This design comes from an exercise in tuning for a short achievable clock period and few clock cycles on the open sky130 flow, not from production work. Function was checked by simulation only, so behaviour that the tests miss may differ from the original. Some runs may be left out. An edit can pass the tests and still lose a function that they never use. No activity file was given, so power comes from the tool's default toggle rates.

## design/flow/config.mk

```make
export PLATFORM = sky130hd
export DESIGN_NAME = mips
export DESIGN_NICKNAME = mips
export VERILOG_FILES = /design/flow/design.v
export SDC_FILE = /design/flow/constraint.sdc
export NUM_CORES = 4
export LEC_CHECK = 0
export CAP_MARGIN = 20
export CORE_MARGIN = 2
export CORE_UTILIZATION = 35
export PLACE_DENSITY = 0.45
export SLEW_MARGIN = 20
```

## design/flow/constraint.sdc

```tcl
create_clock -name core_clock -period 8.5 [get_ports {clk}]
set_input_delay 1.7000 -clock core_clock [delete_from_list [all_inputs] [get_ports {clk}]]
set_output_delay 1.7000 -clock core_clock [all_outputs]
set_load 0.01 [all_outputs]
```

## design/flow/design.v

```verilog
`timescale 1ns / 1ps
module IFU(
    input [31:0] NPC,
	 input clk,
    input reset,
	 input PCWR,
	 input branch,
	 output [31:0] PCout,
	 output [31:0] PC4,
	 output [31:0] PC8,
    output [31:0] Instr,
	 output [11:2] IM_A,
	 input [31:0] IM_D
    );
	 reg [31:0] PC;
	 assign IM_A = PC[11:2];
	 assign Instr = IM_D;
	 assign PCout = PC;
	 assign PC4 = PC + 4;
	 assign PC8 = PC + 8;
	 always @(posedge clk) begin
		if (reset) begin
			PC <= 32'h00003000;
		end
		else begin
		   if (PCWR) begin
				PC <= branch ? NPC : PC+4;
			end
		end
	 end
endmodule
`timescale 1ns / 1ps
module D(
    input WR,
	 input clk,
	 input reset,
	 input [31:0] PC,
    input [31:0] PC8,
    input [31:0] IR,
    output reg [31:0] PC_D,
    output reg [31:0] PC8_D,
    output reg [31:0] IR_D
    );
	 always @(posedge clk) begin
		if (reset) begin
			PC_D <= 0;
			PC8_D <= 0;
			IR_D <= 0;
		end
		else begin
			if (WR) begin
				PC_D <= PC;
				PC8_D <= PC8;
				IR_D <= IR;
			end
		end
	 end
endmodule
`timescale 1ns / 1ps
module GRF(
    input clk,
    input reset,
    input WE,
    input [4:0] A1,
    input [4:0] A2,
    input [4:0] A3,
    input [31:0] WD,
    output [31:0] RD1,
    output [31:0] RD2
    );
	 reg [31:0] regs [31:0];
	 integer i;
	 assign RD1 = (A1 == A3 && WE && A1 != 0) ? WD : regs[A1];
	 assign RD2 = (A2 == A3 && WE && A2 != 0) ? WD : regs[A2];
	 always @(posedge clk) begin
		if (reset) begin
			for ( i = 0; i < 32; i = i + 1 )
				regs[i] <= 0;
		end
		else begin
			if (WE && A3 != 0) begin
				regs[A3] <= WD;
			end
		end
	 end
endmodule
`timescale 1ns / 1ps
module EXT(
    input [15:0] A,
    input [1:0] EXTOp,
    output reg [31:0] B
    );
	 always @(*) begin
		B = 32'b0;
		if (EXTOp == 2'b00) begin
			B = {16'b0,A};
		end
		if (EXTOp == 2'b01) begin
			B = {A,16'b0};
		end
		if (EXTOp == 2'b10) begin
			B = {{16{A[15]}},A};
		end
	 end
endmodule
`timescale 1ns / 1ps
module CMP(
    input [31:0] A,
    input [31:0] B,
    output C
    );
	 assign C = (A == B);
endmodule
`timescale 1ns / 1ps
module NPC(
    input [31:0] Instr,
    input [31:0] rs,
    input [1:0] Br,
    input [31:0] PC,
    output reg [31:0] NPC
    );
	 wire [15:0] Imm;
	 wire [25:0] Jal;
	 assign Imm = Instr[15:0];
	 assign Jal = Instr[25:0];
	 always @(*) begin
		NPC = 32'b0;
		if (Br == 2'b00) begin
			NPC = PC + 4 + {{14{Imm[15]}},Imm,2'b0};
		end
		if (Br == 2'b01) begin
			NPC = {PC[31:28] ,Jal,2'b0};
		end
		if (Br == 2'b10) begin
			NPC = rs;
		end
	 end
endmodule
`timescale 1ns / 1ps
module Dpipe(
    input clk,
	 input reset,
	 input RegWr,
	 input [1:0] Br,
	 input [1:0] EXTOp,
	 input [31:0] PC_D,
    input [31:0] IR_D,
    input [31:0] PC8_D,
	 input [4:0] A3_W,
	 input [31:0] M_WD_src,
	 input [31:0] MF_RD1_D,
	 input [31:0] MF_RD2_D,
    output [31:0] RD1,
    output [31:0] RD2,
    output [31:0] EXTout,
    output CMPout,
    output [31:0] NPCout
    );
	 wire [31:0] NPC;
	 GRF grf(.clk(clk),.reset(reset),.WE(RegWr),.A1(IR_D[25:21]),.A2(IR_D[20:16]),.A3(A3_W),.WD(M_WD_src),.RD1(RD1),.RD2(RD2));
	 EXT ext(.A(IR_D[15:0]),.EXTOp(EXTOp),.B(EXTout));
	 CMP cmp(.A(MF_RD1_D),.B(MF_RD2_D),.C(CMPout));
	 NPC npc(.Instr(IR_D),.rs(MF_RD1_D),.Br(Br),.PC(PC_D),.NPC(NPCout));
endmodule
`timescale 1ns / 1ps
module E(
    input clk,
	 input reset,
	 input clr,
	 input [31:0] IR_D,
    input [31:0] PC8_D,
    input [31:0] MF_RD1_D,
    input [31:0] MF_RD2_D,
    input [31:0] EXT,
	 input [4:0] M_RF_A3,
	 input [2:0] RES,
    output reg [31:0] IR_E,
    output reg [31:0] PC8_E,
    output reg [4:0] A1_E,
    output reg [4:0] A2_E,
    output reg [4:0] A3_E,
    output reg [31:0] RD1_E,
    output reg [31:0] RD2_E,
    output reg [31:0] EXT_E,
	 output reg [2:0] RES_E
    );
	 always @(posedge clk) begin
		if (reset || clr) begin
			IR_E <= 0;
			PC8_E <= 0;
			A1_E <= 0;
			A2_E <= 0;
			A3_E <= 0;
			RD1_E <= 0;
			RD2_E <= 0;
			EXT_E <= 0;
			RES_E <= 0;
		end
		else begin
			IR_E <= IR_D;
			PC8_E <= PC8_D;
			A1_E <= IR_D[25:21];
			A2_E <= IR_D[20:16];
			A3_E <= M_RF_A3;
			RD1_E <= MF_RD1_D;
			RD2_E <= MF_RD2_D;
			EXT_E <= EXT;
			RES_E <= RES;
		end
	 end
endmodule
`timescale 1ns / 1ps
module ALU(
    input [31:0] A,
    input [31:0] B,
    input [2:0] ALUOp,
    output reg [31:0] C
    );
	 always @(*) begin
		C = 32'b0;
		if (ALUOp == 3'b000) begin
			C = A + B;
		end
		if (ALUOp == 3'b001) begin
			C = A - B;
		end
		if (ALUOp == 3'b010) begin
			C = A | B;
		end
	 end
endmodule
`timescale 1ns / 1ps
module M(
    input clk,
	 input reset,
	 input [31:0] IR_E,
    input [31:0] PC8_E,
    input [4:0] A2_E,
    input [4:0] A3_E,
    input [31:0] RD2_E,
    input [31:0] ALUout,
	 input [2:0] RES_E,
    output reg [31:0] IR_M,
    output reg [31:0] PC8_M,
    output reg [4:0] A2_M,
    output reg [4:0] A3_M,
    output reg [31:0] RD2_M,
    output reg [31:0] AO_M,
	 output reg [2:0] RES_M
    );
	 always @(posedge clk) begin
		if (reset) begin
			IR_M <= 0;
			PC8_M <= 0;
			A2_M <= 0;
			A3_M <= 0;
			RD2_M <= 0;
			AO_M <= 0;
			RES_M <= 0;
		end
		else begin
			IR_M <= IR_E;
			PC8_M <= PC8_E;
			A2_M <= A2_E;
			A3_M <= A3_E;
			RD2_M <= RD2_E;
			AO_M <= ALUout;
			RES_M <= RES_E;
		end
	 end
endmodule
`timescale 1ns / 1ps
module W(
    input clk,
	 input reset,
	 input [31:0] IR_M,
    input [31:0] PC8_M,
    input [4:0] A3_M,
    input [31:0] AO_M,
    input [31:0] DMout,
	 input [2:0] RES_M,
    output reg [31:0] IR_W,
    output reg [31:0] PC8_W,
    output reg [4:0] A3_W,
    output reg [31:0] AO_W,
    output reg [31:0] DR_W,
	 output reg [2:0] RES_W
    );
	 always @(posedge clk) begin
		if (reset) begin
			IR_W <= 0;
			PC8_W <= 0;
			A3_W <= 0;
			AO_W <= 0;
			DR_W <= 0;
			RES_W <= 0;
		end
		else begin
			IR_W <= IR_M;
			PC8_W <= PC8_M;
			A3_W <= A3_M;
			AO_W <= AO_M;
			DR_W <= DMout;
			RES_W <= RES_M;
		end
	 end
endmodule
`timescale 1ns / 1ps
module datapath(
    input clk,
    input reset,
	 input [1:0] Br,
	 input branch,
	 input RegWr,
	 input [1:0] RegIn,
	 input [1:0] EXTOp,
	 input ALUsrc,
	 input [2:0] ALUOp,
	 input MemWr,
	 input [1:0] ToReg,
	 input [2:0] RES,
	 input stall,
	 input [2:0] MRD1_D,
	 input [2:0] MRD2_D,
	 input [2:0] MRD1_E,
	 input [2:0] MRD2_E,
	 input [2:0] MRD2_M,
	 output [31:0] IR_D,
	 output [31:0] IR_E,
	 output [31:0] IR_M,
	 output [31:0] IR_W,
	 output [2:0] RES_E,
	 output [2:0] RES_M,
	 output [2:0] RES_W,
	 output [4:0] A1_E,
	 output [4:0] A2_E,
	 output [4:0] A2_M,
	 output [4:0] A3_E,
	 output [4:0] A3_M,
	 output [4:0] A3_W,
	 output [11:2] IM_A,
	 input [31:0] IM_D,
	 output [11:2] DM_A,
	 output [31:0] DM_WD,
	 output DM_WE,
	 input [31:0] DM_RD,
	 output W_EN,
	 output [4:0] W_REG,
	 output [31:0] W_DATA,
	 output [31:0] W_PC
    );
	 wire [31:0] PC,PC4,PC8,IR,GRFout1,GRFout2,EXTout,NPCout,ALUout,DMout;
	 wire [31:0] M_WD_src,MF_RD1_D,MF_RD2_D,MF_RD1_E,MF_RD2_E,MF_RD2_M,M_ALU_B;
	 wire [31:0] PC_D,PC8_D,RD1_E,RD2_E,PC8_E,EXT_E,PC8_M,AO_M,PC8_W,AO_W,DR_W,RD2_M;
	 wire [4:0] M_RF_A3;
	 IFU ifu(.NPC(NPCout),.clk(clk),.reset(reset),.PCWR(!stall),.branch(branchPC),.PCout(PC),.PC4(PC4),.PC8(PC8),.Instr(IR),.IM_A(IM_A),.IM_D(IM_D));
	 D d(.WR(!stall),.clk(clk),.reset(reset),.PC(PC),.PC8(PC8),.IR(IR),.PC_D(PC_D),.PC8_D(PC8_D),.IR_D(IR_D));
	 Dpipe dpiple(.clk(clk),.reset(reset),.RegWr(RegWr),.Br(Br),.EXTOp(EXTOp),.PC_D(PC_D),.IR_D(IR_D),.PC8_D(PC8_D),.A3_W(A3_W),.M_WD_src(M_WD_src),
					  .MF_RD1_D(MF_RD1_D),.MF_RD2_D(MF_RD2_D),.RD1(GRFout1),.RD2(GRFout2),.EXTout(EXTout),.CMPout(CMPout),.NPCout(NPCout));
	 E e(.clk(clk),.reset(reset),.clr(stall),.IR_D(IR_D),.PC8_D(PC8_D),.MF_RD1_D(MF_RD1_D),.MF_RD2_D(MF_RD2_D),.EXT(EXTout),.M_RF_A3(M_RF_A3),.RES(RES),
		  .IR_E(IR_E),.PC8_E(PC8_E),.A1_E(A1_E),.A2_E(A2_E),.A3_E(A3_E),.RD1_E(RD1_E),.RD2_E(RD2_E),.EXT_E(EXT_E),.RES_E(RES_E));
	 ALU epipe(.A(MF_RD1_E),.B(M_ALU_B),.ALUOp(ALUOp),.C(ALUout));
	 M m(.clk(clk),.reset(reset),.IR_E(IR_E),.PC8_E(PC8_E),.A2_E(A2_E),.A3_E(A3_E),.RD2_E(MF_RD2_E),.ALUout(ALUout),.RES_E(RES_E),
		  .IR_M(IR_M),.PC8_M(PC8_M),.A2_M(A2_M),.A3_M(A3_M),.RD2_M(RD2_M),.AO_M(AO_M),.RES_M(RES_M));
	 assign DM_A = AO_M[11:2];
	 assign DM_WD = MF_RD2_M;
	 assign DM_WE = MemWr;
	 assign DMout = DM_RD;
	 assign W_EN = RegWr && (A3_W != 0);
	 assign W_REG = A3_W;
	 assign W_DATA = M_WD_src;
	 assign W_PC = PC8_W - 8;
	 W w(.clk(clk),.reset(reset),.IR_M(IR_M),.PC8_M(PC8_M),.A3_M(A3_M),.AO_M(AO_M),.DMout(DMout),.RES_M(RES_M),
		  .IR_W(IR_W),.PC8_W(PC8_W),.A3_W(A3_W),.AO_W(AO_W),.DR_W(DR_W),.RES_W(RES_W));
	 assign branchPC = (Br == 2'b00) ? (CMPout ? branch : 0) : branch;
	 assign M_WD_src = (ToReg == 2'b00) ? AO_W :
							 (ToReg == 2'b01)  ? DR_W :
							 (ToReg == 2'b10) ? PC8_W : 32'b0 ;
	 assign M_ALU_B = ALUsrc ? EXT_E : MF_RD2_E;
	 assign M_RF_A3 = (RegIn == 2'b00) ? IR_D[20:16] :
							(RegIn == 2'b01) ? IR_D[15:11] :
							(RegIn == 2'b10) ? 5'b11111 : 5'b00000;
	 assign MF_RD1_D = (MRD1_D == 3'b000) ? PC8_E :
							 (MRD1_D == 3'b001) ? PC8_M :
							 (MRD1_D == 3'b010) ? AO_M : GRFout1;
	 assign MF_RD2_D = (MRD2_D == 3'b000) ? PC8_E :
							 (MRD2_D == 3'b001) ? PC8_M :
							 (MRD2_D == 3'b010) ? AO_M : GRFout2;
	 assign MF_RD1_E = (MRD1_E == 3'b001) ? PC8_M :
							 (MRD1_E == 3'b010) ? AO_M :
							 (MRD1_E == 3'b011) ? M_WD_src : RD1_E;
	 assign MF_RD2_E = (MRD2_E == 3'b001) ? PC8_M :
							 (MRD2_E == 3'b010) ? AO_M :
							 (MRD2_E == 3'b011) ? M_WD_src : RD2_E;
	 assign MF_RD2_M = (MRD2_M == 3'b011) ? M_WD_src : RD2_M;
endmodule
`timescale 1ns / 1ps
module control(
    input [31:0] Instr,
    output branch,
    output [1:0] Br,
    output [1:0] RegIn,
    output RegWr,
    output [1:0] EXTOp,
    output ALUsrc,
    output [2:0] ALUOp,
    output MemWr,
    output [1:0] ToReg
    );
	 wire [5:0] op = Instr[31:26];
	 wire [5:0] fun = Instr[5:0];
	 assign branch = (op == 6'b000100 || op == 6'b000010 || op == 6'b000011 || (op == 6'b000000 && fun == 6'b001000)) ? 1 : 0;
	 assign Br = (op == 6'b000010 || op == 6'b000011) ? 2'b01 :
					 (op == 6'b000000 && fun == 6'b001000) ? 2'b10 : 2'b00;
	 assign RegIn = (op == 6'b000000) ? 2'b01 :
						 (op == 6'b000011) ? 2'b10 : 2'b00;
	 assign RegWr = (op == 6'b000000) ?
											(fun == 6'b001000 || fun == 6'b000000) ? 0 : 1 :
						 (op == 6'b001101 || op == 6'b100011 || op == 6'b001111 || op == 6'b000011) ? 1 : 0;
	 assign EXTOp = (op == 6'b001111) ? 2'b01 :
						 (op == 6'b100011 || op == 6'b101011) ? 2'b10 : 2'b00;
	 assign ALUsrc = (op == 6'b001101 || op == 6'b100011 || op == 6'b001111 || op == 6'b101011) ? 1 : 0;
	 assign ALUOp = (op == 6'b000000 && fun == 6'b100011) ? 3'b001 :
						 (op == 6'b001101) ? 3'b010 : 3'b000;
	 assign MemWr = (op == 6'b101011) ? 1 : 0;
	 assign ToReg = (op == 6'b100011) ? 2'b01 :
						 (op == 6'b000011) ? 2'b10 : 2'b00;							
endmodule
`timescale 1ns / 1ps
module AT(
    input [31:0] Instr,
    output [1:0] Tuse_rs,
	 output [1:0] Tuse_rt,
    output [2:0] RES
    );
	 wire [5:0] op = Instr[31:26];
	 wire [5:0] fun = Instr[5:0];
	 assign Tuse_rs = (op == 6'b000000) ?
												(fun == 6'b001000) ? 2'b00 :
												(fun == 6'b000000) ? 2'b11 :2'b01 :
							(op == 6'b001101 || op == 6'b100011 || op == 6'b101011) ? 2'b01 :
							(op == 6'b000100) ? 2'b00 : 2'b11;
	 assign Tuse_rt = (op == 6'b000000 && (fun == 6'b100001 || fun == 6'b100011)) ? 2'b01 :
						   (op == 6'b101011) ? 2'b10 :
							(op == 6'b000100) ? 2'b00 : 2'b11;
	 assign RES = (op == 6'b000000 && (fun == 6'b100001 || fun == 6'b100011)) ? 3'b001 :
					  (op == 6'b001101 || op == 6'b001111) ? 3'b001 :
					  (op == 6'b100011) ? 3'b010 :
					  (op == 6'b000011) ? 3'b011 : 3'b000;
endmodule
`timescale 1ns / 1ps
module STALL(
    input [31:0] Instr,
	 input [1:0] Tuse_rs,
	 input [1:0] Tuse_rt,
	 input [2:0] RES_E,
	 input [2:0] RES_M,
	 input [2:0] RES_W,
	 input [4:0] A3_E,
	 input [4:0] A3_M,
	 input [4:0] A3_W,
    output stall
    );
	 wire [4:0] A1 = Instr[25:21];
	 wire [4:0] A2 = Instr[20:16];
	 wire stall_rs0_E1 = ((Tuse_rs == 2'b00) && (RES_E == 3'b001) && (A1 == A3_E) && (A1 != 0));
	 wire stall_rs0_E2 = ((Tuse_rs == 2'b00) && (RES_E == 3'b010) && (A1 == A3_E) && (A1 != 0));
	 wire stall_rs0_M2 = ((Tuse_rs == 2'b00) && (RES_M == 3'b010) && (A1 == A3_M) && (A1 != 0));
	 wire stall_rs1_E2 = ((Tuse_rs == 2'b01) && (RES_E == 3'b010) && (A1 == A3_E) && (A1 != 0));
	 wire stall_rt0_E1 = ((Tuse_rt == 2'b00) && (RES_E == 3'b001) && (A2 == A3_E) && (A2 != 0));
	 wire stall_rt0_E2 = ((Tuse_rt == 2'b00) && (RES_E == 3'b010) && (A2 == A3_E) && (A2 != 0));
	 wire stall_rt0_M2 = ((Tuse_rt == 2'b00) && (RES_M == 3'b010) && (A2 == A3_M) && (A2 != 0));
	 wire stall_rt1_E2 = ((Tuse_rt == 2'b01) && (RES_E == 3'b010) && (A2 == A3_E) && (A2 != 0));
	 wire stall_rs = (stall_rs0_E1 || stall_rs0_E2 || stall_rs0_M2 || stall_rs1_E2);
	 wire stall_rt = (stall_rt0_E1 || stall_rt0_E2 || stall_rt0_M2 || stall_rt1_E2);
	 assign stall = (stall_rs || stall_rt);
endmodule
`timescale 1ns / 1ps
module FORWARD(
	 input [31:0] Instr,
	 input [2:0] RES_E,
	 input [2:0] RES_M,
	 input [2:0] RES_W,
	 input [4:0] A1_E,
	 input [4:0] A2_E,
	 input [4:0] A2_M,
	 input [4:0] A3_E,
	 input [4:0] A3_M,
	 input [4:0] A3_W,
    output [2:0] RD1_D,
	 output [2:0] RD2_D,
	 output [2:0] RD1_E,
	 output [2:0] RD2_E,
	 output [2:0] RD2_M
    );
	 wire [4:0] A1_D = Instr[25:21];
	 wire [4:0] A2_D = Instr[20:16]; 
	 assign RD1_D = (A1_D == A3_E && RES_E == 3'b011 && A1_D != 0) ? 3'b000 :
						 (A1_D == A3_M && RES_M == 3'b011 && A1_D != 0) ? 3'b001 :
						 (A1_D == A3_M && RES_M == 3'b001 && A1_D != 0) ? 3'b010 : 3'b100;
	 assign RD2_D = (A2_D == A3_E && RES_E == 3'b011 && A2_D != 0) ? 3'b000 :
						 (A2_D == A3_M && RES_M == 3'b011 && A2_D != 0) ? 3'b001 :
						 (A2_D == A3_M && RES_M == 3'b001 && A2_D != 0) ? 3'b010 : 3'b100;
	 assign RD1_E = (A1_E == A3_M && RES_M == 3'b011 && A1_E != 0) ? 3'b001 :
						 (A1_E == A3_M && RES_M == 3'b001 && A1_E != 0) ? 3'b010 :
						 (A1_E == A3_W && RES_W != 3'b000 && A1_E != 0) ? 3'b011 :3'b100;
	 assign RD2_E = (A2_E == A3_M && RES_M == 3'b011 && A2_E != 0) ? 3'b001 :
						 (A2_E == A3_M && RES_M == 3'b001 && A2_E != 0) ? 3'b010 :
						 (A2_E == A3_W && RES_W != 3'b000 && A2_E != 0) ? 3'b011 :3'b100;
	 assign RD2_M = (A2_M == A3_W && RES_W != 3'b000 && A2_M != 0) ? 3'b011 :3'b100;
endmodule
`timescale 1ns / 1ps
module CPUUUUU(
    input clk,
    input reset,
	 output [11:2] IM_A,
	 input [31:0] IM_D,
	 output [11:2] DM_A,
	 output [31:0] DM_WD,
	 output DM_WE,
	 input [31:0] DM_RD,
	 output W_EN,
	 output [4:0] W_REG,
	 output [31:0] W_DATA,
	 output [31:0] W_PC
    );
	 wire [1:0] Br,RegIn,EXTOp,ToReg,Tuse_rs,Tuse_rt;
	 wire [2:0] ALUOp,RES,MRD1_D,MRD2_D,MRD1_E,MRD2_E,MRD2_M,RES_E,RES_M,RES_W;
	 wire [4:0] A3_E,A3_M,A3_W,A1_E,A2_E,A2_M;
	 wire [31:0] IR_D,IR_E,IR_M,IR_W;
	 datapath path(.clk(clk),.reset(reset),.Br(Br),.branch(branch),.RegWr(RegWr),.RegIn(RegIn),.EXTOp(EXTOp),
						.ALUsrc(ALUsrc),.ALUOp(ALUOp),.MemWr(MemWr),.ToReg(ToReg),.RES(RES),.stall(stall),
						.MRD1_D(MRD1_D),.MRD2_D(MRD2_D),.MRD1_E(MRD1_E),.MRD2_E(MRD2_E),.MRD2_M(MRD2_M),.IR_D(IR_D),.IR_E(IR_E),
						.IR_M(IR_M),.IR_W(IR_W),.RES_E(RES_E),.RES_M(RES_M),.RES_W(RES_W),.A1_E(A1_E),.A2_E(A2_E),
						.A2_M(A2_M),.A3_E(A3_E),.A3_M(A3_M),.A3_W(A3_W),
						.IM_A(IM_A),.IM_D(IM_D),.DM_A(DM_A),.DM_WD(DM_WD),.DM_WE(DM_WE),.DM_RD(DM_RD),
						.W_EN(W_EN),.W_REG(W_REG),.W_DATA(W_DATA),.W_PC(W_PC));
	 control ctrlD(.Instr(IR_D),.branch(branch),.Br(Br),.RegIn(RegIn),.EXTOp(EXTOp));
	 control ctrlE(.Instr(IR_E),.ALUsrc(ALUsrc),.ALUOp(ALUOp));
	 control ctrlM(.Instr(IR_M),.MemWr(MemWr));
	 control ctrlW(.Instr(IR_W),.RegWr(RegWr),.ToReg(ToReg));
	 AT at(.Instr(IR_D),.Tuse_rs(Tuse_rs),.Tuse_rt(Tuse_rt),.RES(RES));
	 STALL Stall(.Instr(IR_D),.Tuse_rs(Tuse_rs),.Tuse_rt(Tuse_rt),.RES_E(RES_E),.RES_M(RES_M),.RES_W(RES_W),.A3_E(A3_E),.A3_M(A3_M),.A3_W(A3_W),.stall(stall));
	 FORWARD forward(.Instr(IR_D),.RES_E(RES_E),.RES_M(RES_M),.RES_W(RES_W),.A1_E(A1_E),.A2_E(A2_E),.A2_M(A2_M),.A3_E(A3_E),.A3_M(A3_M),.A3_W(A3_W),
						  .RD1_D(MRD1_D),.RD2_D(MRD2_D),.RD1_E(MRD1_E),.RD2_E(MRD2_E),.RD2_M(MRD2_M));
endmodule
`timescale 1ns / 1ps
module mips(
    input clk,
    input reset,
    output [11:2] im_addr,
    input [31:0] im_rdata,
    output [11:2] dm_addr,
    output [31:0] dm_wdata,
    output dm_we,
    input [31:0] dm_rdata,
    output wb_en,
    output [4:0] wb_reg,
    output [31:0] wb_data,
    output [31:0] wb_pc
    );
	 CPUUUUU cpu(.clk(clk),.reset(reset),
	             .IM_A(im_addr),.IM_D(im_rdata),
	             .DM_A(dm_addr),.DM_WD(dm_wdata),.DM_WE(dm_we),.DM_RD(dm_rdata),
	             .W_EN(wb_en),.W_REG(wb_reg),.W_DATA(wb_data),.W_PC(wb_pc));
endmodule
```

## design/flow/run.sh

```bash
#!/bin/bash
# synth_recipe.tcl (not shown) runs the flow's synth.tcl, then flattens the netlist and writes it again
# the make line also repeats each setting of config.mk as NAME=value (left out here)
make -C /OpenROAD-flow-scripts/flow DESIGN_CONFIG=/design/flow/config.mk WORK_HOME=/design/flow/orfs CLKGATE_MAP_FILE= SYNTH_SCRIPT=/design/flow/synth_recipe.tcl finish
```

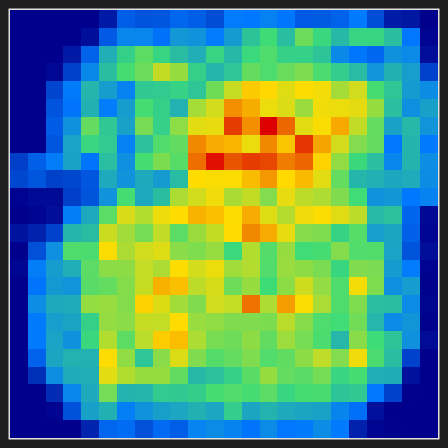
*Wire density map, run 1*
24 x 24 tiles, from dark blue (low) to red (high), scaled to the fullest tile. Values are wire area over tile area, all layers added.
- nearly empty tiles: 11%
- densest ninth of the die: center
- mean over tiles: 0.29
- emptiest ninth of the die: upper left
- fullest tile: 0.68
- tiles over half the peak: 44%

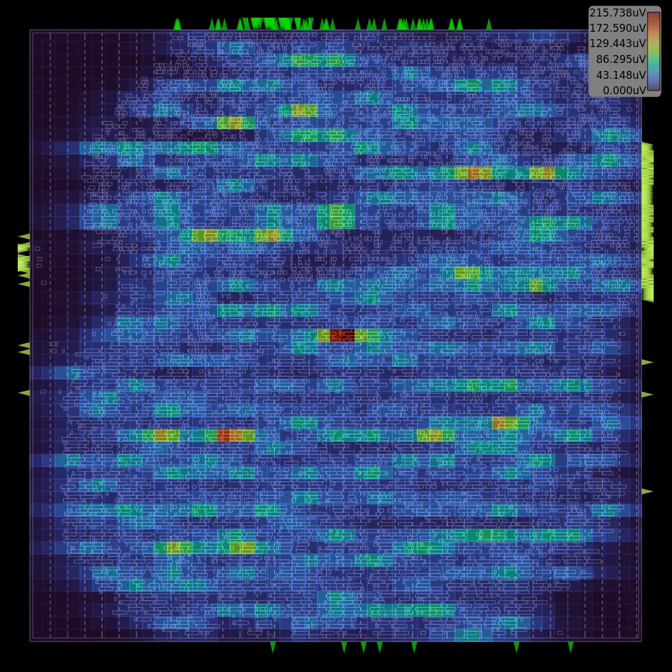
*Supply voltage drop heat map, run 1*
PwrDens: 207 nW/um^2
Total Power: 19.5 mW

==> impl_metrics.py, run 1 <==
metrics = {
    "yosys": {
        "yosys.area_share.simple": 0.145,
        "syn_avg_cell_area_sq_um": 11.1,
        "synth-xor-area-share": 0.0183,
        "netlist_area_sq_um": 82400,
        "synth_fa_ha_area_frac": 0.0241,
        "yosysUniqueCellTypes": 101,
        "syn_inst": 7409,
        "synth_top_family_by_area": "multiplexers",
        "synth_seq_cells": 1549,
        "ys_seq_area_frac": 0.501,
        "synth-compound-area-share": 0.0930,
        "synthFlopType": "edfxtp_1",
        "synth_edf_count": 1024,
        "async_reset_ff_frac": 0,
        "yosys-mux-area-fraction": 0.176,
        "synth_warnings": 16,
    },
    "clock_network": {
        "cts_max_level": 4,
        "cts_sinks": 1549,
        "cts_root_buffer": "clkbuf_16",
        "cts_setup_buffers": 0,
        "cts_tree": "built",
        "clk_latency_ns": 0.88,
        "numCtsBuffers": 180,
        "clockBufferDepth": 3,
        "clk_pin_slew_worst_paths_ns": 0.06,
        "ctsResizeCount": 0,
        "cts_hold_buf": 0,
    },
    "layout": {
        "final_nets": 7654,
        "final_cell_mix": "1470 x nor2_1, 1024 x edfxtp_1, 513 x dfxtp_1",
        "final_common_cell": "nor2_1",
        "layout-drive-gt1-share": 0.167,
        "area_growth_pct": 14.5,
        "fin_util": 0.402,
    },
    "setup_path": {
        "cp_max_fo": 17,
        "cp-endpoint": "cpu.path.ifu.PC[24]$_SDFFE_PP0N_",
        "r2r-start": "cpu.path.d.IR_D[23]$_SDFFE_PP0N_",
        "crit_slowest_cell": "a21oi_1",
        "startpoint": "cpu.path.d.IR_D[23]$_SDFFE_PP0N_",
        "cpPeakStageDelay_ns": 1.21,
        "worstPathArrival_ns": 8.14,
        "cp-end-kind": "flop",
        "critPathTopFamily": "simple AND/OR/NAND/NOR gates",
        "r2r_slack_ns": 1.17,
        "crit_path_cell_trace": "xor2_1 > nor3_1 > nand2_1 > a21oi_1 > a221oi_1 > a222oi_1 > buf_4 > xnor2_1 > or4_1 > or4_4 > or3_1 > buf_4 > o41ai_1 > a31oi_1 > a21oi_1",
        "path_depth": 15,
        "worstSetupPathType": "reg -> reg",
        "cp_num_buf_inv": 2,
        "r2r_end": "cpu.path.ifu.PC[24]$_SDFFE_PP0N_",
        "worstPathRequired_ns": 9.31,
        "startpoint_type": "flop",
        "r2r_cells": 15,
    },
    "route": {
        "drt-vias-per-instance": 6.24,
        "vias": 67100,
        "wirelength_um": 405000,
        "post_drt_wl_per_cell_um": 37.7,
        "first_pass_iters": 8,
        "drtIter0Drc": 10100,
        "drtAntennaViolNets": 0,
        "drcViolationCount": 0,
    },
    "die": {
        "die-area_sq_um": 239000,
        "rows": 178,
        "start_util": 0.351,
        "fp.dieW_um": 489,
        "die_h_um": 489,
        "pin_count": 189,
        "core_sq_um": 235000,
    },
    "sta": {
        "period_minus_slack_ns": 7.33,
        "post-route-period-util": 0.862,
        "rsz0062_at_grt": "no",
        "fin_skew_ns": 0.0343,
        "hold_violations": 0,
        "max-slew-margin-rel": 0.146,
        "fmax_mhz": 136,
        "setup_viol": 0,
        "tightest_slew_ns": 1.28,
        "tns_ns": 0,
        "slew_viol_final": 0,
    },
    "global_routing": {
        "grt_max_degree": 197,
        "grt-ovfl-total": 0,
        "track_usage": 0.332,
        "grt_pass1_wl_um": 546000,
        "antenna_found_initial": 42,
        "grt_pass1_vias": 63100,
    },
    "placed_design": {
        "gp_congestion": 0.976,
        "io_buffers": 188,
        "dp_hpwl_um": 268000,
    },
    "outcome": {
        "status": "no timing/DRC/antenna violations",
    },
    "worst_hold_path": {
        "hold_path_class": "reg -> reg",
    },
    "flow_run": {
        "drv_cap": 0,
    },
    "power": {
        "power_leakage_nw": 33.7,
        "peakVddDrop_mv": 0.194,
    },
}
Testbench counts for the RTL of run 1, summed over its fixed seeds: cycles 65,723.
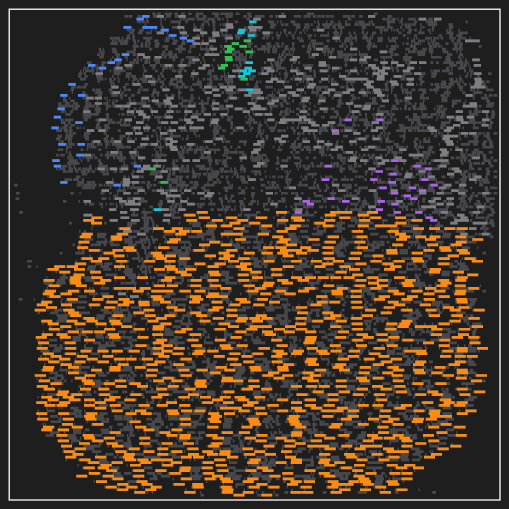
*Register map, names as in the netlist, run 1*
Scale: 1 px per um.
- cpu.path.m.IR_M: cyan (placed flops 12; where top center)
- cpu.path.dpiple.grf.regs: orange (placed flops 1024)
- cpu.path.d.PC_D: blue (placed flops 29; where upper left)
- cpu.path.e.IR_E: green (placed flops 14; where top center)
- cpu.path.w.AO_W: purple (placed flops 32)
- not colored: 438

## run 1: per-layer routing
| metal | track usage | vias to the layer above | wire [um] |
|---|---|---|---|
| met5 | 0 | - | 366 |
| met4 | 0.148 | 34 | 21000 |
| met3 | 0.0801 | 824 | 44400 |
| met2 | 0.485 | 4442 | 172000 |
| met1 | 0.464 | 34600 | 167000 |
| li1 | - | 27200 | - |
## run 1: final cells by class
type,instances,area (sq um)
fillers,22600,140000
flip-flops and latches,1549,41300
multi-input cells,5052,38400
clock buffers,233,4870
repair buffers,473,4230
well taps,3150,3940
clock inverters,100,937
inverters,175,659
diodes,20,50.0
## run 1: worst register-to-register path, delay by kind of cell, from the launching register on
kind	cells	cell delay (ns)
buffers and inverters	2	0.66
XOR/XNOR	2	0.24
AND/OR/NAND/NOR	5	3.34
flip-flops	1	0.65
AO/OA/AOI/OAI	6	2.36
## run 1: cell usage after synthesis, types with 111 or more instances
| cell | number | share of area |
|---|---|---|
| ha_1 | 154 | 0.023 |
| and3_1 | 111 | 0.0084 |
| nand2_1 | 525 | 0.024 |
| dfxtp_1 | 525 | 0.13 |
| mux2i_1 | 267 | 0.032 |
| nor2b_1 | 196 | 0.015 |
| inv_1 | 171 | 0.0078 |
| nor2_1 | 1473 | 0.067 |
| o21ai_0 | 154 | 0.0094 |
| clkbuf_1 | 482 | 0.022 |
| a21oi_1 | 351 | 0.021 |
| mux4_2 | 477 | 0.13 |
| edfxtp_1 | 1024 | 0.37 |
## run 1: registers in the layout, indices dropped and copies added, names as in the netlist, 29 cells and up, named ones only
register	count
cpu.path.d.PC8_D	32
cpu.path.w.PC8_W	32
cpu.path.w.DR_W	32
cpu.path.m.AO_M	32
cpu.path.m.RD2_M	32
cpu.path.m.PC8_M	32
cpu.path.d.IR_D	32
cpu.path.w.AO_W	32
cpu.path.e.PC8_E	32
cpu.path.e.RD2_E	32
cpu.path.ifu.PC	32
cpu.path.d.PC_D	29
cpu.path.e.EXT_E	32
cpu.path.dpiple.grf.regs	1024
cpu.path.e.RD1_E	32
## run 1: cells by family after synthesis
family          count (synthesis)
compound gates               1155
xor+xnor                      172
fa+ha+maj                     157
buf+inv                       839
flops                        1549
mux                           828
other cells                     1
simple gates                 2708
## run 1: where the power goes
| group | internal [mW] | switching (mW) |
|---|---|---|
| Clock | 4.39 | 3.42 |
| Combinational | 1.06 | 1.99 |
| Sequential | 8.32 | 0.341 |
## run 1: stage by stage
stage	power, mW	cell area, sq um	setup slack, ns	hold slack (ns)	cells
2_1_floorplan	10.3	82500	2.70	0.414	7440
4_1_cts	19.5	94300	1.49	0.438	10700
5_1_grt	20.0	94300	0.978	0.450	10700
3_5_place_dp	11.8	88500	1.54	0.424	10400
6_report	19.5	94300	1.17	0.435	10800
3_3_place_gp	11.8	88400	0.781	0.420	10400
## run 1: worst min-delay path by stage
stage | from | endpoint | slack (ns) | cells after the start
2_1_floorplan | cpu.path.m.IR_M[0]$_SDFF_PP0_ | cpu.path.w.IR_W[0]$_SDFF_PP0_ | 0.41 | 1
3_3_place_gp | cpu.path.m.IR_M[4]$_SDFF_PP0_ | cpu.path.w.IR_W[4]$_SDFF_PP0_ | 0.42 | 1
3_5_place_dp | cpu.path.m.IR_M[0]$_SDFF_PP0_ | cpu.path.w.IR_W[0]$_SDFF_PP0_ | 0.42 | 1
4_1_cts | cpu.path.m.IR_M[0]$_SDFF_PP0_ | cpu.path.w.IR_W[0]$_SDFF_PP0_ | 0.44 | 1
5_1_grt | cpu.path.m.IR_M[1]$_SDFF_PP0_ | cpu.path.w.IR_W[1]$_SDFF_PP0_ | 0.45 | 1
6_report | cpu.path.m.IR_M[0]$_SDFF_PP0_ | cpu.path.w.IR_W[0]$_SDFF_PP0_ | 0.44 | 1
==> run 2: a larger rewrite; changed files in full <==
==> design/flow/design.v <==
`timescale 1ns / 1ps
module mips(
    input clk,
    input reset,
    output [11:2] im_addr,
    input [31:0] im_rdata,
    output [11:2] dm_addr,
    output [31:0] dm_wdata,
    output dm_we,
    input [31:0] dm_rdata,
    output wb_en,
    output [4:0] wb_reg,
    output [31:0] wb_data,
    output [31:0] wb_pc
    );
    reg [31:0] pc_f;
    reg        v_d;
    reg [31:0] pc_d;
    reg [4:0]  rs_d, rt_d;
    reg [15:0] imm_d;
    reg [25:0] jidx_d;
    reg [31:1] srs_d, srt_d;         
    reg        addu_d, subu_d, jr_d, j_d, jal_d, beq_d, ori_d, lui_d, lw_d, sw_d;
    reg [4:0]  dst_d;
    reg        wr_d, urs_d, urt_d, bpt_d, early_d;
    reg        v_e;
    reg [31:0] pc_e, a_e, b_e, sd_e, ev_e, alt_e;
    reg [4:0]  dst_e;
    reg        wr_e, early_e, lw_e, sw_e, mem_e, beq_e, sub_e, or_e, predt_e;
    reg        fa_e, fb_e, fs_alu_e, fs_lw_e;
    reg [31:0] pc_m, ao_m, sd_m;
    reg [11:2] da_m;
    reg [4:0]  dst_m;
    reg        wr_m, lw_m, we_m;
    reg [31:0] pc_w, wd_w;
    reg [4:0]  dst_w;
    reg        wr_w;
    reg [31:0] regs [1:31];
    wire [5:0]  f_op = im_rdata[31:26];
    wire [5:0]  f_fn = im_rdata[5:0];
    wire [4:0]  f_rs = im_rdata[25:21];
    wire [4:0]  f_rt = im_rdata[20:16];
    wire [4:0]  f_rd = im_rdata[15:11];
    wire f_isR  = (f_op == 6'h00);
    wire f_addu = f_isR && (f_fn == 6'h21);
    wire f_subu = f_isR && (f_fn == 6'h23);
    wire f_jr   = f_isR && (f_fn == 6'h08);
    wire f_j    = (f_op == 6'h02);
    wire f_jal  = (f_op == 6'h03);
    wire f_beq  = (f_op == 6'h04);
    wire f_ori  = (f_op == 6'h0d);
    wire f_lui  = (f_op == 6'h0f);
    wire f_lw   = (f_op == 6'h23);
    wire f_sw   = (f_op == 6'h2b);
    wire [4:0] f_dst = (f_addu || f_subu) ? f_rd :
                       (f_ori || f_lui || f_lw) ? f_rt :
                       f_jal ? 5'd31 : 5'd0;
    wire f_urs = f_addu || f_subu || f_ori || f_lw || f_sw || f_beq || f_jr;
    wire f_urt = f_addu || f_subu || f_beq;
    wire [31:1] f_srs, f_srt;
    genvar g;
    generate
        for (g = 1; g < 32; g = g + 1) begin : sel
            assign f_srs[g] = (f_rs == g);
            assign f_srt[g] = (f_rt == g);
        end
    endgenerate
    wire d_addu = v_d && addu_d;
    wire d_subu = v_d && subu_d;
    wire d_jr   = v_d && jr_d;
    wire d_j    = v_d && j_d;
    wire d_jal  = v_d && jal_d;
    wire d_beq  = v_d && beq_d;
    wire d_ori  = ori_d;
    wire d_lui  = lui_d;
    wire d_lw   = v_d && lw_d;
    wire d_sw   = v_d && sw_d;
    wire d_wr   = v_d && wr_d;
    wire d_urs  = v_d && urs_d;
    wire d_urt  = v_d && urt_d;
    reg [31:0] grf_rs, grf_rt;
    integer k;
    always @(*) begin
        grf_rs = 32'd0;
        grf_rt = 32'd0;
        for (k = 1; k < 32; k = k + 1) begin
            grf_rs = grf_rs | ({32{srs_d[k]}} & regs[k]);
            grf_rt = grf_rt | ({32{srt_d[k]}} & regs[k]);
        end
    end
    wire e_rs = v_e && wr_e && (dst_e == rs_d);
    wire m_rs = wr_m && (dst_m == rs_d);
    wire e_rt = v_e && wr_e && (dst_e == rt_d);
    wire m_rt = wr_m && (dst_m == rt_d);
    wire [31:0] res_m = lw_m ? dm_rdata : ao_m;
    wire [31:0] fv_rs = e_rs ? ev_e : m_rs ? res_m : grf_rs;
    wire [31:0] fv_rt = e_rt ? ev_e : m_rt ? res_m : grf_rt;
    wire [31:0] pc8_d = pc_d + 32'd8;
    wire [31:0] d_ev = jal_d ? pc8_d : lui_d ? {imm_d, 16'd0} : {16'd0, imm_d};
    wire stall = (v_e && lw_e && wr_e &&
                  ((dst_e == rs_d && d_urs) || (dst_e == rt_d && d_urt))) ||
                 (d_jr && e_rs && !early_e) ||
                 (d_jr && m_rs && lw_m);
    wire [31:0] btarget = pc_d + 32'd4 + {{14{imm_d[15]}}, imm_d, 2'b00};
    wire d_predt = d_j || d_jal || d_jr || (d_beq && bpt_d);
    wire [31:0] d_target = (j_d || jal_d) ? {pc_d[31:28], jidx_d, 2'b00} :
                           jr_d ? fv_rs : btarget;
    wire [31:0] d_alt = bpt_d ? pc8_d : btarget;
    wire [31:0] ea = fa_e ? ao_m : a_e;
    wire [31:0] eb = fb_e ? ao_m : b_e;
    wire [31:0] esum = ea + (sub_e ? ~eb : eb) + {31'd0, sub_e};
    wire [31:0] eres = or_e ? (ea | eb) : esum;
    wire eeq = (ea == eb);
    wire mispredict = v_e && beq_e && (eeq != predt_e);
    always @(posedge clk) begin
        if (reset)
            pc_f <= 32'h00003000;
        else if (mispredict)
            pc_f <= alt_e;
        else if (!stall)
            pc_f <= (d_predt) ? d_target : pc_f + 32'd4;
        if (reset)
            v_d <= 1'b0;
        else if (!stall)
            v_d <= !mispredict;
        if (!stall) begin
            pc_d    <= pc_f;
            rs_d    <= f_rs;
            rt_d    <= f_rt;
            imm_d   <= im_rdata[15:0];
            jidx_d  <= im_rdata[25:0];
            srs_d   <= f_srs;
            srt_d   <= f_srt;
            addu_d  <= f_addu;
            subu_d  <= f_subu;
            jr_d    <= f_jr;
            j_d     <= f_j;
            jal_d   <= f_jal;
            beq_d   <= f_beq;
            ori_d   <= f_ori;
            lui_d   <= f_lui;
            lw_d    <= f_lw;
            sw_d    <= f_sw;
            dst_d   <= f_dst;
            wr_d    <= (f_dst != 5'd0);
            urs_d   <= f_urs;
            urt_d   <= f_urt;
            bpt_d   <= (f_rs == f_rt) || im_rdata[15];
            early_d <= f_jal || f_lui || (f_ori && f_rs == 5'd0);
        end
        if (reset)
            v_e <= 1'b0;
        else
            v_e <= !stall && v_d;
        pc_e    <= pc_d;
        a_e     <= jal_d ? pc8_d : fv_rs;
        b_e     <= (addu_d || subu_d || beq_d) ? fv_rt :
                   lui_d ? {imm_d, 16'd0} :
                   ori_d ? {16'd0, imm_d} :
                   jal_d ? 32'd0 : {{16{imm_d[15]}}, imm_d};
        sd_e    <= fv_rt;
        ev_e    <= d_ev;
        alt_e   <= d_alt;
        dst_e   <= dst_d;
        wr_e    <= d_wr;
        early_e <= early_d;
        lw_e    <= lw_d;
        sw_e    <= sw_d;
        mem_e   <= d_lw || d_sw;
        beq_e   <= beq_d;
        sub_e   <= subu_d;
        or_e    <= ori_d;
        predt_e <= bpt_d;
        fa_e    <= e_rs && d_urs && !lw_e && !early_e;
        fb_e    <= e_rt && d_urt && !lw_e && !early_e;
        fs_alu_e <= e_rt && d_sw && !lw_e && !early_e;
        fs_lw_e  <= e_rt && d_sw && lw_e;
        if (reset) begin
            wr_m <= 1'b0;
            we_m <= 1'b0;
        end else begin
            wr_m <= v_e && wr_e;
            we_m <= v_e && sw_e;
        end
        pc_m  <= pc_e;
        ao_m  <= eres;
        if (v_e && mem_e)
            da_m <= esum[11:2];
        sd_m  <= fs_lw_e ? dm_rdata : fs_alu_e ? ao_m : sd_e;
        dst_m <= dst_e;
        lw_m  <= lw_e;
        if (reset)
            wr_w <= 1'b0;
        else
            wr_w <= wr_m;
        if (wr_m) begin
            pc_w  <= pc_m;
            wd_w  <= res_m;
            dst_w <= dst_m;
        end
    end
    integer i;
    always @(posedge clk) begin
        if (reset) begin
            for (i = 1; i < 32; i = i + 1)
                regs[i] <= 32'd0;
        end else if (wr_m) begin
            regs[dst_m] <= res_m;
        end
    end
    assign im_addr  = pc_f[11:2];
    assign dm_addr  = da_m;
    assign dm_wdata = sd_m;
    assign dm_we    = we_m;
    assign wb_en    = wr_w;
    assign wb_reg   = dst_w;
    assign wb_data  = wd_w;
    assign wb_pc    = pc_w;
endmodule
==> design/flow/config.mk <==
export PLATFORM = sky130hd
export DESIGN_NAME = mips
export DESIGN_NICKNAME = mips
export VERILOG_FILES = /design/flow/design.v
export SDC_FILE = /design/flow/constraint.sdc
export NUM_CORES = 4
export LEC_CHECK = 0
export CAP_MARGIN = 20
export CORE_MARGIN = 2
export CORE_UTILIZATION = 35
export PLACE_DENSITY = 0.45
export SETUP_SLACK_MARGIN = 5
export SLEW_MARGIN = 20
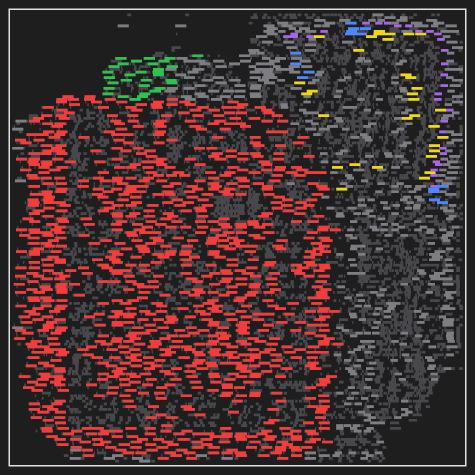
*Register map, names as in the netlist, run 2*
Scale: 1 px per um.
- pc_d: yellow (placed flops 32; where upper right)
- regs: red (placed flops 992)
- pc_e: purple (placed flops 30)
- imm_d: blue (placed flops 15; where upper right)
- srs_d: green (placed flops 31)

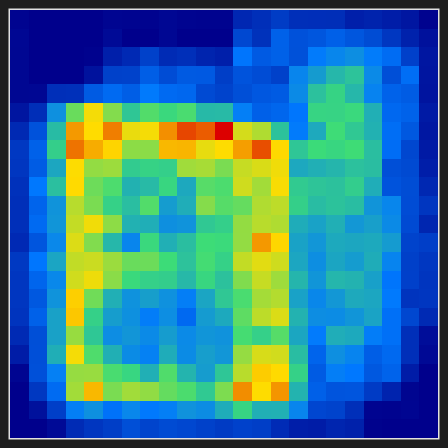
*Wire density map, run 2*
23 x 23 tiles, from dark blue (low) to red (high), scaled to the fullest tile. Values are wire area over tile area, all layers added.
- emptiest ninth of the die: lower right
- mean over tiles: 0.35
- nearly empty tiles: 9.8%
- fullest tile: 1.1

==> run 2 against run 1 <==
- still clean
- final area shrank 8.3%
- combinational power is essentially flat
- sequential power grew 3.9%
- highest routed layer unchanged
==> impl_metrics.py, run 2 <==
metrics = {
    "global_routing": {
        "grt_pass1_vias": 58200,
        "grt_pass1_wl_um": 523000,
        "antenna_found_initial": 22,
        "grt_max_degree": 91,
        "track_usage": 0.373,
        "grt-ovfl-total": 0,
    },
    "die": {
        "core_sq_um": 202000,
        "fp.dieW_um": 455,
        "die-area_sq_um": 207000,
        "start_util": 0.352,
        "die_h_um": 455,
        "rows": 165,
        "pin_count": 189,
    },
    "route": {
        "drcViolationCount": 0,
        "drtIter0Drc": 12600,
        "first_pass_iters": 17,
        "wirelength_um": 399000,
        "drtAntennaViolNets": 0,
        "vias": 62900,
        "drt-vias-per-instance": 6.84,
    },
    "clock_network": {
        "cts_sinks": 1558,
        "clk_pin_slew_worst_paths_ns": 0.07,
        "clockBufferDepth": 3,
        "cts_max_level": 4,
        "cts_root_buffer": "clkbuf_16",
        "clk_latency_ns": 0.88,
        "cts_tree": "built",
        "numCtsBuffers": 176,
    },
    "layout": {
        "largest-register": "regs",
        "layout-drive-gt1-share": 0.155,
        "final_cell_mix": "1211 x edfxtp_1, 1186 x nor2_1, 466 x a22o_1",
        "stdcell_area_sq_um": 86500,
        "fill_cells": 18900,
        "area_growth_pct": 21.4,
        "final_nets": 6546,
        "final_common_cell": "edfxtp_1",
        "largest_reg_flops": 992,
    },
    "setup_path": {
        "r2r-start": "fb_e$_DFF_P_",
        "r2r_slack_ns": 4.72,
        "worstSetupPathType": "reg -> reg",
        "startpoint": "fb_e$_DFF_P_",
        "r2r_end": "pc_f[20]$_SDFFE_PP0P_",
        "startpoint_type": "flop",
        "cp-end-kind": "flop",
        "crit_top_cell": "buf_12",
        "cp_max_fo": 8,
        "worstPathArrival_ns": 4.54,
        "cpPeakStageDelay_ns": 0.43,
        "worstPathRequired_ns": 9.26,
        "r2r_cells": 16,
        "critPathTopFamily": "simple AND/OR/NAND/NOR gates",
        "crit_path_cell_trace": "buf_12 > buf_12 > buf_12 > buf_12 > mux2i_4 > ha_4 > nor4_4 > nand4_1 > nor2_4 > xor2_4 > nand2_2 > buf_12 > nand2_8 > o31ai_1 > a311o_1 > o32ai_1",
        "cp_num_buf_inv": 5,
        "crit_slowest_cell": "dfxtp_4",
    },
    "yosys": {
        "syn_avg_cell_area_sq_um": 11.6,
        "yosysUniqueCellTypes": 84,
        "synth_warnings": 1,
        "async_reset_ff_frac": 0,
        "synth_edf_count": 1211,
        "synth_seq_cells": 1558,
        "yosysMostFrequentCell": "edfxtp_1",
        "synth.top_cells.by_count": "1211 x edfxtp_1, 1203 x nor2_1, 466 x a22o_1, 459 x clkbuf_1, 452 x a221oi_1",
        "ys_seq_area_frac": 0.608,
        "yosys.area.top_type": "edfxtp_1",
        "syn_inst": 6131,
        "synthFlopType": "edfxtp_1",
        "synth_area_leaders": "edfxtp_1 51%, dfxtp_1 9.8%, nor2_1 6.3%",
        "synth.top_cell.area_share": 0.511,
        "netlist_area_sq_um": 71200,
    },
    "sta": {
        "fin_ws_ns": 4.72,
        "hold_violations": 0,
        "fin_skew_ns": 0.0540,
        "setup_viol": 0,
        "slew_viol_final": 0,
        "tns_ns": 0,
        "fmax_mhz": 265,
        "rsz0062_at_grt": "yes",
        "period_minus_slack_ns": 3.78,
        "tightest_slew_ns": 1.27,
        "post-route-period-util": 0.444,
        "max-slew-margin-rel": 0.145,
    },
    "worst_hold_path": {
        "min_to": "pc_m[23]$_DFF_P_",
        "whs_path_depth": 0,
        "min_from": "pc_e[23]$_DFF_P_",
        "hold_path_class": "reg -> reg",
    },
    "placed_design": {
        "gp_congestion": 0.999,
        "place_area_sq_um": 77100,
        "dp_hpwl_um": 250000,
        "dp_slack_ns": 2.52,
        "io_buffers": 188,
    },
    "power": {
        "peakVddDrop_mv": 0.241,
        "powerDensity_nw_per_um2": 233,
        "power_leakage_nw": 32.1,
    },
    "outcome": {
        "status": "no timing/DRC/antenna violations",
    },
    "flow_run": {
        "drv_cap": 0,
    },
}
Testbench counts for the RTL of run 2, summed over its fixed seeds: cycles 61,848.
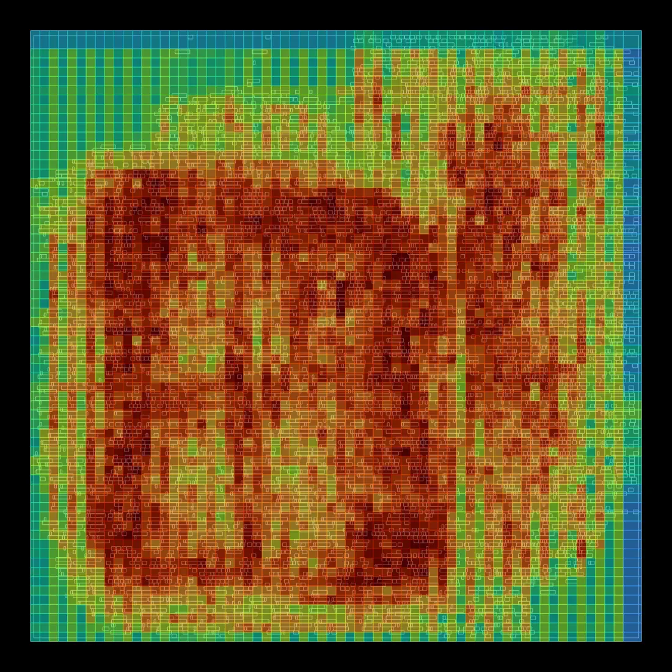
*Congestion heat map, run 2*
WL per Instance: 43.4 um
met1 usage: 0.458

==> run 2: changes by cell type after synthesis, moves of 71 or more <==
cell,before,now
dfxtp_1,525,347
mux4_2,477,0
a22oi_1,87,4
a21oi_1,351,202
nand4_1,34,155
inv_1,171,100
a221oi_1,43,452
nor2b_1,196,6
edfxtp_1,1024,1211
mux2i_1,267,185
nor2_1,1473,1203
a22o_1,14,466
nand2_1,525,250
and3_1,111,35
==> run 2: cells by family (layout without fill, tap and decap cells) <==
family / Yosys count / count (layout) / synth area share
other: 0 / 20 / 0
AND/OR/NAND/NOR: 1918 / 1925 / 0.116
flip-flops: 1558 / 1558 / 0.608
XOR/XNOR: 135 / 135 / 0.0166
AO/OA/AOI/OAI: 1544 / 1544 / 0.171
multiplexers: 224 / 224 / 0.0322
adder cells (fa/ha/maj): 123 / 123 / 0.0218
buffers and inverters: 629 / 999 / 0.0340
==> run 2: how the worst max path moves through the flow <==
stage | endpoint | slack (ns) | cells after the start
floorplan | regs[22][0]$_SDFFCE_PN0P_ | 4.58 | 7
global placement | regs[5][25]$_SDFFCE_PN0P_ | 2.46 | 7
detailed placement | regs[5][25]$_SDFFCE_PN0P_ | 2.52 | 7
CTS | ao_m[28]$_DFF_P_ | 4.73 | 13
global route | ao_m[26]$_DFF_P_ | 4.59 | 15
finish | pc_f[20]$_SDFFE_PP0P_ | 4.72 | 16
==> run 2: per-stage QoR <==
stage               instances  hold slack [ns]  total power, mW  utilization
floorplan                6131            0.310             10.3            -
global placement         8722            0.310             11.8        0.381
detailed placement       8723            0.312             11.8        0.381
CTS                      9139            0.325             20.0        0.422
global route             9187            0.328             20.6        0.427
finish                   9200            0.324             20.1        0.427
==> run 2: repair_timing <==
action	4_1_cts	5_1_grt
pin swaps	44	55
buffers inserted	78	36
gates resized for setup	303	146
hold endpoints to repair	0	0
hold buffers	0	0
cloned	9	4
setup endpoints to repair	1857	465
==> run 2: area by class of cell <==
class / count / area [sq um] / area share
timing repair buffer: 567 / 5470 / 0.0633
antenna: 20 / 50.0 / 0.000579
inverter: 103 / 397 / 0.00459
clock buffer: 232 / 4800 / 0.0555
sequential: 1558 / 43400 / 0.502
clock inverter: 97 / 1230 / 0.0142
tap: 2672 / 3340 / 0.0387
multi-input combinational: 3951 / 27800 / 0.322
==> run 2: worst register-to-register path: cells and delay by family (launching register included) <==
kind | cells | cell delay [ns]
AND/OR/NAND/NOR | 5 | 1.20
buffers and inverters | 5 | 0.65
AO/OA/AOI/OAI | 3 | 0.65
flip-flops | 1 | 0.43
multiplexers | 1 | 0.28
adder cells (fa/ha/maj) | 1 | 0.24
XOR/XNOR | 1 | 0.24
==> run 2: routing by layer <==
metal	track usage	share of wire	vias up
met5	0.0129	0.0012	-
met4	0.261	0.093	33
met3	0.148	0.14	1882
met2	0.531	0.40	5832
met1	0.458	0.36	31100
li1	-	-	24100
==> run 2: where the power goes <==
| part | internal [mW] | switching [mW] | leakage (nW) |
|---|---|---|---|
| Combinational | 0.797 | 2.22 | 13.7 |
| Sequential | 8.58 | 0.421 | 15.5 |
| Clock | 4.68 | 3.44 | 2.93 |
==> run 3: a larger rewrite; changed files in full <==
removed: design/flow/run.sh
==> design/flow/design.v <==
`timescale 1ns / 1ps
module mips(
    input clk,
    input reset,
    output [11:2] im_addr,
    input [31:0] im_rdata,
    output [11:2] dm_addr,
    output [31:0] dm_wdata,
    output dm_we,
    input [31:0] dm_rdata,
    output wb_en,
    output [4:0] wb_reg,
    output [31:0] wb_data,
    output [31:0] wb_pc
    );
    function [32:0] kadd;
        input [31:0] a;
        input [31:0] b;
        input        cin;
        reg [31:0] p, g, pp, gg;
        integer lv, i;
        begin
            p = a ^ b;
            g = a & b;
            pp = p;
            gg = g;
            for (lv = 1; lv < 32; lv = lv * 2)
                for (i = 31; i >= 0; i = i - 1)
                    if (i & lv) begin
                        gg[i] = gg[i] | (pp[i] & gg[(i & ~(lv - 1)) - 1]);
                        pp[i] = pp[i] & pp[(i & ~(lv - 1)) - 1];
                    end
            gg = gg | (pp & {32{cin}});
            kadd = {gg[31], p ^ {gg[30:0], cin}};
        end
    endfunction
    reg [31:0] pc_f;
    reg        v_d;
    reg [31:0] pc_d, pc8_d;
    reg [15:0] blo_d;
    reg        bc_d;
    reg [15:0] imm_d;
    reg [25:0] jidx_d;
    reg [31:0] rsv_d, rtv_d;         
    reg        addu_d, subu_d, jr_d, j_d, jal_d, beq_d, ori_d, lui_d, lw_d, sw_d;
    reg [4:0]  dst_d;
    reg        wr_d, urs_d, urt_d, bpt_d, early_d;
    reg        em_rs, em_rt;         
    reg        mm_rs, mm_rt;         
    reg        v_e;
    reg [31:0] pc_e, a_e, b_e, sd_e, ev_e, alt_e;
    reg [4:0]  dst_e;
    reg        wr_e, early_e, lw_e, sw_e, mem_e, sub_e;
    reg        chk_t_e, chk_n_e;
    reg        fs_lw_e;
    reg [31:0] ao_m, sd_m, pc_m;
    reg [31:1] wen_m;
    reg [11:2] da_m;
    reg [4:0]  dst_m;
    reg        wr_m, lw_m, we_m;
    reg [31:0] pc_w, wd_w;
    reg [4:0]  dst_w;
    reg        wr_w;
    reg [31:0] regs [1:31];
    integer i;
    wire [31:0] res_m = lw_m ? dm_rdata : ao_m;
    wire [5:0]  f_op = im_rdata[31:26];
    wire [5:0]  f_fn = im_rdata[5:0];
    wire [4:0]  f_rs = im_rdata[25:21];
    wire [4:0]  f_rt = im_rdata[20:16];
    wire [4:0]  f_rd = im_rdata[15:11];
    wire [15:0] f_imm = im_rdata[15:0];
    wire f_isR  = (f_op == 6'h00);
    wire f_addu = f_isR && (f_fn == 6'h21);
    wire f_subu = f_isR && (f_fn == 6'h23);
    wire f_jr   = f_isR && (f_fn == 6'h08);
    wire f_j    = (f_op == 6'h02);
    wire f_jal  = (f_op == 6'h03);
    wire f_beq  = (f_op == 6'h04);
    wire f_ori  = (f_op == 6'h0d);
    wire f_lui  = (f_op == 6'h0f);
    wire f_lw   = (f_op == 6'h23);
    wire f_sw   = (f_op == 6'h2b);
    wire [4:0] f_dst = (f_addu || f_subu) ? f_rd :
                       (f_ori || f_lui || f_lw) ? f_rt :
                       f_jal ? 5'd31 : 5'd0;
    wire f_urs = f_addu || f_subu || f_ori || f_lw || f_sw || f_beq || f_jr;
    wire f_urt = f_addu || f_subu || f_beq;
    wire [31:0] f_grs = (f_rs == 5'd0) ? 32'd0 : regs[f_rs];
    wire [31:0] f_grt = (f_rt == 5'd0) ? 32'd0 : regs[f_rt];
    wire [31:0] f_vrs = (wr_m && dst_m == f_rs) ? res_m : f_grs;
    wire [31:0] f_vrt = (wr_m && dst_m == f_rt) ? res_m : f_grt;
    wire [32:0] pc4_s = kadd({2'b00, pc_f[31:2]}, 32'd0, 1'b1);
    wire [32:0] pc8_s = kadd({3'b000, pc_f[31:3]}, 32'd0, 1'b1);
    wire [32:0] blo_s = kadd({16'd0, pc_f[17:2]}, {16'd0, f_imm}, 1'b1);
    wire [31:0] pc4_f = {pc4_s[29:0], pc_f[1:0]};
    wire [31:0] pc8_f = {pc8_s[28:0], pc_f[2:0]};
    wire d_jr   = v_d && jr_d;
    wire d_beq  = v_d && beq_d;
    wire d_lw   = v_d && lw_d;
    wire d_sw   = v_d && sw_d;
    wire d_wr   = v_d && wr_d;
    wire d_urs  = v_d && urs_d;
    wire d_urt  = v_d && urt_d;
    wire d_predt = v_d && (j_d || jal_d || jr_d || (beq_d && bpt_d));
    wire [31:0] fv_rs = em_rs ? eres : mm_rs ? res_m : rsv_d;
    wire [31:0] fv_rt = em_rt ? eres : mm_rt ? res_m : rtv_d;
    wire [31:0] fj_rs = em_rs ? ev_e : mm_rs ? res_m : rsv_d;
    wire [31:0] d_ev = jal_d ? pc8_d : lui_d ? {imm_d, 16'd0} : {16'd0, imm_d};
    wire stall = (lw_e && ((em_rs && d_urs) || (em_rt && d_urt))) ||
                 (d_jr && em_rs && !early_e) ||
                 (d_jr && mm_rs && lw_m);
    wire [13:0] phi = pc_d[31:18];
    wire [32:0] phi_p = kadd({18'd0, phi}, 32'd0, 1'b1);
    wire [32:0] phi_m = kadd({18'd0, phi}, 32'hffffffff, 1'b0);
    wire [13:0] bhi = (imm_d[15] == bc_d) ? phi :
                      imm_d[15] ? phi_m[13:0] : phi_p[13:0];
    wire [31:0] btgt_d = {bhi, blo_d, pc_d[1:0]};
    wire [31:0] d_target = (j_d || jal_d) ? {pc_d[31:28], jidx_d, 2'b00} :
                           jr_d ? fj_rs : btgt_d;
    wire [31:0] d_alt = bpt_d ? pc8_d : btgt_d;
    wire [31:0] esum = kadd(a_e, b_e, sub_e);
    wire [31:0] eres = esum;
    wire eeq = (a_e == b_e);
    wire mispredict = (chk_t_e && !eeq) || (chk_n_e && eeq);
    always @(posedge clk) begin
        if (reset)
            pc_f <= 32'h00003000;
        else if (mispredict)
            pc_f <= alt_e;
        else if (!stall)
            pc_f <= d_predt ? d_target : pc4_f;
        if (reset)
            v_d <= 1'b0;
        else if (!stall)
            v_d <= !mispredict;
        if (!stall) begin
            pc_d    <= pc_f;
            pc8_d   <= pc8_f;
            blo_d   <= blo_s[15:0];
            bc_d    <= blo_s[16];
            imm_d   <= f_imm;
            jidx_d  <= im_rdata[25:0];
            rsv_d   <= f_vrs;
            rtv_d   <= f_vrt;
            addu_d  <= f_addu;
            subu_d  <= f_subu;
            jr_d    <= f_jr;
            j_d     <= f_j;
            jal_d   <= f_jal;
            beq_d   <= f_beq;
            ori_d   <= f_ori;
            lui_d   <= f_lui;
            lw_d    <= f_lw;
            sw_d    <= f_sw;
            dst_d   <= f_dst;
            wr_d    <= (f_dst != 5'd0);
            urs_d   <= f_urs;
            urt_d   <= f_urt;
            bpt_d   <= (f_rs == f_rt) || f_imm[15];
            early_d <= f_jal || f_lui || (f_ori && f_rs == 5'd0);
            em_rs   <= d_wr && (dst_d == f_rs);
            em_rt   <= d_wr && (dst_d == f_rt);
            mm_rs   <= v_e && wr_e && (dst_e == f_rs);
            mm_rt   <= v_e && wr_e && (dst_e == f_rt);
        end else begin
            if (mm_rs) rsv_d <= res_m;
            if (mm_rt) rtv_d <= res_m;
            em_rs   <= 1'b0;
            em_rt   <= 1'b0;
            mm_rs   <= em_rs;
            mm_rt   <= em_rt;
        end
        if (reset)
            v_e <= 1'b0;
        else
            v_e <= !stall && v_d;
        pc_e    <= pc_d;
        a_e     <= jal_d ? pc8_d : fv_rs;
        b_e     <= (addu_d || beq_d) ? fv_rt :
                   subu_d ? ~fv_rt :
                   lui_d ? {imm_d, 16'd0} :
                   ori_d ? {16'd0, imm_d & ~fv_rs[15:0]} :
                   jal_d ? 32'd0 : {{16{imm_d[15]}}, imm_d};
        sd_e    <= fv_rt;
        ev_e    <= d_ev;
        alt_e   <= d_alt;
        dst_e   <= dst_d;
        wr_e    <= d_wr;
        early_e <= early_d;
        lw_e    <= lw_d;
        sw_e    <= sw_d;
        mem_e   <= d_lw || d_sw;
        sub_e   <= subu_d;
        chk_t_e <= !stall && d_beq && bpt_d && !mispredict;
        chk_n_e <= !stall && d_beq && !bpt_d && !mispredict;
        fs_lw_e  <= em_rt && d_sw && lw_e;
        if (reset) begin
            wr_m <= 1'b0;
            we_m <= 1'b0;
        end else begin
            wr_m <= v_e && wr_e;
            we_m <= v_e && sw_e;
        end
        pc_m  <= pc_e;
        ao_m  <= eres;
        da_m  <= esum[11:2];
        sd_m  <= fs_lw_e ? dm_rdata : sd_e;
        for (i = 1; i < 32; i = i + 1)
            wen_m[i] <= v_e && wr_e && (dst_e == i);
        dst_m <= dst_e;
        lw_m  <= lw_e;
        if (reset)
            wr_w <= 1'b0;
        else
            wr_w <= wr_m;
        pc_w  <= pc_m;
        wd_w  <= res_m;
        dst_w <= dst_m;
    end
    integer j;
    always @(posedge clk) begin
        for (j = 1; j < 32; j = j + 1)
            if (reset)
                regs[j] <= 32'd0;
            else if (wen_m[j])
                regs[j] <= res_m;
    end
    assign im_addr  = pc_f[11:2];
    assign dm_addr  = da_m;
    assign dm_wdata = sd_m;
    assign dm_we    = we_m;
    assign wb_en    = wr_w;
    assign wb_reg   = dst_w;
    assign wb_data  = wd_w;
    assign wb_pc    = pc_w;
endmodule
==> design/flow/flow/run.sh <==
#!/bin/bash
set -euo pipefail
bash standard.sh SETUP_SLACK_MARGIN=6 finish > standard.log 2>&1
==> design/flow/standard.sh <==
#!/bin/bash
# synth_recipe.tcl (not shown) runs the flow's synth.tcl, then flattens the netlist and writes it again
# the make line also repeats each setting of config.mk as NAME=value (left out here)
make -C /OpenROAD-flow-scripts/flow DESIGN_CONFIG=/design/flow/config.mk WORK_HOME=/design/flow/orfs CLKGATE_MAP_FILE= SYNTH_SCRIPT=/design/flow/synth_recipe.tcl "${@:-finish}"
==> design/flow/config.mk <==
export PLATFORM = sky130hd
export DESIGN_NAME = mips
export DESIGN_NICKNAME = mips
export VERILOG_FILES = /design/flow/design.v
export SDC_FILE = /design/flow/constraint.sdc
export NUM_CORES = 4
export LEC_CHECK = 0
export CAP_MARGIN = 20
export CORE_MARGIN = 2
export CORE_UTILIZATION = 35
export PLACE_DENSITY = 0.45
export SLEW_MARGIN = 20
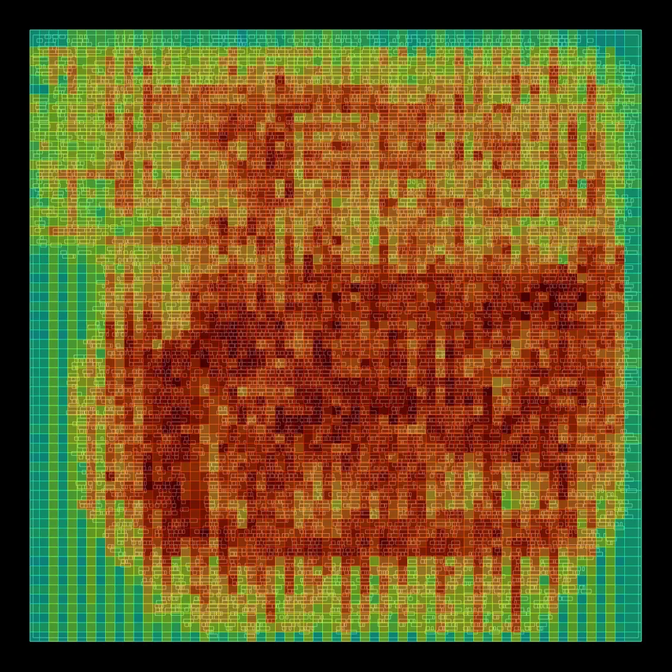
*Congestion heat map, run 3*
Util after Layout: 0.496
gr usage total: 0.419
met2 GRT Util: 0.564
GRT Max-Usage Layer: met2
met3 Usage GRT: 0.192

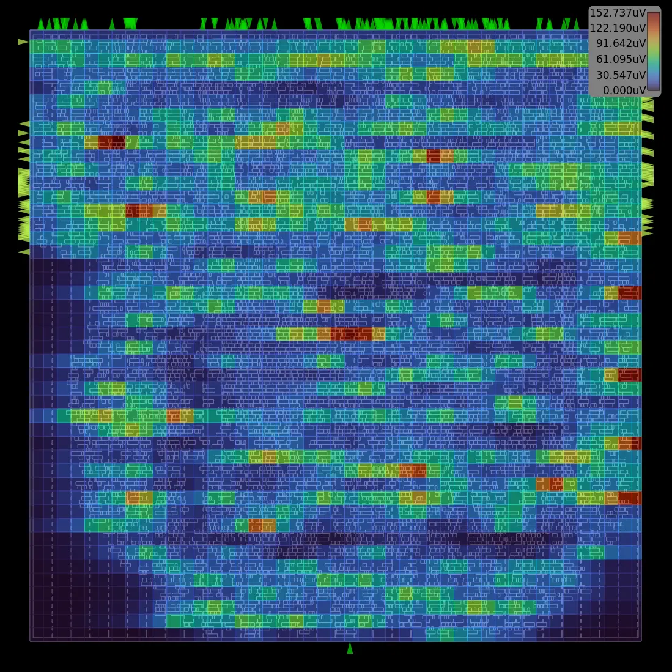
*Supply voltage drop heat map, run 3*
internal power: 13.7 mW
PwrDens: 193 nW/um^2
Total Power: 18.7 mW

==> run 3 against run 2 <==
- global-route usage up 4.7 points
- still clean on timing, DRC and antenna
- core utilization up 6.8 points
- sequential share of layout area down 15 points
- critical path depth down 2
- fmax up 9.4%
- area after synthesis down 3.6%
==> impl_metrics.py, run 3 <==
metrics = {
    "global_routing": {
        "grt_max_degree": 179,
        "gr-usage-met1": 0.530,
        "antenna_found_initial": 38,
        "grt_pass1_vias": 66900,
        "grt_pass1_wl_um": 579000,
        "grt-ovfl-total": 0,
    },
    "flow_run": {
        "drv_cap": 0,
    },
    "yosys": {
        "synth_edf_count": 124,
        "ys_seq_area_frac": 0.493,
        "yosysUniqueCellTypes": 79,
        "synth_area_leaders": "dfxtp_1 44%, a211oi_1 12%, nor2_1 6.9%",
        "netlist_area_sq_um": 68700,
        "syn_avg_cell_area_sq_um": 9.18,
        "synth.top_cells.by_count": "1504 x dfxtp_1, 1265 x nor2_1, 1090 x a211oi_1, 712 x clkbuf_1, 400 x a22oi_1",
        "async_reset_ff_frac": 0,
        "yosys.area.top_type": "dfxtp_1",
        "synth_seq_cells": 1628,
        "synth_warnings": 34,
        "synth.top_cell.area_share": 0.438,
        "syn_inst": 7482,
        "yosysMostFrequentCell": "dfxtp_1",
        "synthFlopType": "dfxtp_1",
    },
    "layout": {
        "final_cells": 10900,
        "final_cell_mix": "1371 x dfxtp_1, 1157 x nor2_1, 1028 x a211oi_1",
        "final_common_cell": "dfxtp_1",
        "final_nets": 8182,
        "area_growth_pct": 40.7,
        "largest_reg_flops": 992,
        "largest-register": "regs",
        "layout-drive-gt1-share": 0.303,
    },
    "route": {
        "drtAntennaViolNets": 0,
        "post_drt_wl_per_cell_um": 39.8,
        "drtIter0Drc": 14100,
        "first_pass_iters": 17,
        "vias": 73400,
        "drcViolationCount": 0,
        "wirelength_um": 432000,
        "drt-vias-per-instance": 6.75,
    },
    "setup_path": {
        "startpoint_type": "input port",
        "worstPathRequired_ns": 9.27,
        "crit_path_cell_trace": "buf_6 > buf_12 > nand2b_4 > buf_6 > buf_6 > nor2_4 > buf_12 > bufbuf_16 > a221oi_2 > nand4_1 > nor3_4 > o22ai_1 > nand2_1 > o21ai_1",
        "cpPeakStageDelay_ns": 0.66,
        "r2r_slack_ns": 5.50,
        "cp_max_fo": 7,
        "crit_slowest_cell": "nor3_4",
        "crit_top_cell": "buf_6",
        "worstPathArrival_ns": 4.22,
        "cp-end-kind": "flop",
        "worstSetupPathType": "in -> reg",
    },
    "sta": {
        "tns_ns": 0,
        "slew_viol_final": 0,
        "max-slew-margin-rel": 0.202,
        "rsz0062_at_grt": "yes",
        "period_minus_slack_ns": 3.45,
        "post-route-period-util": 0.406,
        "setup_viol": 0,
        "hold_violations": 0,
        "whs_ns": 0.318,
        "tightest_slew_ns": 1.20,
        "fmax_mhz": 290,
        "fin_ws_ns": 5.05,
        "fin_skew_ns": 0.0507,
    },
    "die": {
        "start_util": 0.352,
        "rows": 162,
        "die_h_um": 447,
        "fp.dieW_um": 447,
        "die-area_sq_um": 200000,
        "core_sq_um": 195000,
        "pin_count": 189,
    },
    "clock_network": {
        "cts_sinks": 1628,
        "clockBufferDepth": 3,
        "cts_max_level": 4,
        "numCtsBuffers": 184,
        "cts_hold_buf": 0,
        "cts_root_buffer": "clkbuf_16",
        "clk_pin_slew_worst_paths_ns": 0.06,
        "clk_latency_ns": 0.89,
        "cts_tree": "built",
    },
    "placed_design": {
        "dp_slack_ns": 2.75,
        "io_buffers": 188,
        "dp.cells": 9715,
        "gp_congestion": 0.961,
        "dp_hpwl_um": 232000,
    },
    "power": {
        "peakVddDrop_mv": 0.265,
        "power_leakage_nw": 34.1,
    },
    "worst_hold_path": {
        "hold_path_class": "reg -> reg",
    },
    "outcome": {
        "status": "no timing/DRC/antenna violations",
    },
}
Testbench counts for the RTL of run 3, summed over its fixed seeds: cycles 61,848.
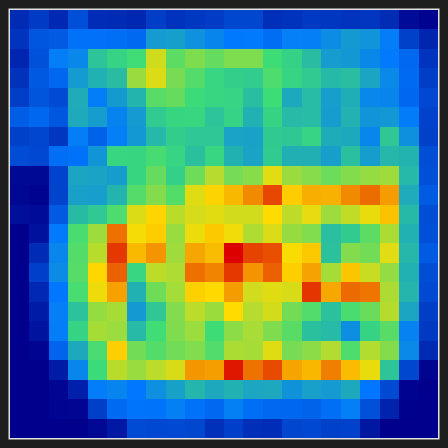
*Wire density map, run 3*
22 x 22 tiles, from dark blue (low) to red (high), scaled to the fullest tile. Values are wire area over tile area, all layers added.
- nearly empty tiles: 7.2%
- densest ninth of the die: center
- mean over tiles: 0.40
- fullest tile: 0.98

run 3: changes by cell type after synthesis, moves of 200 or more:
cell / previous run / this run
a211oi_1: 41 / 1090
a221oi_1: 452 / 252
a22o_1: 466 / 242
a22oi_1: 4 / 400
clkbuf_1: 459 / 712
dfxtp_1: 347 / 1504
edfxtp_1: 1211 / 124
run 3: final cells by class:
class	instances	area, sq um
Antenna cell	33	82.6
Clock buffer	272	5390
Clock inverter	69	912
Fill cell	17900	98400
Inverter	89	362
Multi-Input combinational cell	4972	37600
Sequential cell	1628	34100
Tap cell	2624	3280
Timing Repair Buffer	1174	14900
run 3: final timing paths:
check        depth (start not counted)           endpoint                  from
max                                 14  rsv_d[21]$_DFF_P_          im_rdata[25]
min                                  0    pc_w[3]$_DFF_P_       pc_m[3]$_DFF_P_
max reg2reg                         14     bc_d$_DFFE_PP_  pc_f[2]$_SDFFE_PP0P_
min reg2reg                          0    pc_w[3]$_DFF_P_       pc_m[3]$_DFF_P_
run 3: logic make-up (layout without fill, tap and decap cells):
| kind of cell | after synthesis | count (layout) | share of synthesized area |
|---|---|---|---|
| fa+ha+maj | 67 | 67 | 0.0123 |
| mux | 118 | 122 | 0.0183 |
| xor+xnor | 106 | 106 | 0.0135 |
| buf+inv | 889 | 1604 | 0.0501 |
| simple gates | 1986 | 1989 | 0.124 |
| flops | 1628 | 1628 | 0.493 |
| other cells | 0 | 33 | 0 |
| compound gates | 2688 | 2688 | 0.290 |
run 3: critical path: cells and delay by family:
kind,cells,cell delay [ns]
buffers and inverters,6,0.83
and+or+nand+nor,5,1.16
AOI/OAI and AO/OA,3,0.48
run 3: per-layer routing:
metal  up-vias  routed length, um
met5         -                275
met4        18              37300
met3      1898              62800
met2      6271             167000
met1     35700             165000
li1      29500                  -
run 3: power by group:
part	switching (mW)	internal, mW	total, mW
combinational	1.34	0.883	2.23
clock	3.53	4.90	8.43
sequential	0.134	7.87	8.00
run 3: what timing repair did:
item	4_1_cts	5_1_grt
gates resized for setup	2086	347
buffers inserted	550	125
pin swaps	508	218
endpoints found under the setup margin	780	409
gates cloned	97	0
run 3: metrics by stage:
| step | area (sq um) | power (mW) |
|---|---|---|
| 2_1_floorplan | 71800 | 8.82 |
| 3_3_place_gp | 74800 | 9.41 |
| 3_5_place_dp | 74800 | 9.41 |
| 4_1_cts | 94100 | 18.5 |
| 5_1_grt | 96600 | 19.0 |
| 6_report | 96600 | 18.7 |
--- run 4 (changed files replaced; the others as in run 3) ---
==> design/flow/design.v <==
`timescale 1ns / 1ps
module mips(
    input clk,
    input reset,
    output [11:2] im_addr,
    input [31:0] im_rdata,
    output [11:2] dm_addr,
    output [31:0] dm_wdata,
    output dm_we,
    input [31:0] dm_rdata,
    output wb_en,
    output [4:0] wb_reg,
    output [31:0] wb_data,
    output [31:0] wb_pc
    );
    function [32:0] kadd;
        input [31:0] a;
        input [31:0] b;
        input        cin;
        reg [31:0] p, g, pp, gg;
        integer lv, i;
        begin
            p = a ^ b;
            g = a & b;
            pp = p;
            gg = g;
            for (lv = 1; lv < 32; lv = lv * 2)
                for (i = 31; i >= 0; i = i - 1)
                    if (i & lv) begin
                        gg[i] = gg[i] | (pp[i] & gg[(i & ~(lv - 1)) - 1]);
                        pp[i] = pp[i] & pp[(i & ~(lv - 1)) - 1];
                    end
            gg = gg | (pp & {32{cin}});
            kadd = {gg[31], p ^ {gg[30:0], cin}};
        end
    endfunction
    reg [31:0] pc_f;
    reg        v_d;
    reg [31:0] pc_d, pc8_d;
    reg [15:0] imm_d;
    reg [25:0] jidx_d;
    reg [31:0] rsg0_d, rsg1_d, rsg2_d, rsg3_d;
    reg [31:0] rtg0_d, rtg1_d, rtg2_d, rtg3_d;
    reg [1:0]  rsh_d, rth_d;
    reg        addu_d, subu_d, jr_d, j_d, jal_d, beq_d, ori_d, lui_d, lw_d, sw_d;
    reg [4:0]  dst_d;
    reg        wr_d, urs_d, urt_d, bpt_d, early_d;
    reg        em_rs, em_rt;         
    reg        mm_rs, mm_rt;         
    reg        ww_rs, ww_rt;         
    reg [15:0] bs0_d, bs1_d;         
    reg [3:0]  bg_d, bp_d;           
    reg [13:0] phip_d, phim_d;       
    reg        v_e;
    reg [31:0] pc_e, a_e, b_e, sd_e, ev_e, alt_e;
    reg [4:0]  dst_e;
    reg        wr_e, early_e, lw_e, sw_e, mem_e, sub_e;
    reg        chk_t_e, chk_n_e;
    reg        fs_lw_e;
    reg [31:0] ao_m, sd_m, pc_m;
    reg [31:1] wen_m;
    reg [11:2] da_m;
    reg [4:0]  dst_m;
    reg        wr_m, lw_m, we_m;
    reg [31:0] pc_w, wd_w, wv_w;
    reg [4:0]  dst_w;
    reg        wr_w;
    reg [31:0] regs [1:31];
    integer i;
    wire [31:0] res_m = lw_m ? dm_rdata : ao_m;
    genvar g;
    wire [5:0]  f_op = im_rdata[31:26];
    wire [5:0]  f_fn = im_rdata[5:0];
    wire [4:0]  f_rs = im_rdata[25:21];
    wire [4:0]  f_rt = im_rdata[20:16];
    wire [4:0]  f_rd = im_rdata[15:11];
    wire [15:0] f_imm = im_rdata[15:0];
    wire f_isR  = (f_op == 6'h00);
    wire f_addu = f_isR && (f_fn == 6'h21);
    wire f_subu = f_isR && (f_fn == 6'h23);
    wire f_jr   = f_isR && (f_fn == 6'h08);
    wire f_j    = (f_op == 6'h02);
    wire f_jal  = (f_op == 6'h03);
    wire f_beq  = (f_op == 6'h04);
    wire f_ori  = (f_op == 6'h0d);
    wire f_lui  = (f_op == 6'h0f);
    wire f_lw   = (f_op == 6'h23);
    wire f_sw   = (f_op == 6'h2b);
    wire [4:0] f_dst = (f_addu || f_subu) ? f_rd :
                       (f_ori || f_lui || f_lw) ? f_rt :
                       f_jal ? 5'd31 : 5'd0;
    wire f_urs = f_addu || f_subu || f_ori || f_lw || f_sw || f_beq || f_jr;
    wire f_urt = f_addu || f_subu || f_beq;
    wire [31:0] f_rsg0 = (f_rs[2:0] == 3'd0) ? 32'd0 : regs[{2'd0, f_rs[2:0]}];
    wire [31:0] f_rsg1 = regs[{2'd1, f_rs[2:0]}];
    wire [31:0] f_rsg2 = regs[{2'd2, f_rs[2:0]}];
    wire [31:0] f_rsg3 = regs[{2'd3, f_rs[2:0]}];
    wire [31:0] f_rtg0 = (f_rt[2:0] == 3'd0) ? 32'd0 : regs[{2'd0, f_rt[2:0]}];
    wire [31:0] f_rtg1 = regs[{2'd1, f_rt[2:0]}];
    wire [31:0] f_rtg2 = regs[{2'd2, f_rt[2:0]}];
    wire [31:0] f_rtg3 = regs[{2'd3, f_rt[2:0]}];
    wire [4:0] f_b0 [0:3];
    wire [4:0] f_b1 [0:3];
    generate
        for (g = 0; g < 4; g = g + 1) begin : bblk
            assign f_b0[g] = {1'b0, pc_f[4*g+5:4*g+2]} + {1'b0, f_imm[4*g+3:4*g]};
            assign f_b1[g] = {1'b0, pc_f[4*g+5:4*g+2]} + {1'b0, f_imm[4*g+3:4*g]} + 5'd1;
        end
    endgenerate
    wire [32:0] f_phip = kadd({18'd0, pc_f[31:18]}, 32'd0, 1'b1);
    wire [32:0] f_phim = kadd({18'd0, pc_f[31:18]}, 32'hffffffff, 1'b0);
    wire [32:0] pc4_s = kadd({2'b00, pc_f[31:2]}, 32'd0, 1'b1);
    wire [32:0] pc8_s = kadd({3'b000, pc_f[31:3]}, 32'd0, 1'b1);
    wire [31:0] pc4_f = {pc4_s[29:0], pc_f[1:0]};
    wire [31:0] pc8_f = {pc8_s[28:0], pc_f[2:0]};
    wire d_jr   = v_d && jr_d;
    wire d_beq  = v_d && beq_d;
    wire d_lw   = v_d && lw_d;
    wire d_sw   = v_d && sw_d;
    wire d_wr   = v_d && wr_d;
    wire d_urs  = v_d && urs_d;
    wire d_urt  = v_d && urt_d;
    wire d_predt = v_d && (j_d || jal_d || jr_d || (beq_d && bpt_d));
    wire [31:0] rsv_d = rsh_d[1] ? (rsh_d[0] ? rsg3_d : rsg2_d) : (rsh_d[0] ? rsg1_d : rsg0_d);
    wire [31:0] rtv_d = rth_d[1] ? (rth_d[0] ? rtg3_d : rtg2_d) : (rth_d[0] ? rtg1_d : rtg0_d);
    wire [31:0] bv_rs = ww_rs ? wv_w : rsv_d;
    wire [31:0] bv_rt = ww_rt ? wv_w : rtv_d;
    wire [31:0] fv_rs = em_rs ? eres : mm_rs ? res_m : bv_rs;
    wire [31:0] fv_rt = em_rt ? eres : mm_rt ? res_m : bv_rt;
    wire [31:0] fj_rs = em_rs ? ev_e : mm_rs ? res_m : bv_rs;
    wire [31:0] d_ev = jal_d ? pc8_d : lui_d ? {imm_d, 16'd0} : {16'd0, imm_d};
    wire stall = (lw_e && ((em_rs && d_urs) || (em_rt && d_urt))) ||
                 (d_jr && em_rs && !early_e) ||
                 (d_jr && mm_rs && lw_m);
    wire [31:0] fx_rs = mm_rs ? res_m : bv_rs;
    wire [31:0] fx_rt = mm_rt ? res_m : bv_rt;
    wire ea_sel = em_rs && !jal_d;
    wire eb_pos = em_rt && (addu_d || beq_d);
    wire [31:0] eb_neg = {32{em_rt && subu_d}} | {16'd0, imm_d & {16{em_rs && ori_d}}};
    wire [31:0] a_oth = ea_sel ? 32'd0 : jal_d ? pc8_d : fx_rs;
    wire [31:0] b_oth = (addu_d || beq_d) ? (em_rt ? 32'd0 : fx_rt) :
                        subu_d ? (em_rt ? 32'd0 : ~fx_rt) :
                        lui_d ? {imm_d, 16'd0} :
                        ori_d ? (em_rs ? 32'd0 : {16'd0, imm_d & ~fx_rs[15:0]}) :
                        jal_d ? 32'd0 : {{16{imm_d[15]}}, imm_d};
    wire [31:0] sd_oth = em_rt ? 32'd0 : fx_rt;
    wire bk1 = bp_d[0];
    wire bk2 = bk1 ? bp_d[1] : bg_d[1];
    wire bk3 = bk2 ? bp_d[2] : bg_d[2];
    wire bc_d = bk3 ? bp_d[3] : bg_d[3];
    wire [15:0] blo_d = {bk3 ? bs1_d[15:12] : bs0_d[15:12],
                         bk2 ? bs1_d[11:8]  : bs0_d[11:8],
                         bk1 ? bs1_d[7:4]   : bs0_d[7:4],
                         bs1_d[3:0]};
    wire [13:0] phi = pc_d[31:18];
    wire [13:0] bhi = (imm_d[15] == bc_d) ? phi :
                      imm_d[15] ? phim_d : phip_d;
    wire [31:0] btgt_d = {bhi, blo_d, pc_d[1:0]};
    wire [31:0] d_target = (j_d || jal_d) ? {pc_d[31:28], jidx_d, 2'b00} :
                           jr_d ? fj_rs : btgt_d;
    wire [31:0] pc_nm = stall ? pc_f : d_predt ? d_target : pc4_f;
    wire [31:0] d_alt = bpt_d ? pc8_d : btgt_d;
    wire [31:0] esum = kadd(a_e, b_e, sub_e);
    wire [31:0] eres = esum;
    wire eeq = (a_e == b_e);
    wire mispredict = (chk_t_e && !eeq) || (chk_n_e && eeq);
    always @(posedge clk) begin
        if (reset)
            pc_f <= 32'h00003000;
        else
            pc_f <= mispredict ? alt_e : pc_nm;
        if (reset)
            v_d <= 1'b0;
        else if (!stall)
            v_d <= !mispredict;
        if (!stall) begin
            pc_d    <= pc_f;
            pc8_d   <= pc8_f;
            imm_d   <= f_imm;
            jidx_d  <= im_rdata[25:0];
            rsg0_d  <= f_rsg0;
            rsg1_d  <= f_rsg1;
            rsg2_d  <= f_rsg2;
            rsg3_d  <= f_rsg3;
            rtg0_d  <= f_rtg0;
            rtg1_d  <= f_rtg1;
            rtg2_d  <= f_rtg2;
            rtg3_d  <= f_rtg3;
            rsh_d   <= f_rs[4:3];
            rth_d   <= f_rt[4:3];
            bs0_d   <= {f_b0[3][3:0], f_b0[2][3:0], f_b0[1][3:0], f_b0[0][3:0]};
            bs1_d   <= {f_b1[3][3:0], f_b1[2][3:0], f_b1[1][3:0], f_b1[0][3:0]};
            bg_d    <= {f_b0[3][4], f_b0[2][4], f_b0[1][4], f_b0[0][4]};
            bp_d    <= {f_b1[3][4], f_b1[2][4], f_b1[1][4], f_b1[0][4]};
            phip_d  <= f_phip[13:0];
            phim_d  <= f_phim[13:0];
            addu_d  <= f_addu;
            subu_d  <= f_subu;
            jr_d    <= f_jr;
            j_d     <= f_j;
            jal_d   <= f_jal;
            beq_d   <= f_beq;
            ori_d   <= f_ori;
            lui_d   <= f_lui;
            lw_d    <= f_lw;
            sw_d    <= f_sw;
            dst_d   <= f_dst;
            wr_d    <= (f_dst != 5'd0);
            urs_d   <= f_urs;
            urt_d   <= f_urt;
            bpt_d   <= (f_rs == f_rt) || f_imm[15];
            early_d <= f_jal || f_lui || (f_ori && f_rs == 5'd0);
            em_rs   <= d_wr && (dst_d == f_rs);
            em_rt   <= d_wr && (dst_d == f_rt);
            mm_rs   <= v_e && wr_e && (dst_e == f_rs);
            mm_rt   <= v_e && wr_e && (dst_e == f_rt);
            ww_rs   <= wr_m && (dst_m == f_rs);
            ww_rt   <= wr_m && (dst_m == f_rt);
        end else begin
            if (ww_rs) begin
                rsg0_d <= wv_w;
                rsg1_d <= wv_w;
                rsg2_d <= wv_w;
                rsg3_d <= wv_w;
            end
            if (ww_rt) begin
                rtg0_d <= wv_w;
                rtg1_d <= wv_w;
                rtg2_d <= wv_w;
                rtg3_d <= wv_w;
            end
            em_rs   <= 1'b0;
            em_rt   <= 1'b0;
            mm_rs   <= em_rs;
            mm_rt   <= em_rt;
            ww_rs   <= mm_rs;
            ww_rt   <= mm_rt;
        end
        if (reset)
            v_e <= 1'b0;
        else
            v_e <= !stall && v_d;
        pc_e    <= pc_d;
        a_e     <= ({32{ea_sel}} & eres) | a_oth;
        b_e     <= ({32{eb_pos}} & eres) | (eb_neg & ~eres) | b_oth;
        sd_e    <= ({32{em_rt}} & eres) | sd_oth;
        ev_e    <= d_ev;
        alt_e   <= d_alt;
        dst_e   <= dst_d;
        wr_e    <= d_wr;
        early_e <= early_d;
        lw_e    <= lw_d;
        sw_e    <= sw_d;
        mem_e   <= d_lw || d_sw;
        sub_e   <= subu_d;
        chk_t_e <= !stall && d_beq && bpt_d && !mispredict;
        chk_n_e <= !stall && d_beq && !bpt_d && !mispredict;
        fs_lw_e  <= em_rt && d_sw && lw_e;
        if (reset) begin
            wr_m <= 1'b0;
            we_m <= 1'b0;
        end else begin
            wr_m <= v_e && wr_e;
            we_m <= v_e && sw_e;
        end
        pc_m  <= pc_e;
        ao_m  <= eres;
        da_m  <= esum[11:2];
        sd_m  <= fs_lw_e ? dm_rdata : sd_e;
        for (i = 1; i < 32; i = i + 1)
            wen_m[i] <= v_e && wr_e && (dst_e == i);
        dst_m <= dst_e;
        lw_m  <= lw_e;
        if (reset)
            wr_w <= 1'b0;
        else
            wr_w <= wr_m;
        pc_w  <= pc_m;
        wd_w  <= res_m;
        if (wr_m)
            wv_w <= res_m;
        dst_w <= dst_m;
    end
    integer j;
    always @(posedge clk) begin
        for (j = 1; j < 32; j = j + 1)
            if (reset)
                regs[j] <= 32'd0;
            else if (wen_m[j])
                regs[j] <= res_m;
    end
    assign im_addr  = pc_f[11:2];
    assign dm_addr  = da_m;
    assign dm_wdata = sd_m;
    assign dm_we    = we_m;
    assign wb_en    = wr_w;
    assign wb_reg   = dst_w;
    assign wb_data  = wd_w;
    assign wb_pc    = pc_w;
endmodule
==> design/flow/config.mk <==
export PLATFORM = sky130hd
export DESIGN_NAME = mips
export DESIGN_NICKNAME = mips
export VERILOG_FILES = /design/flow/design.v
export SDC_FILE = /design/flow/constraint.sdc
export NUM_CORES = 4
export LEC_CHECK = 0
export CAP_MARGIN = 20
export CORE_MARGIN = 2
export CORE_UTILIZATION = 45
export CTS_CLUSTER_DIAMETER = 100
export CTS_CLUSTER_SIZE = 20
export PLACE_DENSITY = 0.55
export SLEW_MARGIN = 20
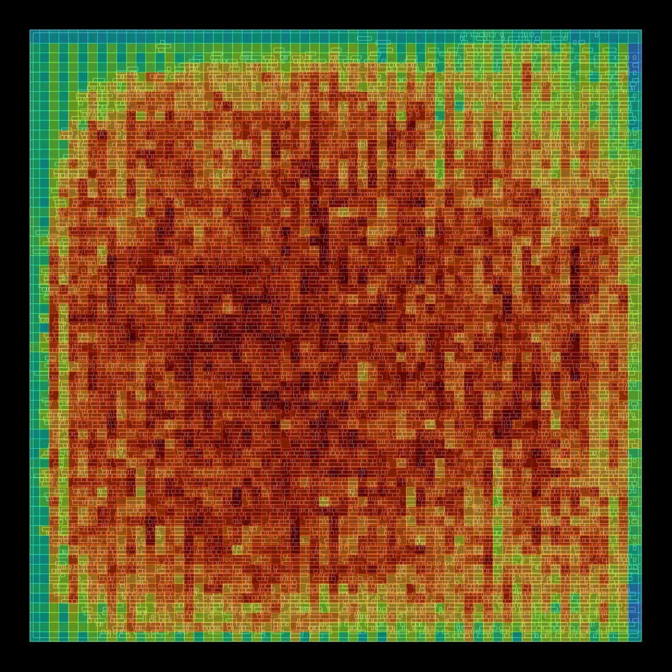
*Congestion heat map, run 4*
met1 usage: 0.565
gr usage total: 0.470
WL per Instance: 39.7 um
Util after Layout: 0.610
met2 GRT Util: 0.645

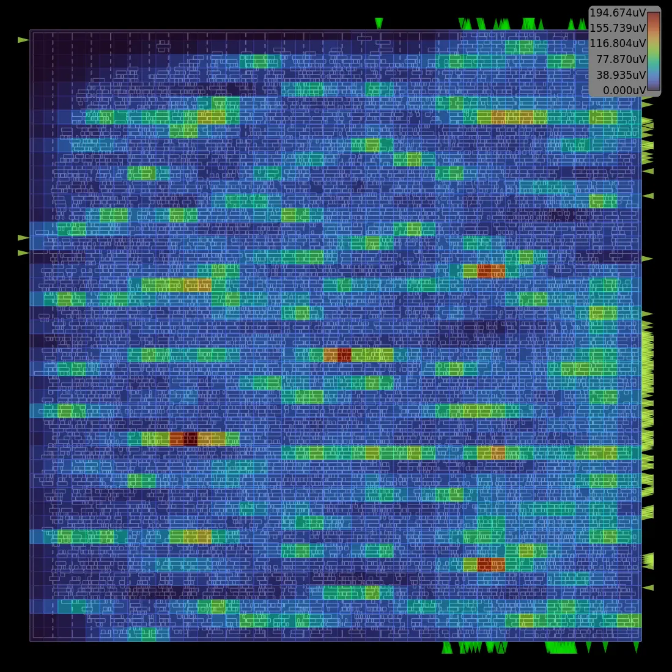
*Supply voltage drop heat map, run 4*
PwrDens: 177 nW/um^2
switching pwr: 6.36 mW
Total Power: 20.2 mW

==> run 4 against run 3 <==
- clock power decreased by 32%
- still clean
- first-iteration DRC count rose by 5.5%
- fmax is 9.4% higher
- critical endpoint is now rtg3_d[24]$_DFFE_PP_
==> impl_metrics.py, run 4 <==
metrics = {
    "global_routing": {
        "grt_max_degree": 212,
        "grt_pass1_vias": 75800,
        "antenna_found_initial": 47,
        "grt_pass1_wl_um": 631000,
        "grt-ovfl-total": 0,
    },
    "die": {
        "pin_count": 189,
        "core_sq_um": 187000,
        "die_h_um": 437,
        "rows": 159,
        "fp.dieW_um": 437,
        "die-area_sq_um": 191000,
        "start_util": 0.451,
    },
    "sta": {
        "fin_skew_ns": 0.0468,
        "fin_ws_ns": 5.35,
        "tns_ns": 0,
        "slew_viol_final": 0,
        "fmax_mhz": 317,
        "post-route-period-util": 0.371,
        "tightest_slew_ns": 1.38,
        "period_minus_slack_ns": 3.15,
        "hold_violations": 0,
        "rsz0062_at_grt": "yes",
        "max-slew-margin-rel": 0.0804,
        "setup_viol": 0,
    },
    "power": {
        "switching_share": 0.315,
        "p_int_mw": 13.9,
        "power_leakage_nw": 41.0,
        "clkPwrFrac": 0.283,
        "peakVddDrop_mv": 0.198,
        "pwr-share-seq": 0.483,
        "share_comb_of_total_power": 0.234,
    },
    "yosys": {
        "yosysMostFrequentCell": "dfxtp_1",
        "synth_warnings": 34,
        "yosys.area.top_type": "dfxtp_1",
        "synth.top_cell.area_share": 0.342,
        "synth_area_leaders": "dfxtp_1 34%, edfxtp_1 16%, a211oi_1 9.5%",
        "synth_seq_cells": 1899,
        "netlist_area_sq_um": 84500,
        "async_reset_ff_frac": 0,
        "syn_inst": 8854,
        "synth_edf_count": 457,
        "synthFlopType": "dfxtp_1",
        "syn_avg_cell_area_sq_um": 9.54,
        "ys_seq_area_frac": 0.504,
        "yosysUniqueCellTypes": 76,
        "synth.top_cells.by_count": "1442 x dfxtp_1, 1250 x nor2_1, 1074 x a211oi_1, 788 x clkbuf_1, 642 x o21ai_0",
    },
    "clock_network": {
        "cts_sinks": 1899,
        "numCtsBuffers": 105,
        "clockBufferDepth": 3,
        "cts_tree": "built",
        "cts_root_buffer": "clkbuf_16",
        "clk_latency_ns": 0.85,
        "cts_max_level": 3,
        "clk_pin_slew_worst_paths_ns": 0.09,
    },
    "setup_path": {
        "r2r-start": "b_e[28]$_DFF_P_",
        "cp-endpoint": "rtg3_d[24]$_DFFE_PP_",
        "cp_max_fo": 5,
        "r2r_cells": 10,
        "startpoint": "im_rdata[17]",
        "worstPathRequired_ns": 9.08,
        "worstPathArrival_ns": 3.73,
        "cp-end-kind": "flop",
        "r2r_end": "pc_f[27]$_SDFFE_PP0P_",
        "startpoint_type": "input port",
        "worstSetupPathType": "in -> reg",
        "r2r_slack_ns": 5.55,
    },
    "layout": {
        "largest-register": "regs",
        "largest_reg_flops": 992,
        "final_common_cell": "dfxtp_1",
        "area_growth_pct": 35.2,
        "final_cell_mix": "1329 x dfxtp_1, 1183 x nor2_1, 1015 x a211oi_1",
        "layout-drive-gt1-share": 0.317,
        "final_cells": 12000,
        "final_nets": 9515,
    },
    "route": {
        "drtIter0Drc": 14900,
        "vias": 85100,
        "drcViolationCount": 0,
        "drtAntennaViolNets": 0,
        "first_pass_iters": 11,
        "wirelength_um": 476000,
        "drt-vias-per-instance": 7.10,
    },
    "outcome": {
        "status": "no timing/DRC/antenna violations",
    },
    "placed_design": {
        "io_buffers": 188,
        "gp_congestion": 0.997,
        "dp_hpwl_um": 233000,
        "dp_slack_ns": 2.88,
        "dp.cells": 10800,
    },
    "worst_hold_path": {
        "hold_path_class": "reg -> reg",
        "min_from": "pc_m[19]$_DFF_P_",
    },
    "flow_run": {
        "drv_cap": 0,
    },
}
Testbench counts for the RTL of run 4, summed over its fixed seeds: cycles 61,848.
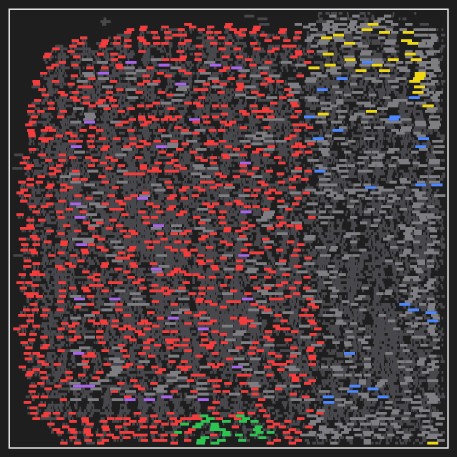
*Register map, names as in the netlist, run 4*
Scale: 1 px per um.
- jidx_d: blue (placed flops 26)
- wen_m: green (placed flops 31; where bottom center)
- rtg2_d: purple (placed flops 32)
- regs: red (placed flops 992)
- pc_d: yellow (placed flops 29; where upper right)
- not colored: 789

[run 4: cell types whose count changed in the layout (fill, tap and decap cells not counted), sizes merged, moves of 78 or more]
cell / before / now
o21ai: 271 / 646
nand2: 231 / 584
edfxtp: 124 / 457
a21oi: 198 / 485
a22oi: 400 / 151
mux2i: 55 / 294
a22o: 242 / 70
nand4: 150 / 12
mux2: 67 / 171
buf: 1101 / 1192
o22ai: 20 / 110
a221oi: 253 / 164
mux4: 0 / 78
[run 4: worst min-delay path by stage]
stage / slack (ns) / depth (start not counted) / end
final: 0.33 / 0 / pc_w[19]$_DFF_P_
after global routing: 0.33 / 0 / pc_m[10]$_DFF_P_
after CTS: 0.33 / 0 / pc_m[17]$_DFF_P_
after detailed placement: 0.31 / 0 / pc_m[17]$_DFF_P_
after global placement: 0.31 / 0 / pc_m[6]$_DFF_P_
after floorplan: 0.31 / 0 / pc_m[0]$_DFF_P_
[run 4: cell type report]
class	instances	area, sq um
fillers	15200	73000
multi-input cells	5939	46300
flip-flops and latches	1899	42800
repair buffers	1305	18100
well taps	2495	3120
clock buffers	191	3070
inverters	113	602
repair inverters	12	128
diodes	28	70.1
clock inverters	5	37.5
[run 4: what timing repair did]
item                       in CTS  in global routing
setup buffers                 599                157
setup endpoints to repair    2063               1073
pin swaps                     497                382
resized for setup            2362                679
gates cloned                  165                 23
hold buffers                    0                  0
[run 4: power by group through the flow]
stage                     clock network [mW]  logic, mW  registers [mW]
after floorplan                            0       1.51            9.88
after global placement                     0       2.59            9.94
after detailed placement                   0       2.60            9.94
after CTS                               5.69       4.14            9.74
after global routing                    6.00       4.68            9.78
final                                   5.72       4.73            9.77
[run 4: routing by layer]
layer  vias to the layer above  track usage  routed length [um]
met5                         -       0.0129                 713
met4                        38        0.373               48700
met3                      2424        0.209               76000
met2                      7714        0.645              187000
met1                     41000        0.565              163000
li1                      33900            -                   -
[run 4: critical path, stage by stage]
cell	delay (ns)
buf_16	0.13
clkinvlp_4	0.12
buf_12	0.13
buf_16	0.13
buf_6	0.11
nor3_4	0.04
buf_6	0.13
buf_12	0.15
buf_4	0.16
buf_16	0.15
a22o_1	0.23
a221o_1	0.28
o221ai_2	0.13
nand2_1	0.07
[run 4: stage by stage]
stage / instance area [sq um] / hold WS (ns) / total power, mW
detailed placement: 90100 / 0.312 / 12.5
global placement: 90100 / 0.310 / 12.5
global route: 114000 / 0.334 / 20.5
CTS: 110000 / 0.330 / 19.6
floorplan: 88900 / 0.310 / 11.4
finish: 114000 / 0.326 / 20.2
[run 4: kinds of logic after synthesis]
kind of cell	Yosys count	share of synthesized area
compound gates	3090	0.245
simple gates	2077	0.0989
flops	1899	0.504
buf+inv	1041	0.0479
mux	543	0.0788
xor+xnor	130	0.0135
fa+ha+maj	74	0.0114
==> run 5, diff against run 4 <==
--- a/design/flow/config.mk
+++ b/design/flow/config.mk
@@ -10,4 +10,2 @@
 export CORE_UTILIZATION = 45
-export CTS_CLUSTER_DIAMETER = 100
-export CTS_CLUSTER_SIZE = 20
 export PLACE_DENSITY = 0.55
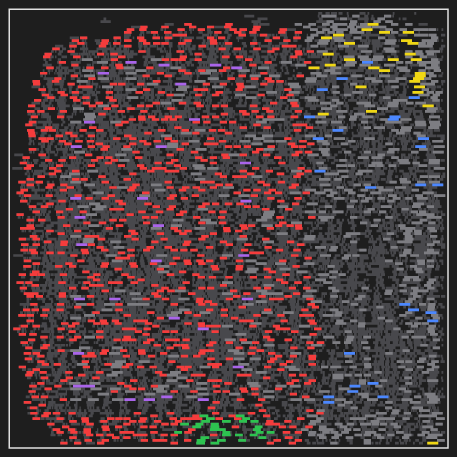
*Register map, names as in the netlist, run 5*
Scale: 1 px per um.
- rtg2_d: purple (placed flops 32)
- regs: red (placed flops 992)
- pc_d: yellow (placed flops 29; where upper right)
- wen_m: green (placed flops 31; where bottom center)
- jidx_d: blue (placed flops 26)
- not colored: 789

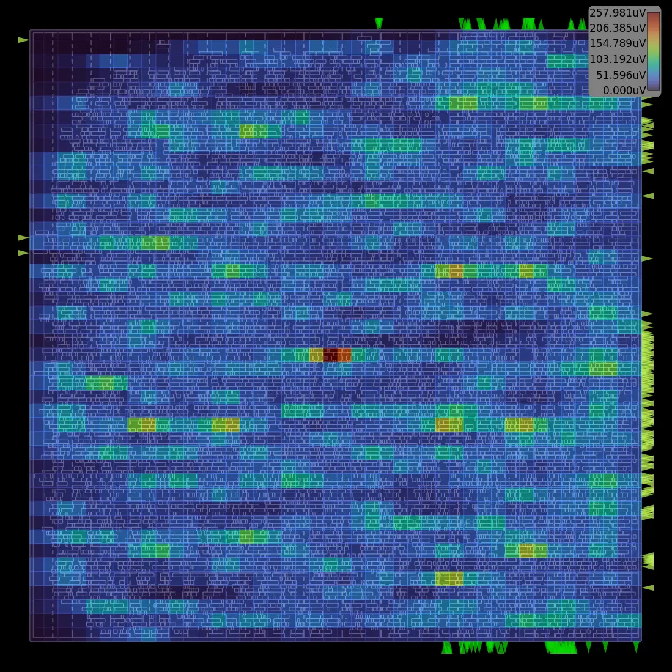
*Supply voltage drop heat map, run 5*
internal power: 16.6 mW
PwrDens: 199 nW/um^2
Total Power: 23.6 mW
switching pwr: 7.05 mW

==> run 5 against run 4 <==
- still clean
- die area unchanged
- setup slack got worse by 0.029 ns
- clock skew decreased by 0.0022 ns
- final cell count increased by 2.1%
- via count increased by 1.5%
- largest cell class unchanged
- highest routed layer unchanged
==> impl_metrics.py, run 5 <==
metrics = {
    "setup_path": {
        "cp_max_fo": 2,
        "cp_num_buf_inv": 2,
        "r2r_slack_ns": 5.51,
        "crit_path_cell_trace": "buf_8 > buf_6",
        "crit_slowest_cell": "dfxtp_2",
        "r2r_end": "pc_f[9]$_SDFFE_PP0P_",
        "r2r_cells": 14,
        "critPathTopFamily": "flip-flops",
        "cp-end-kind": "output port",
        "worstPathArrival_ns": 1.48,
        "r2r-start": "jidx_d[24]$_DFFE_PP_",
        "cpPeakStageDelay_ns": 0.32,
        "worstPathRequired_ns": 6.80,
        "worstSetupPathType": "reg -> out",
        "startpoint_type": "flop",
    },
    "yosys": {
        "yosysUniqueCellTypes": 76,
        "ys_seq_area_frac": 0.504,
        "async_reset_ff_frac": 0,
        "synth_warnings": 34,
        "synthFlopType": "dfxtp_1",
        "synth.top_cell.area_share": 0.342,
        "syn_avg_cell_area_sq_um": 9.54,
        "synth.top_cells.by_count": "1442 x dfxtp_1, 1250 x nor2_1, 1074 x a211oi_1, 788 x clkbuf_1, 642 x o21ai_0",
        "yosys.area.top_type": "dfxtp_1",
        "synth_edf_count": 457,
        "netlist_area_sq_um": 84500,
        "synth_seq_cells": 1899,
        "synth_area_leaders": "dfxtp_1 34%, edfxtp_1 16%, a211oi_1 9.5%",
        "syn_inst": 8854,
        "yosysMostFrequentCell": "dfxtp_1",
    },
    "sta": {
        "max-slew-margin-rel": 0.164,
        "setup_viol": 0,
        "tightest_slew_ns": 1.25,
        "hold_violations": 0,
        "slew_viol_final": 0,
        "fin_skew_ns": 0.0446,
        "period_minus_slack_ns": 3.18,
        "post-route-period-util": 0.375,
        "rsz0062_at_grt": "yes",
        "tns_ns": 0,
        "fmax_mhz": 314,
    },
    "clock_network": {
        "cts_root_buffer": "clkbuf_16",
        "clk_pin_slew_worst_paths_ns": 0.06,
        "numCtsBuffers": 202,
        "clk_latency_ns": 0.94,
        "cts_hold_buf": 0,
        "cts_max_level": 4,
        "clockBufferDepth": 3,
        "cts_sinks": 1899,
        "cts_tree": "built",
    },
    "die": {
        "core_sq_um": 187000,
        "die-area_sq_um": 191000,
        "start_util": 0.451,
        "die_h_um": 437,
        "rows": 159,
        "fp.dieW_um": 437,
        "pin_count": 189,
    },
    "route": {
        "drt-vias-per-instance": 7.05,
        "first_pass_iters": 16,
        "vias": 86300,
        "drcViolationCount": 0,
        "wirelength_um": 478000,
        "post_drt_wl_per_cell_um": 39.1,
        "drtIter0Drc": 15600,
        "drtAntennaViolNets": 0,
    },
    "global_routing": {
        "grt_pass1_vias": 76300,
        "antenna_found_initial": 48,
        "grt_pass1_wl_um": 625000,
        "grt-ovfl-total": 0,
        "grt_max_degree": 212,
    },
    "power": {
        "power_leakage_nw": 43.4,
        "peakVddDrop_mv": 0.207,
    },
    "layout": {
        "area_growth_pct": 40.5,
        "largest_reg_flops": 992,
        "final_cell_mix": "1334 x dfxtp_1, 1191 x nor2_1, 1017 x a211oi_1",
        "largest-register": "regs",
        "final_common_cell": "dfxtp_1",
        "layout-drive-gt1-share": 0.335,
        "final_nets": 9674,
    },
    "outcome": {
        "status": "no timing/DRC/antenna violations",
    },
    "placed_design": {
        "gp_congestion": 0.997,
        "io_buffers": 188,
        "dp_hpwl_um": 233000,
    },
    "worst_hold_path": {
        "whs_path_depth": 0,
        "min_from": "pc_e[6]$_DFF_P_",
        "min_to": "pc_m[6]$_DFF_P_",
        "hold_path_class": "reg -> reg",
    },
    "flow_run": {
        "drv_cap": 0,
    },
}
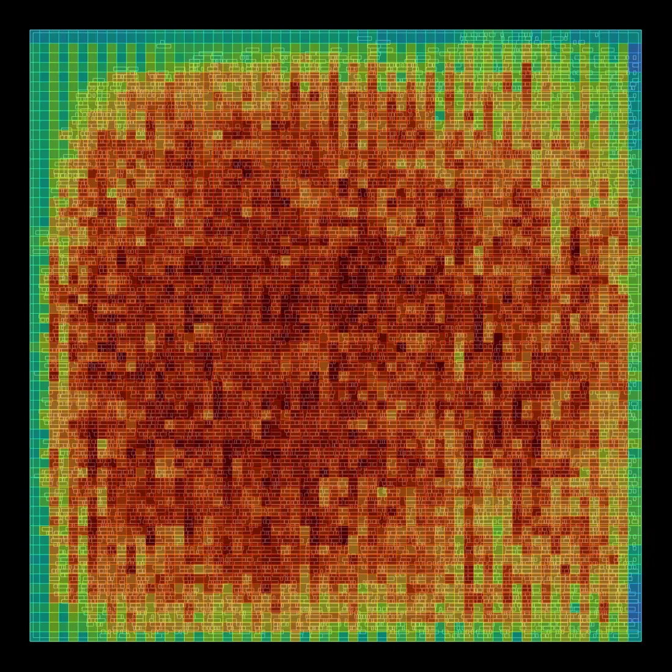
*Congestion heat map, run 5*
met3 Usage GRT: 0.201
gr usage total: 0.464
met1 usage: 0.558
Util after Layout: 0.634

run 5: worst max path at each step:
stage	slack, ns	start	cells past startpoint	end
2_1_floorplan	5.38	im_rdata[18]	9	rtg1_d[22]$_DFFE_PP_
3_3_place_gp	2.97	im_rdata[17]	10	rtg0_d[19]$_DFFE_PP_
3_5_place_dp	2.88	im_rdata[17]	10	rtg0_d[13]$_DFFE_PP_
4_1_cts	5.30	pc_f[3]$_SDFFE_PP0P_	2	im_addr[3]
5_1_grt	5.30	pc_f[3]$_SDFFE_PP0P_	2	im_addr[3]
6_report	5.32	pc_f[3]$_SDFFE_PP0P_	2	im_addr[3]
run 5: layer usage:
layer  global-route usage  vias to the layer above  routed length [um]
li1                     -                    34300                   -
met1                0.558                    41500              162000
met2                0.640                     8012              188000
met3                0.201                     2519               75900
met4                0.373                       32               51700
met5                    0                        -                 757
run 5: kinds of logic after synthesis:
kind of cell / share of synthesized area
XOR/XNOR: 0.0135
adder cells (fa/ha/maj): 0.0114
flip-flops: 0.504
multiplexers: 0.0788
AO/OA/AOI/OAI: 0.245
AND/OR/NAND/NOR: 0.0989
buffers and inverters: 0.0479
run 5: cell type report:
type	instances	area [sq um]
repair buffers	1365	19100
inverters	113	589
clock buffers	314	6120
clock inverters	69	651
repair inverters	11	97.6
diodes	36	90.1
fillers	14700	68500
flip-flops and latches	1899	42800
well taps	2495	3120
multi-input cells	5942	46100
run 5: worst reg2reg max path: stages, from the launching register on:
cell,delay (ns)
edfxtp_1,0.38
buf_12,0.20
buf_6,0.13
buf_8,0.10
buf_12,0.14
mux4_2,0.64
mux2i_4,0.27
a211oi_4,0.10
buf_6,0.17
a21oi_4,0.13
a21oi_1,0.08
a21oi_1,0.12
nand2_1,0.08
a221oi_2,0.25
nor3_1,0.06
run 5: report_power, final:
group / switching [mW] / internal [mW] / leakage, nW
combinational: 2.84 / 1.84 / 23.1
clock: 3.99 / 5.18 / 3.35
sequential: 0.217 / 9.56 / 17.0
run 5: timing repair:
item                                    4_1_cts  5_1_grt
setup buffers                               534      270
gates cloned                                159       43
endpoints found under the hold margin         0        0
resized for setup                          2050      931
pin swaps                                   396      495
endpoints found under the setup margin     1877      932
run 5: stage by stage:
step / util / instance area (sq um) / worst slack (ns) / hold WS [ns] / instances
3_5_place_dp: 0.481 / 90100 / 2.88 / 0.312 / 10800
5_1_grt: 0.634 / 119000 / 5.30 / 0.326 / 12200
6_report: 0.634 / 119000 / 5.32 / 0.322 / 12200
2_1_floorplan: - / 88900 / 5.38 / 0.310 / 8854
4_1_cts: 0.595 / 111000 / 5.30 / 0.321 / 11900
3_3_place_gp: 0.481 / 90100 / 2.97 / 0.310 / 10800
==> run 6, diff against run 5 <==
--- a/design/flow/config.mk
+++ b/design/flow/config.mk
@@ -9,4 +9,6 @@
 export CORE_MARGIN = 2
-export CORE_UTILIZATION = 45
-export PLACE_DENSITY = 0.55
+export CORE_UTILIZATION = 35
+export CTS_CLUSTER_DIAMETER = 100
+export CTS_CLUSTER_SIZE = 20
+export PLACE_DENSITY = 0.45
 export SLEW_MARGIN = 20
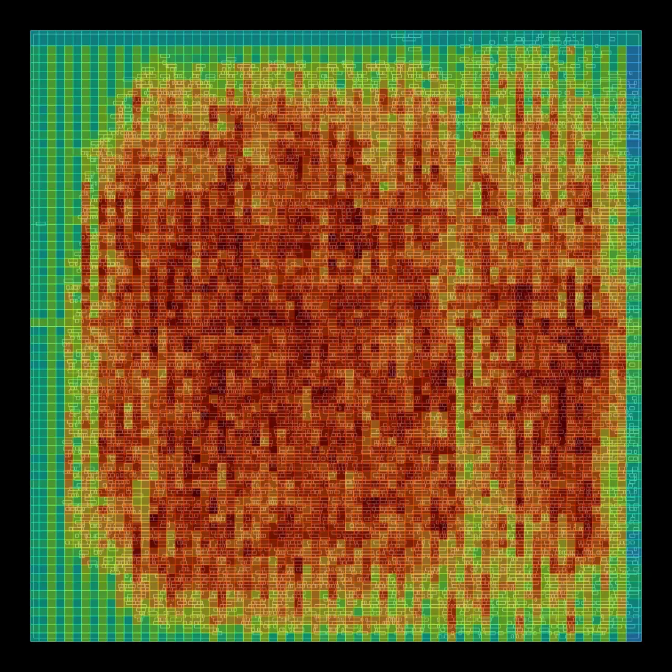
*Congestion heat map, run 6*
WL per Instance: 40.3 um
gr usage total: 0.399
met2 GRT Util: 0.571
Util after Layout: 0.491

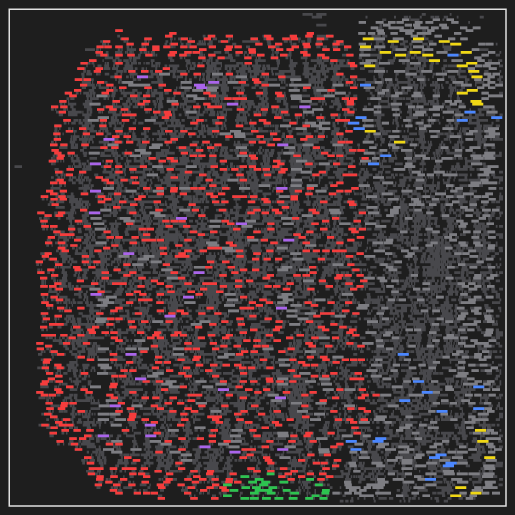
*Register map, names as in the netlist, run 6*
Scale: 1 px per um.
- regs: red (placed flops 992)
- jidx_d: blue (placed flops 26)
- rtg2_d: purple (placed flops 32)
- pc_d: yellow (placed flops 29)
- wen_m: green (placed flops 31; where bottom center)

==> run 6 against run 5 <==
- sequential power is essentially flat
- first-iteration DRC count shrank 15%
- setup slack gained 0.040 ns
- hold slack lost 0.0015 ns
- area after synthesis is the same
- combinational power grew 1%
- non-clock buffer count grew 78
- clock skew shrank 0.0033 ns
- critical endpoint is now im_addr[9]
- largest power group unchanged
==> impl_metrics.py, run 6 <==
metrics = {
    "outcome": {
        "status": "no timing/DRC/antenna violations",
    },
    "sta": {
        "tns_ns": 0,
        "setup_viol": 0,
        "max-slew-margin-rel": 0.155,
        "fin_skew_ns": 0.0412,
        "hold_violations": 0,
        "fmax_mhz": 318,
        "slew_viol_final": 0,
        "tightest_slew_ns": 1.27,
        "period_minus_slack_ns": 3.14,
        "post-route-period-util": 0.370,
        "rsz0062_at_grt": "yes",
    },
    "route": {
        "drtIter0Drc": 13200,
        "drt-vias-per-instance": 6.56,
        "drtAntennaViolNets": 0,
        "vias": 84200,
        "first_pass_iters": 8,
        "drcViolationCount": 0,
        "wirelength_um": 517000,
    },
    "global_routing": {
        "antenna_found_initial": 46,
        "grt_pass1_wl_um": 675000,
        "grt-ovfl-total": 0,
        "grt_pass1_vias": 75300,
        "grt_max_degree": 155,
    },
    "yosys": {
        "synth.top_cell.area_share": 0.342,
        "synth_area_leaders": "dfxtp_1 34%, edfxtp_1 16%, a211oi_1 9.5%",
        "yosysMostFrequentCell": "dfxtp_1",
        "synth_warnings": 34,
        "async_reset_ff_frac": 0,
        "ys_seq_area_frac": 0.504,
        "syn_inst": 8854,
        "syn_avg_cell_area_sq_um": 9.54,
        "yosys.area.top_type": "dfxtp_1",
        "synthFlopType": "dfxtp_1",
        "yosysUniqueCellTypes": 76,
        "synth.top_cells.by_count": "1442 x dfxtp_1, 1250 x nor2_1, 1074 x a211oi_1, 788 x clkbuf_1, 642 x o21ai_0",
        "netlist_area_sq_um": 84500,
        "synth_edf_count": 457,
        "synth_seq_cells": 1899,
    },
    "die": {
        "die_h_um": 495,
        "fp.dieW_um": 495,
        "core_sq_um": 240000,
        "start_util": 0.351,
        "pin_count": 189,
        "rows": 180,
        "die-area_sq_um": 245000,
    },
    "clock_network": {
        "clk_latency_ns": 0.85,
        "cts_root_buffer": "clkbuf_16",
        "cts_max_level": 3,
        "cts_tree": "built",
        "cts_sinks": 1899,
        "clk_pin_slew_worst_paths_ns": 0.09,
        "clockBufferDepth": 3,
        "numCtsBuffers": 110,
    },
    "layout": {
        "final_cells": 12800,
        "multi_input_area_sq_um": 46100,
        "largest-register": "regs",
        "largest_reg_flops": 992,
        "final_cell_mix": "1306 x dfxtp_1, 1185 x nor2_1, 1012 x a211oi_1",
        "fill_cells": 21900,
        "layout-drive-gt1-share": 0.332,
        "register_area_sq_um": 42900,
        "area_growth_pct": 39.6,
        "final_common_cell": "dfxtp_1",
        "final_nets": 9658,
    },
    "worst_hold_path": {
        "hold_path_class": "reg -> reg",
        "whs_path_depth": 0,
    },
    "power": {
        "power_leakage_nw": 42.5,
        "peakVddDrop_mv": 0.191,
        "powerDensity_nw_per_um2": 175,
    },
    "setup_path": {
        "cp-end-kind": "output port",
        "worstPathRequired_ns": 6.80,
        "startpoint_type": "flop",
        "r2r_cells": 11,
        "worstSetupPathType": "reg -> out",
        "worstPathArrival_ns": 1.44,
        "cp_max_fo": 2,
    },
    "placed_design": {
        "io_buffers": 188,
        "gp_congestion": 0.968,
        "dp_hpwl_um": 250000,
        "dp.cells": 11500,
    },
    "flow_run": {
        "drv_cap": 0,
    },
}
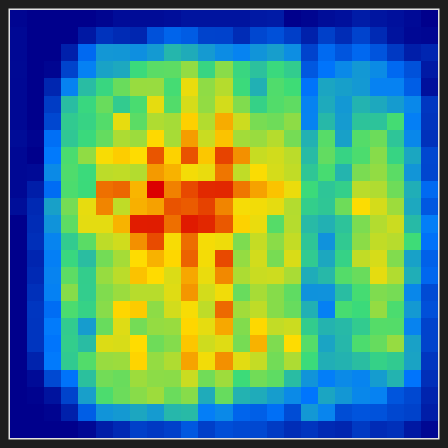
*Wire density map, run 6*
25 x 25 tiles, from dark blue (low) to red (high), scaled to the fullest tile. Values are wire area over tile area, all layers added.
- densest ninth of the die: center
- tiles over half the peak: 44%
- fullest tile: 0.91
- nearly empty tiles: 8.5%

==> run 6: final timing paths <==
| kind | endpoint | startpoint | slack, ns |
|---|---|---|---|
| min reg2reg | pc_w[25]$_DFF_P_ | pc_m[25]$_DFF_P_ | 0.32 |
| min | pc_w[25]$_DFF_P_ | pc_m[25]$_DFF_P_ | 0.32 |
| max | im_addr[9] | pc_f[9]$_SDFFE_PP0P_ | 5.36 |
| max reg2reg | pc_f[8]$_SDFFE_PP0P_ | jidx_d[24]$_DFFE_PP_ | 5.46 |
==> run 6: final cells by class <==
| cell class | instances | area share |
|---|---|---|
| Timing Repair Buffer | 1443 | 0.176 |
| Timing Repair inverter | 13 | 0.00171 |
| Tap cell | 3185 | 0.0338 |
| Multi-Input combinational cell | 5938 | 0.391 |
| Clock inverter | 20 | 0.00145 |
| Inverter | 113 | 0.00492 |
| Clock buffer | 184 | 0.0270 |
| Sequential cell | 1899 | 0.364 |
| Antenna cell | 41 | 0.000870 |
==> run 6: through the flow <==
step | power (mW) | util | setup WS (ns) | area, sq um | hold WS [ns]
floorplan | 11.4 | - | 5.38 | 88900 | 0.310
global placement | 12.6 | 0.379 | 3.45 | 91100 | 0.310
detailed placement | 12.6 | 0.379 | 3.39 | 91100 | 0.312
CTS | 20.0 | 0.466 | 5.31 | 112000 | 0.320
global route | 20.9 | 0.490 | 5.31 | 118000 | 0.328
finish | 20.6 | 0.491 | 5.36 | 118000 | 0.321
==> run 6: cells by family after synthesis <==
group	count (synthesis)	share of synthesized area
AO/OA/AOI/OAI	3090	0.245
AND/OR/NAND/NOR	2077	0.0989
flip-flops	1899	0.504
buffers and inverters	1041	0.0479
multiplexers	543	0.0788
XOR/XNOR	130	0.0135
adder cells (fa/ha/maj)	74	0.0114
==> run 6: worst max-delay path, cell delays in order, from the launching register on <==
cell and delay [ns]:
dfxtp_2 0.36, buf_12 0.14, buf_6 0.11
==> run 6: layer usage <==
layer,vias to the layer above,GRT usage,wire length [um]
met5,-,0.00313,674
met4,32,0.310,52100
met3,1956,0.139,67500
met2,6519,0.571,210000
met1,41500,0.489,187000
li1,34200,-,-
==> run 6: report_power, final <==
group	internal (mW)	switching, mW
registers	9.55	0.234
clock network	2.59	3.47
logic	1.87	2.87
==> run 6: timing repair <==
action / 4_1_cts / 5_1_grt
endpoints found under the setup margin: 1784 / 832
gates cloned: 190 / 24
hold buffers: 0 / 0
buffers inserted: 660 / 217
pin swaps: 526 / 487
resized for setup: 2243 / 780

## separate check: timing with driven ports
The results above use ideal ports. As a check the final layouts listed here were re-extracted and re-timed, cells and wires unchanged.
Step 1 (the two cells are an assumption about what drives the block):
set clk [get_ports {clk}]
set_driving_cell -lib_cell sky130_fd_sc_hd__clkbuf_16 $clk
set_driving_cell -lib_cell sky130_fd_sc_hd__buf_2 [delete_from_list [all_inputs] $clk]
Step 2, shift: input delay + t, output delay - t, t = (earliest + latest rising clock arrival at the registers) / 2. This alone moves slack from input paths to output paths.
a / b / c = no drivers / after step 1 / after step 2; a / b = the first two.
run | shift t [ns] | setup WS [ns] | worst setup path at the end
run 1 | 0.974 | 1.170 / 1.170 / 1.170 | register to register
run 2 | 0.949 | 4.724 / 4.724 / 4.005 | input to register
run 3 | 0.965 | 5.049 / 5.104 / 4.140 | input to register
run 4 | 0.915 | 5.346 / 5.124 / 4.209 | input to register
run 5 | 1.004 | 5.316 / 5.226 / 4.226 | input to register
run 6 | 0.923 | 5.356 / 5.259 / 4.352 | input to register
After both steps every run listed still meets setup and hold. The setup slack of run 4, which loses most, moves by -0.222 ns with the drivers and by -1.137 ns with both steps.
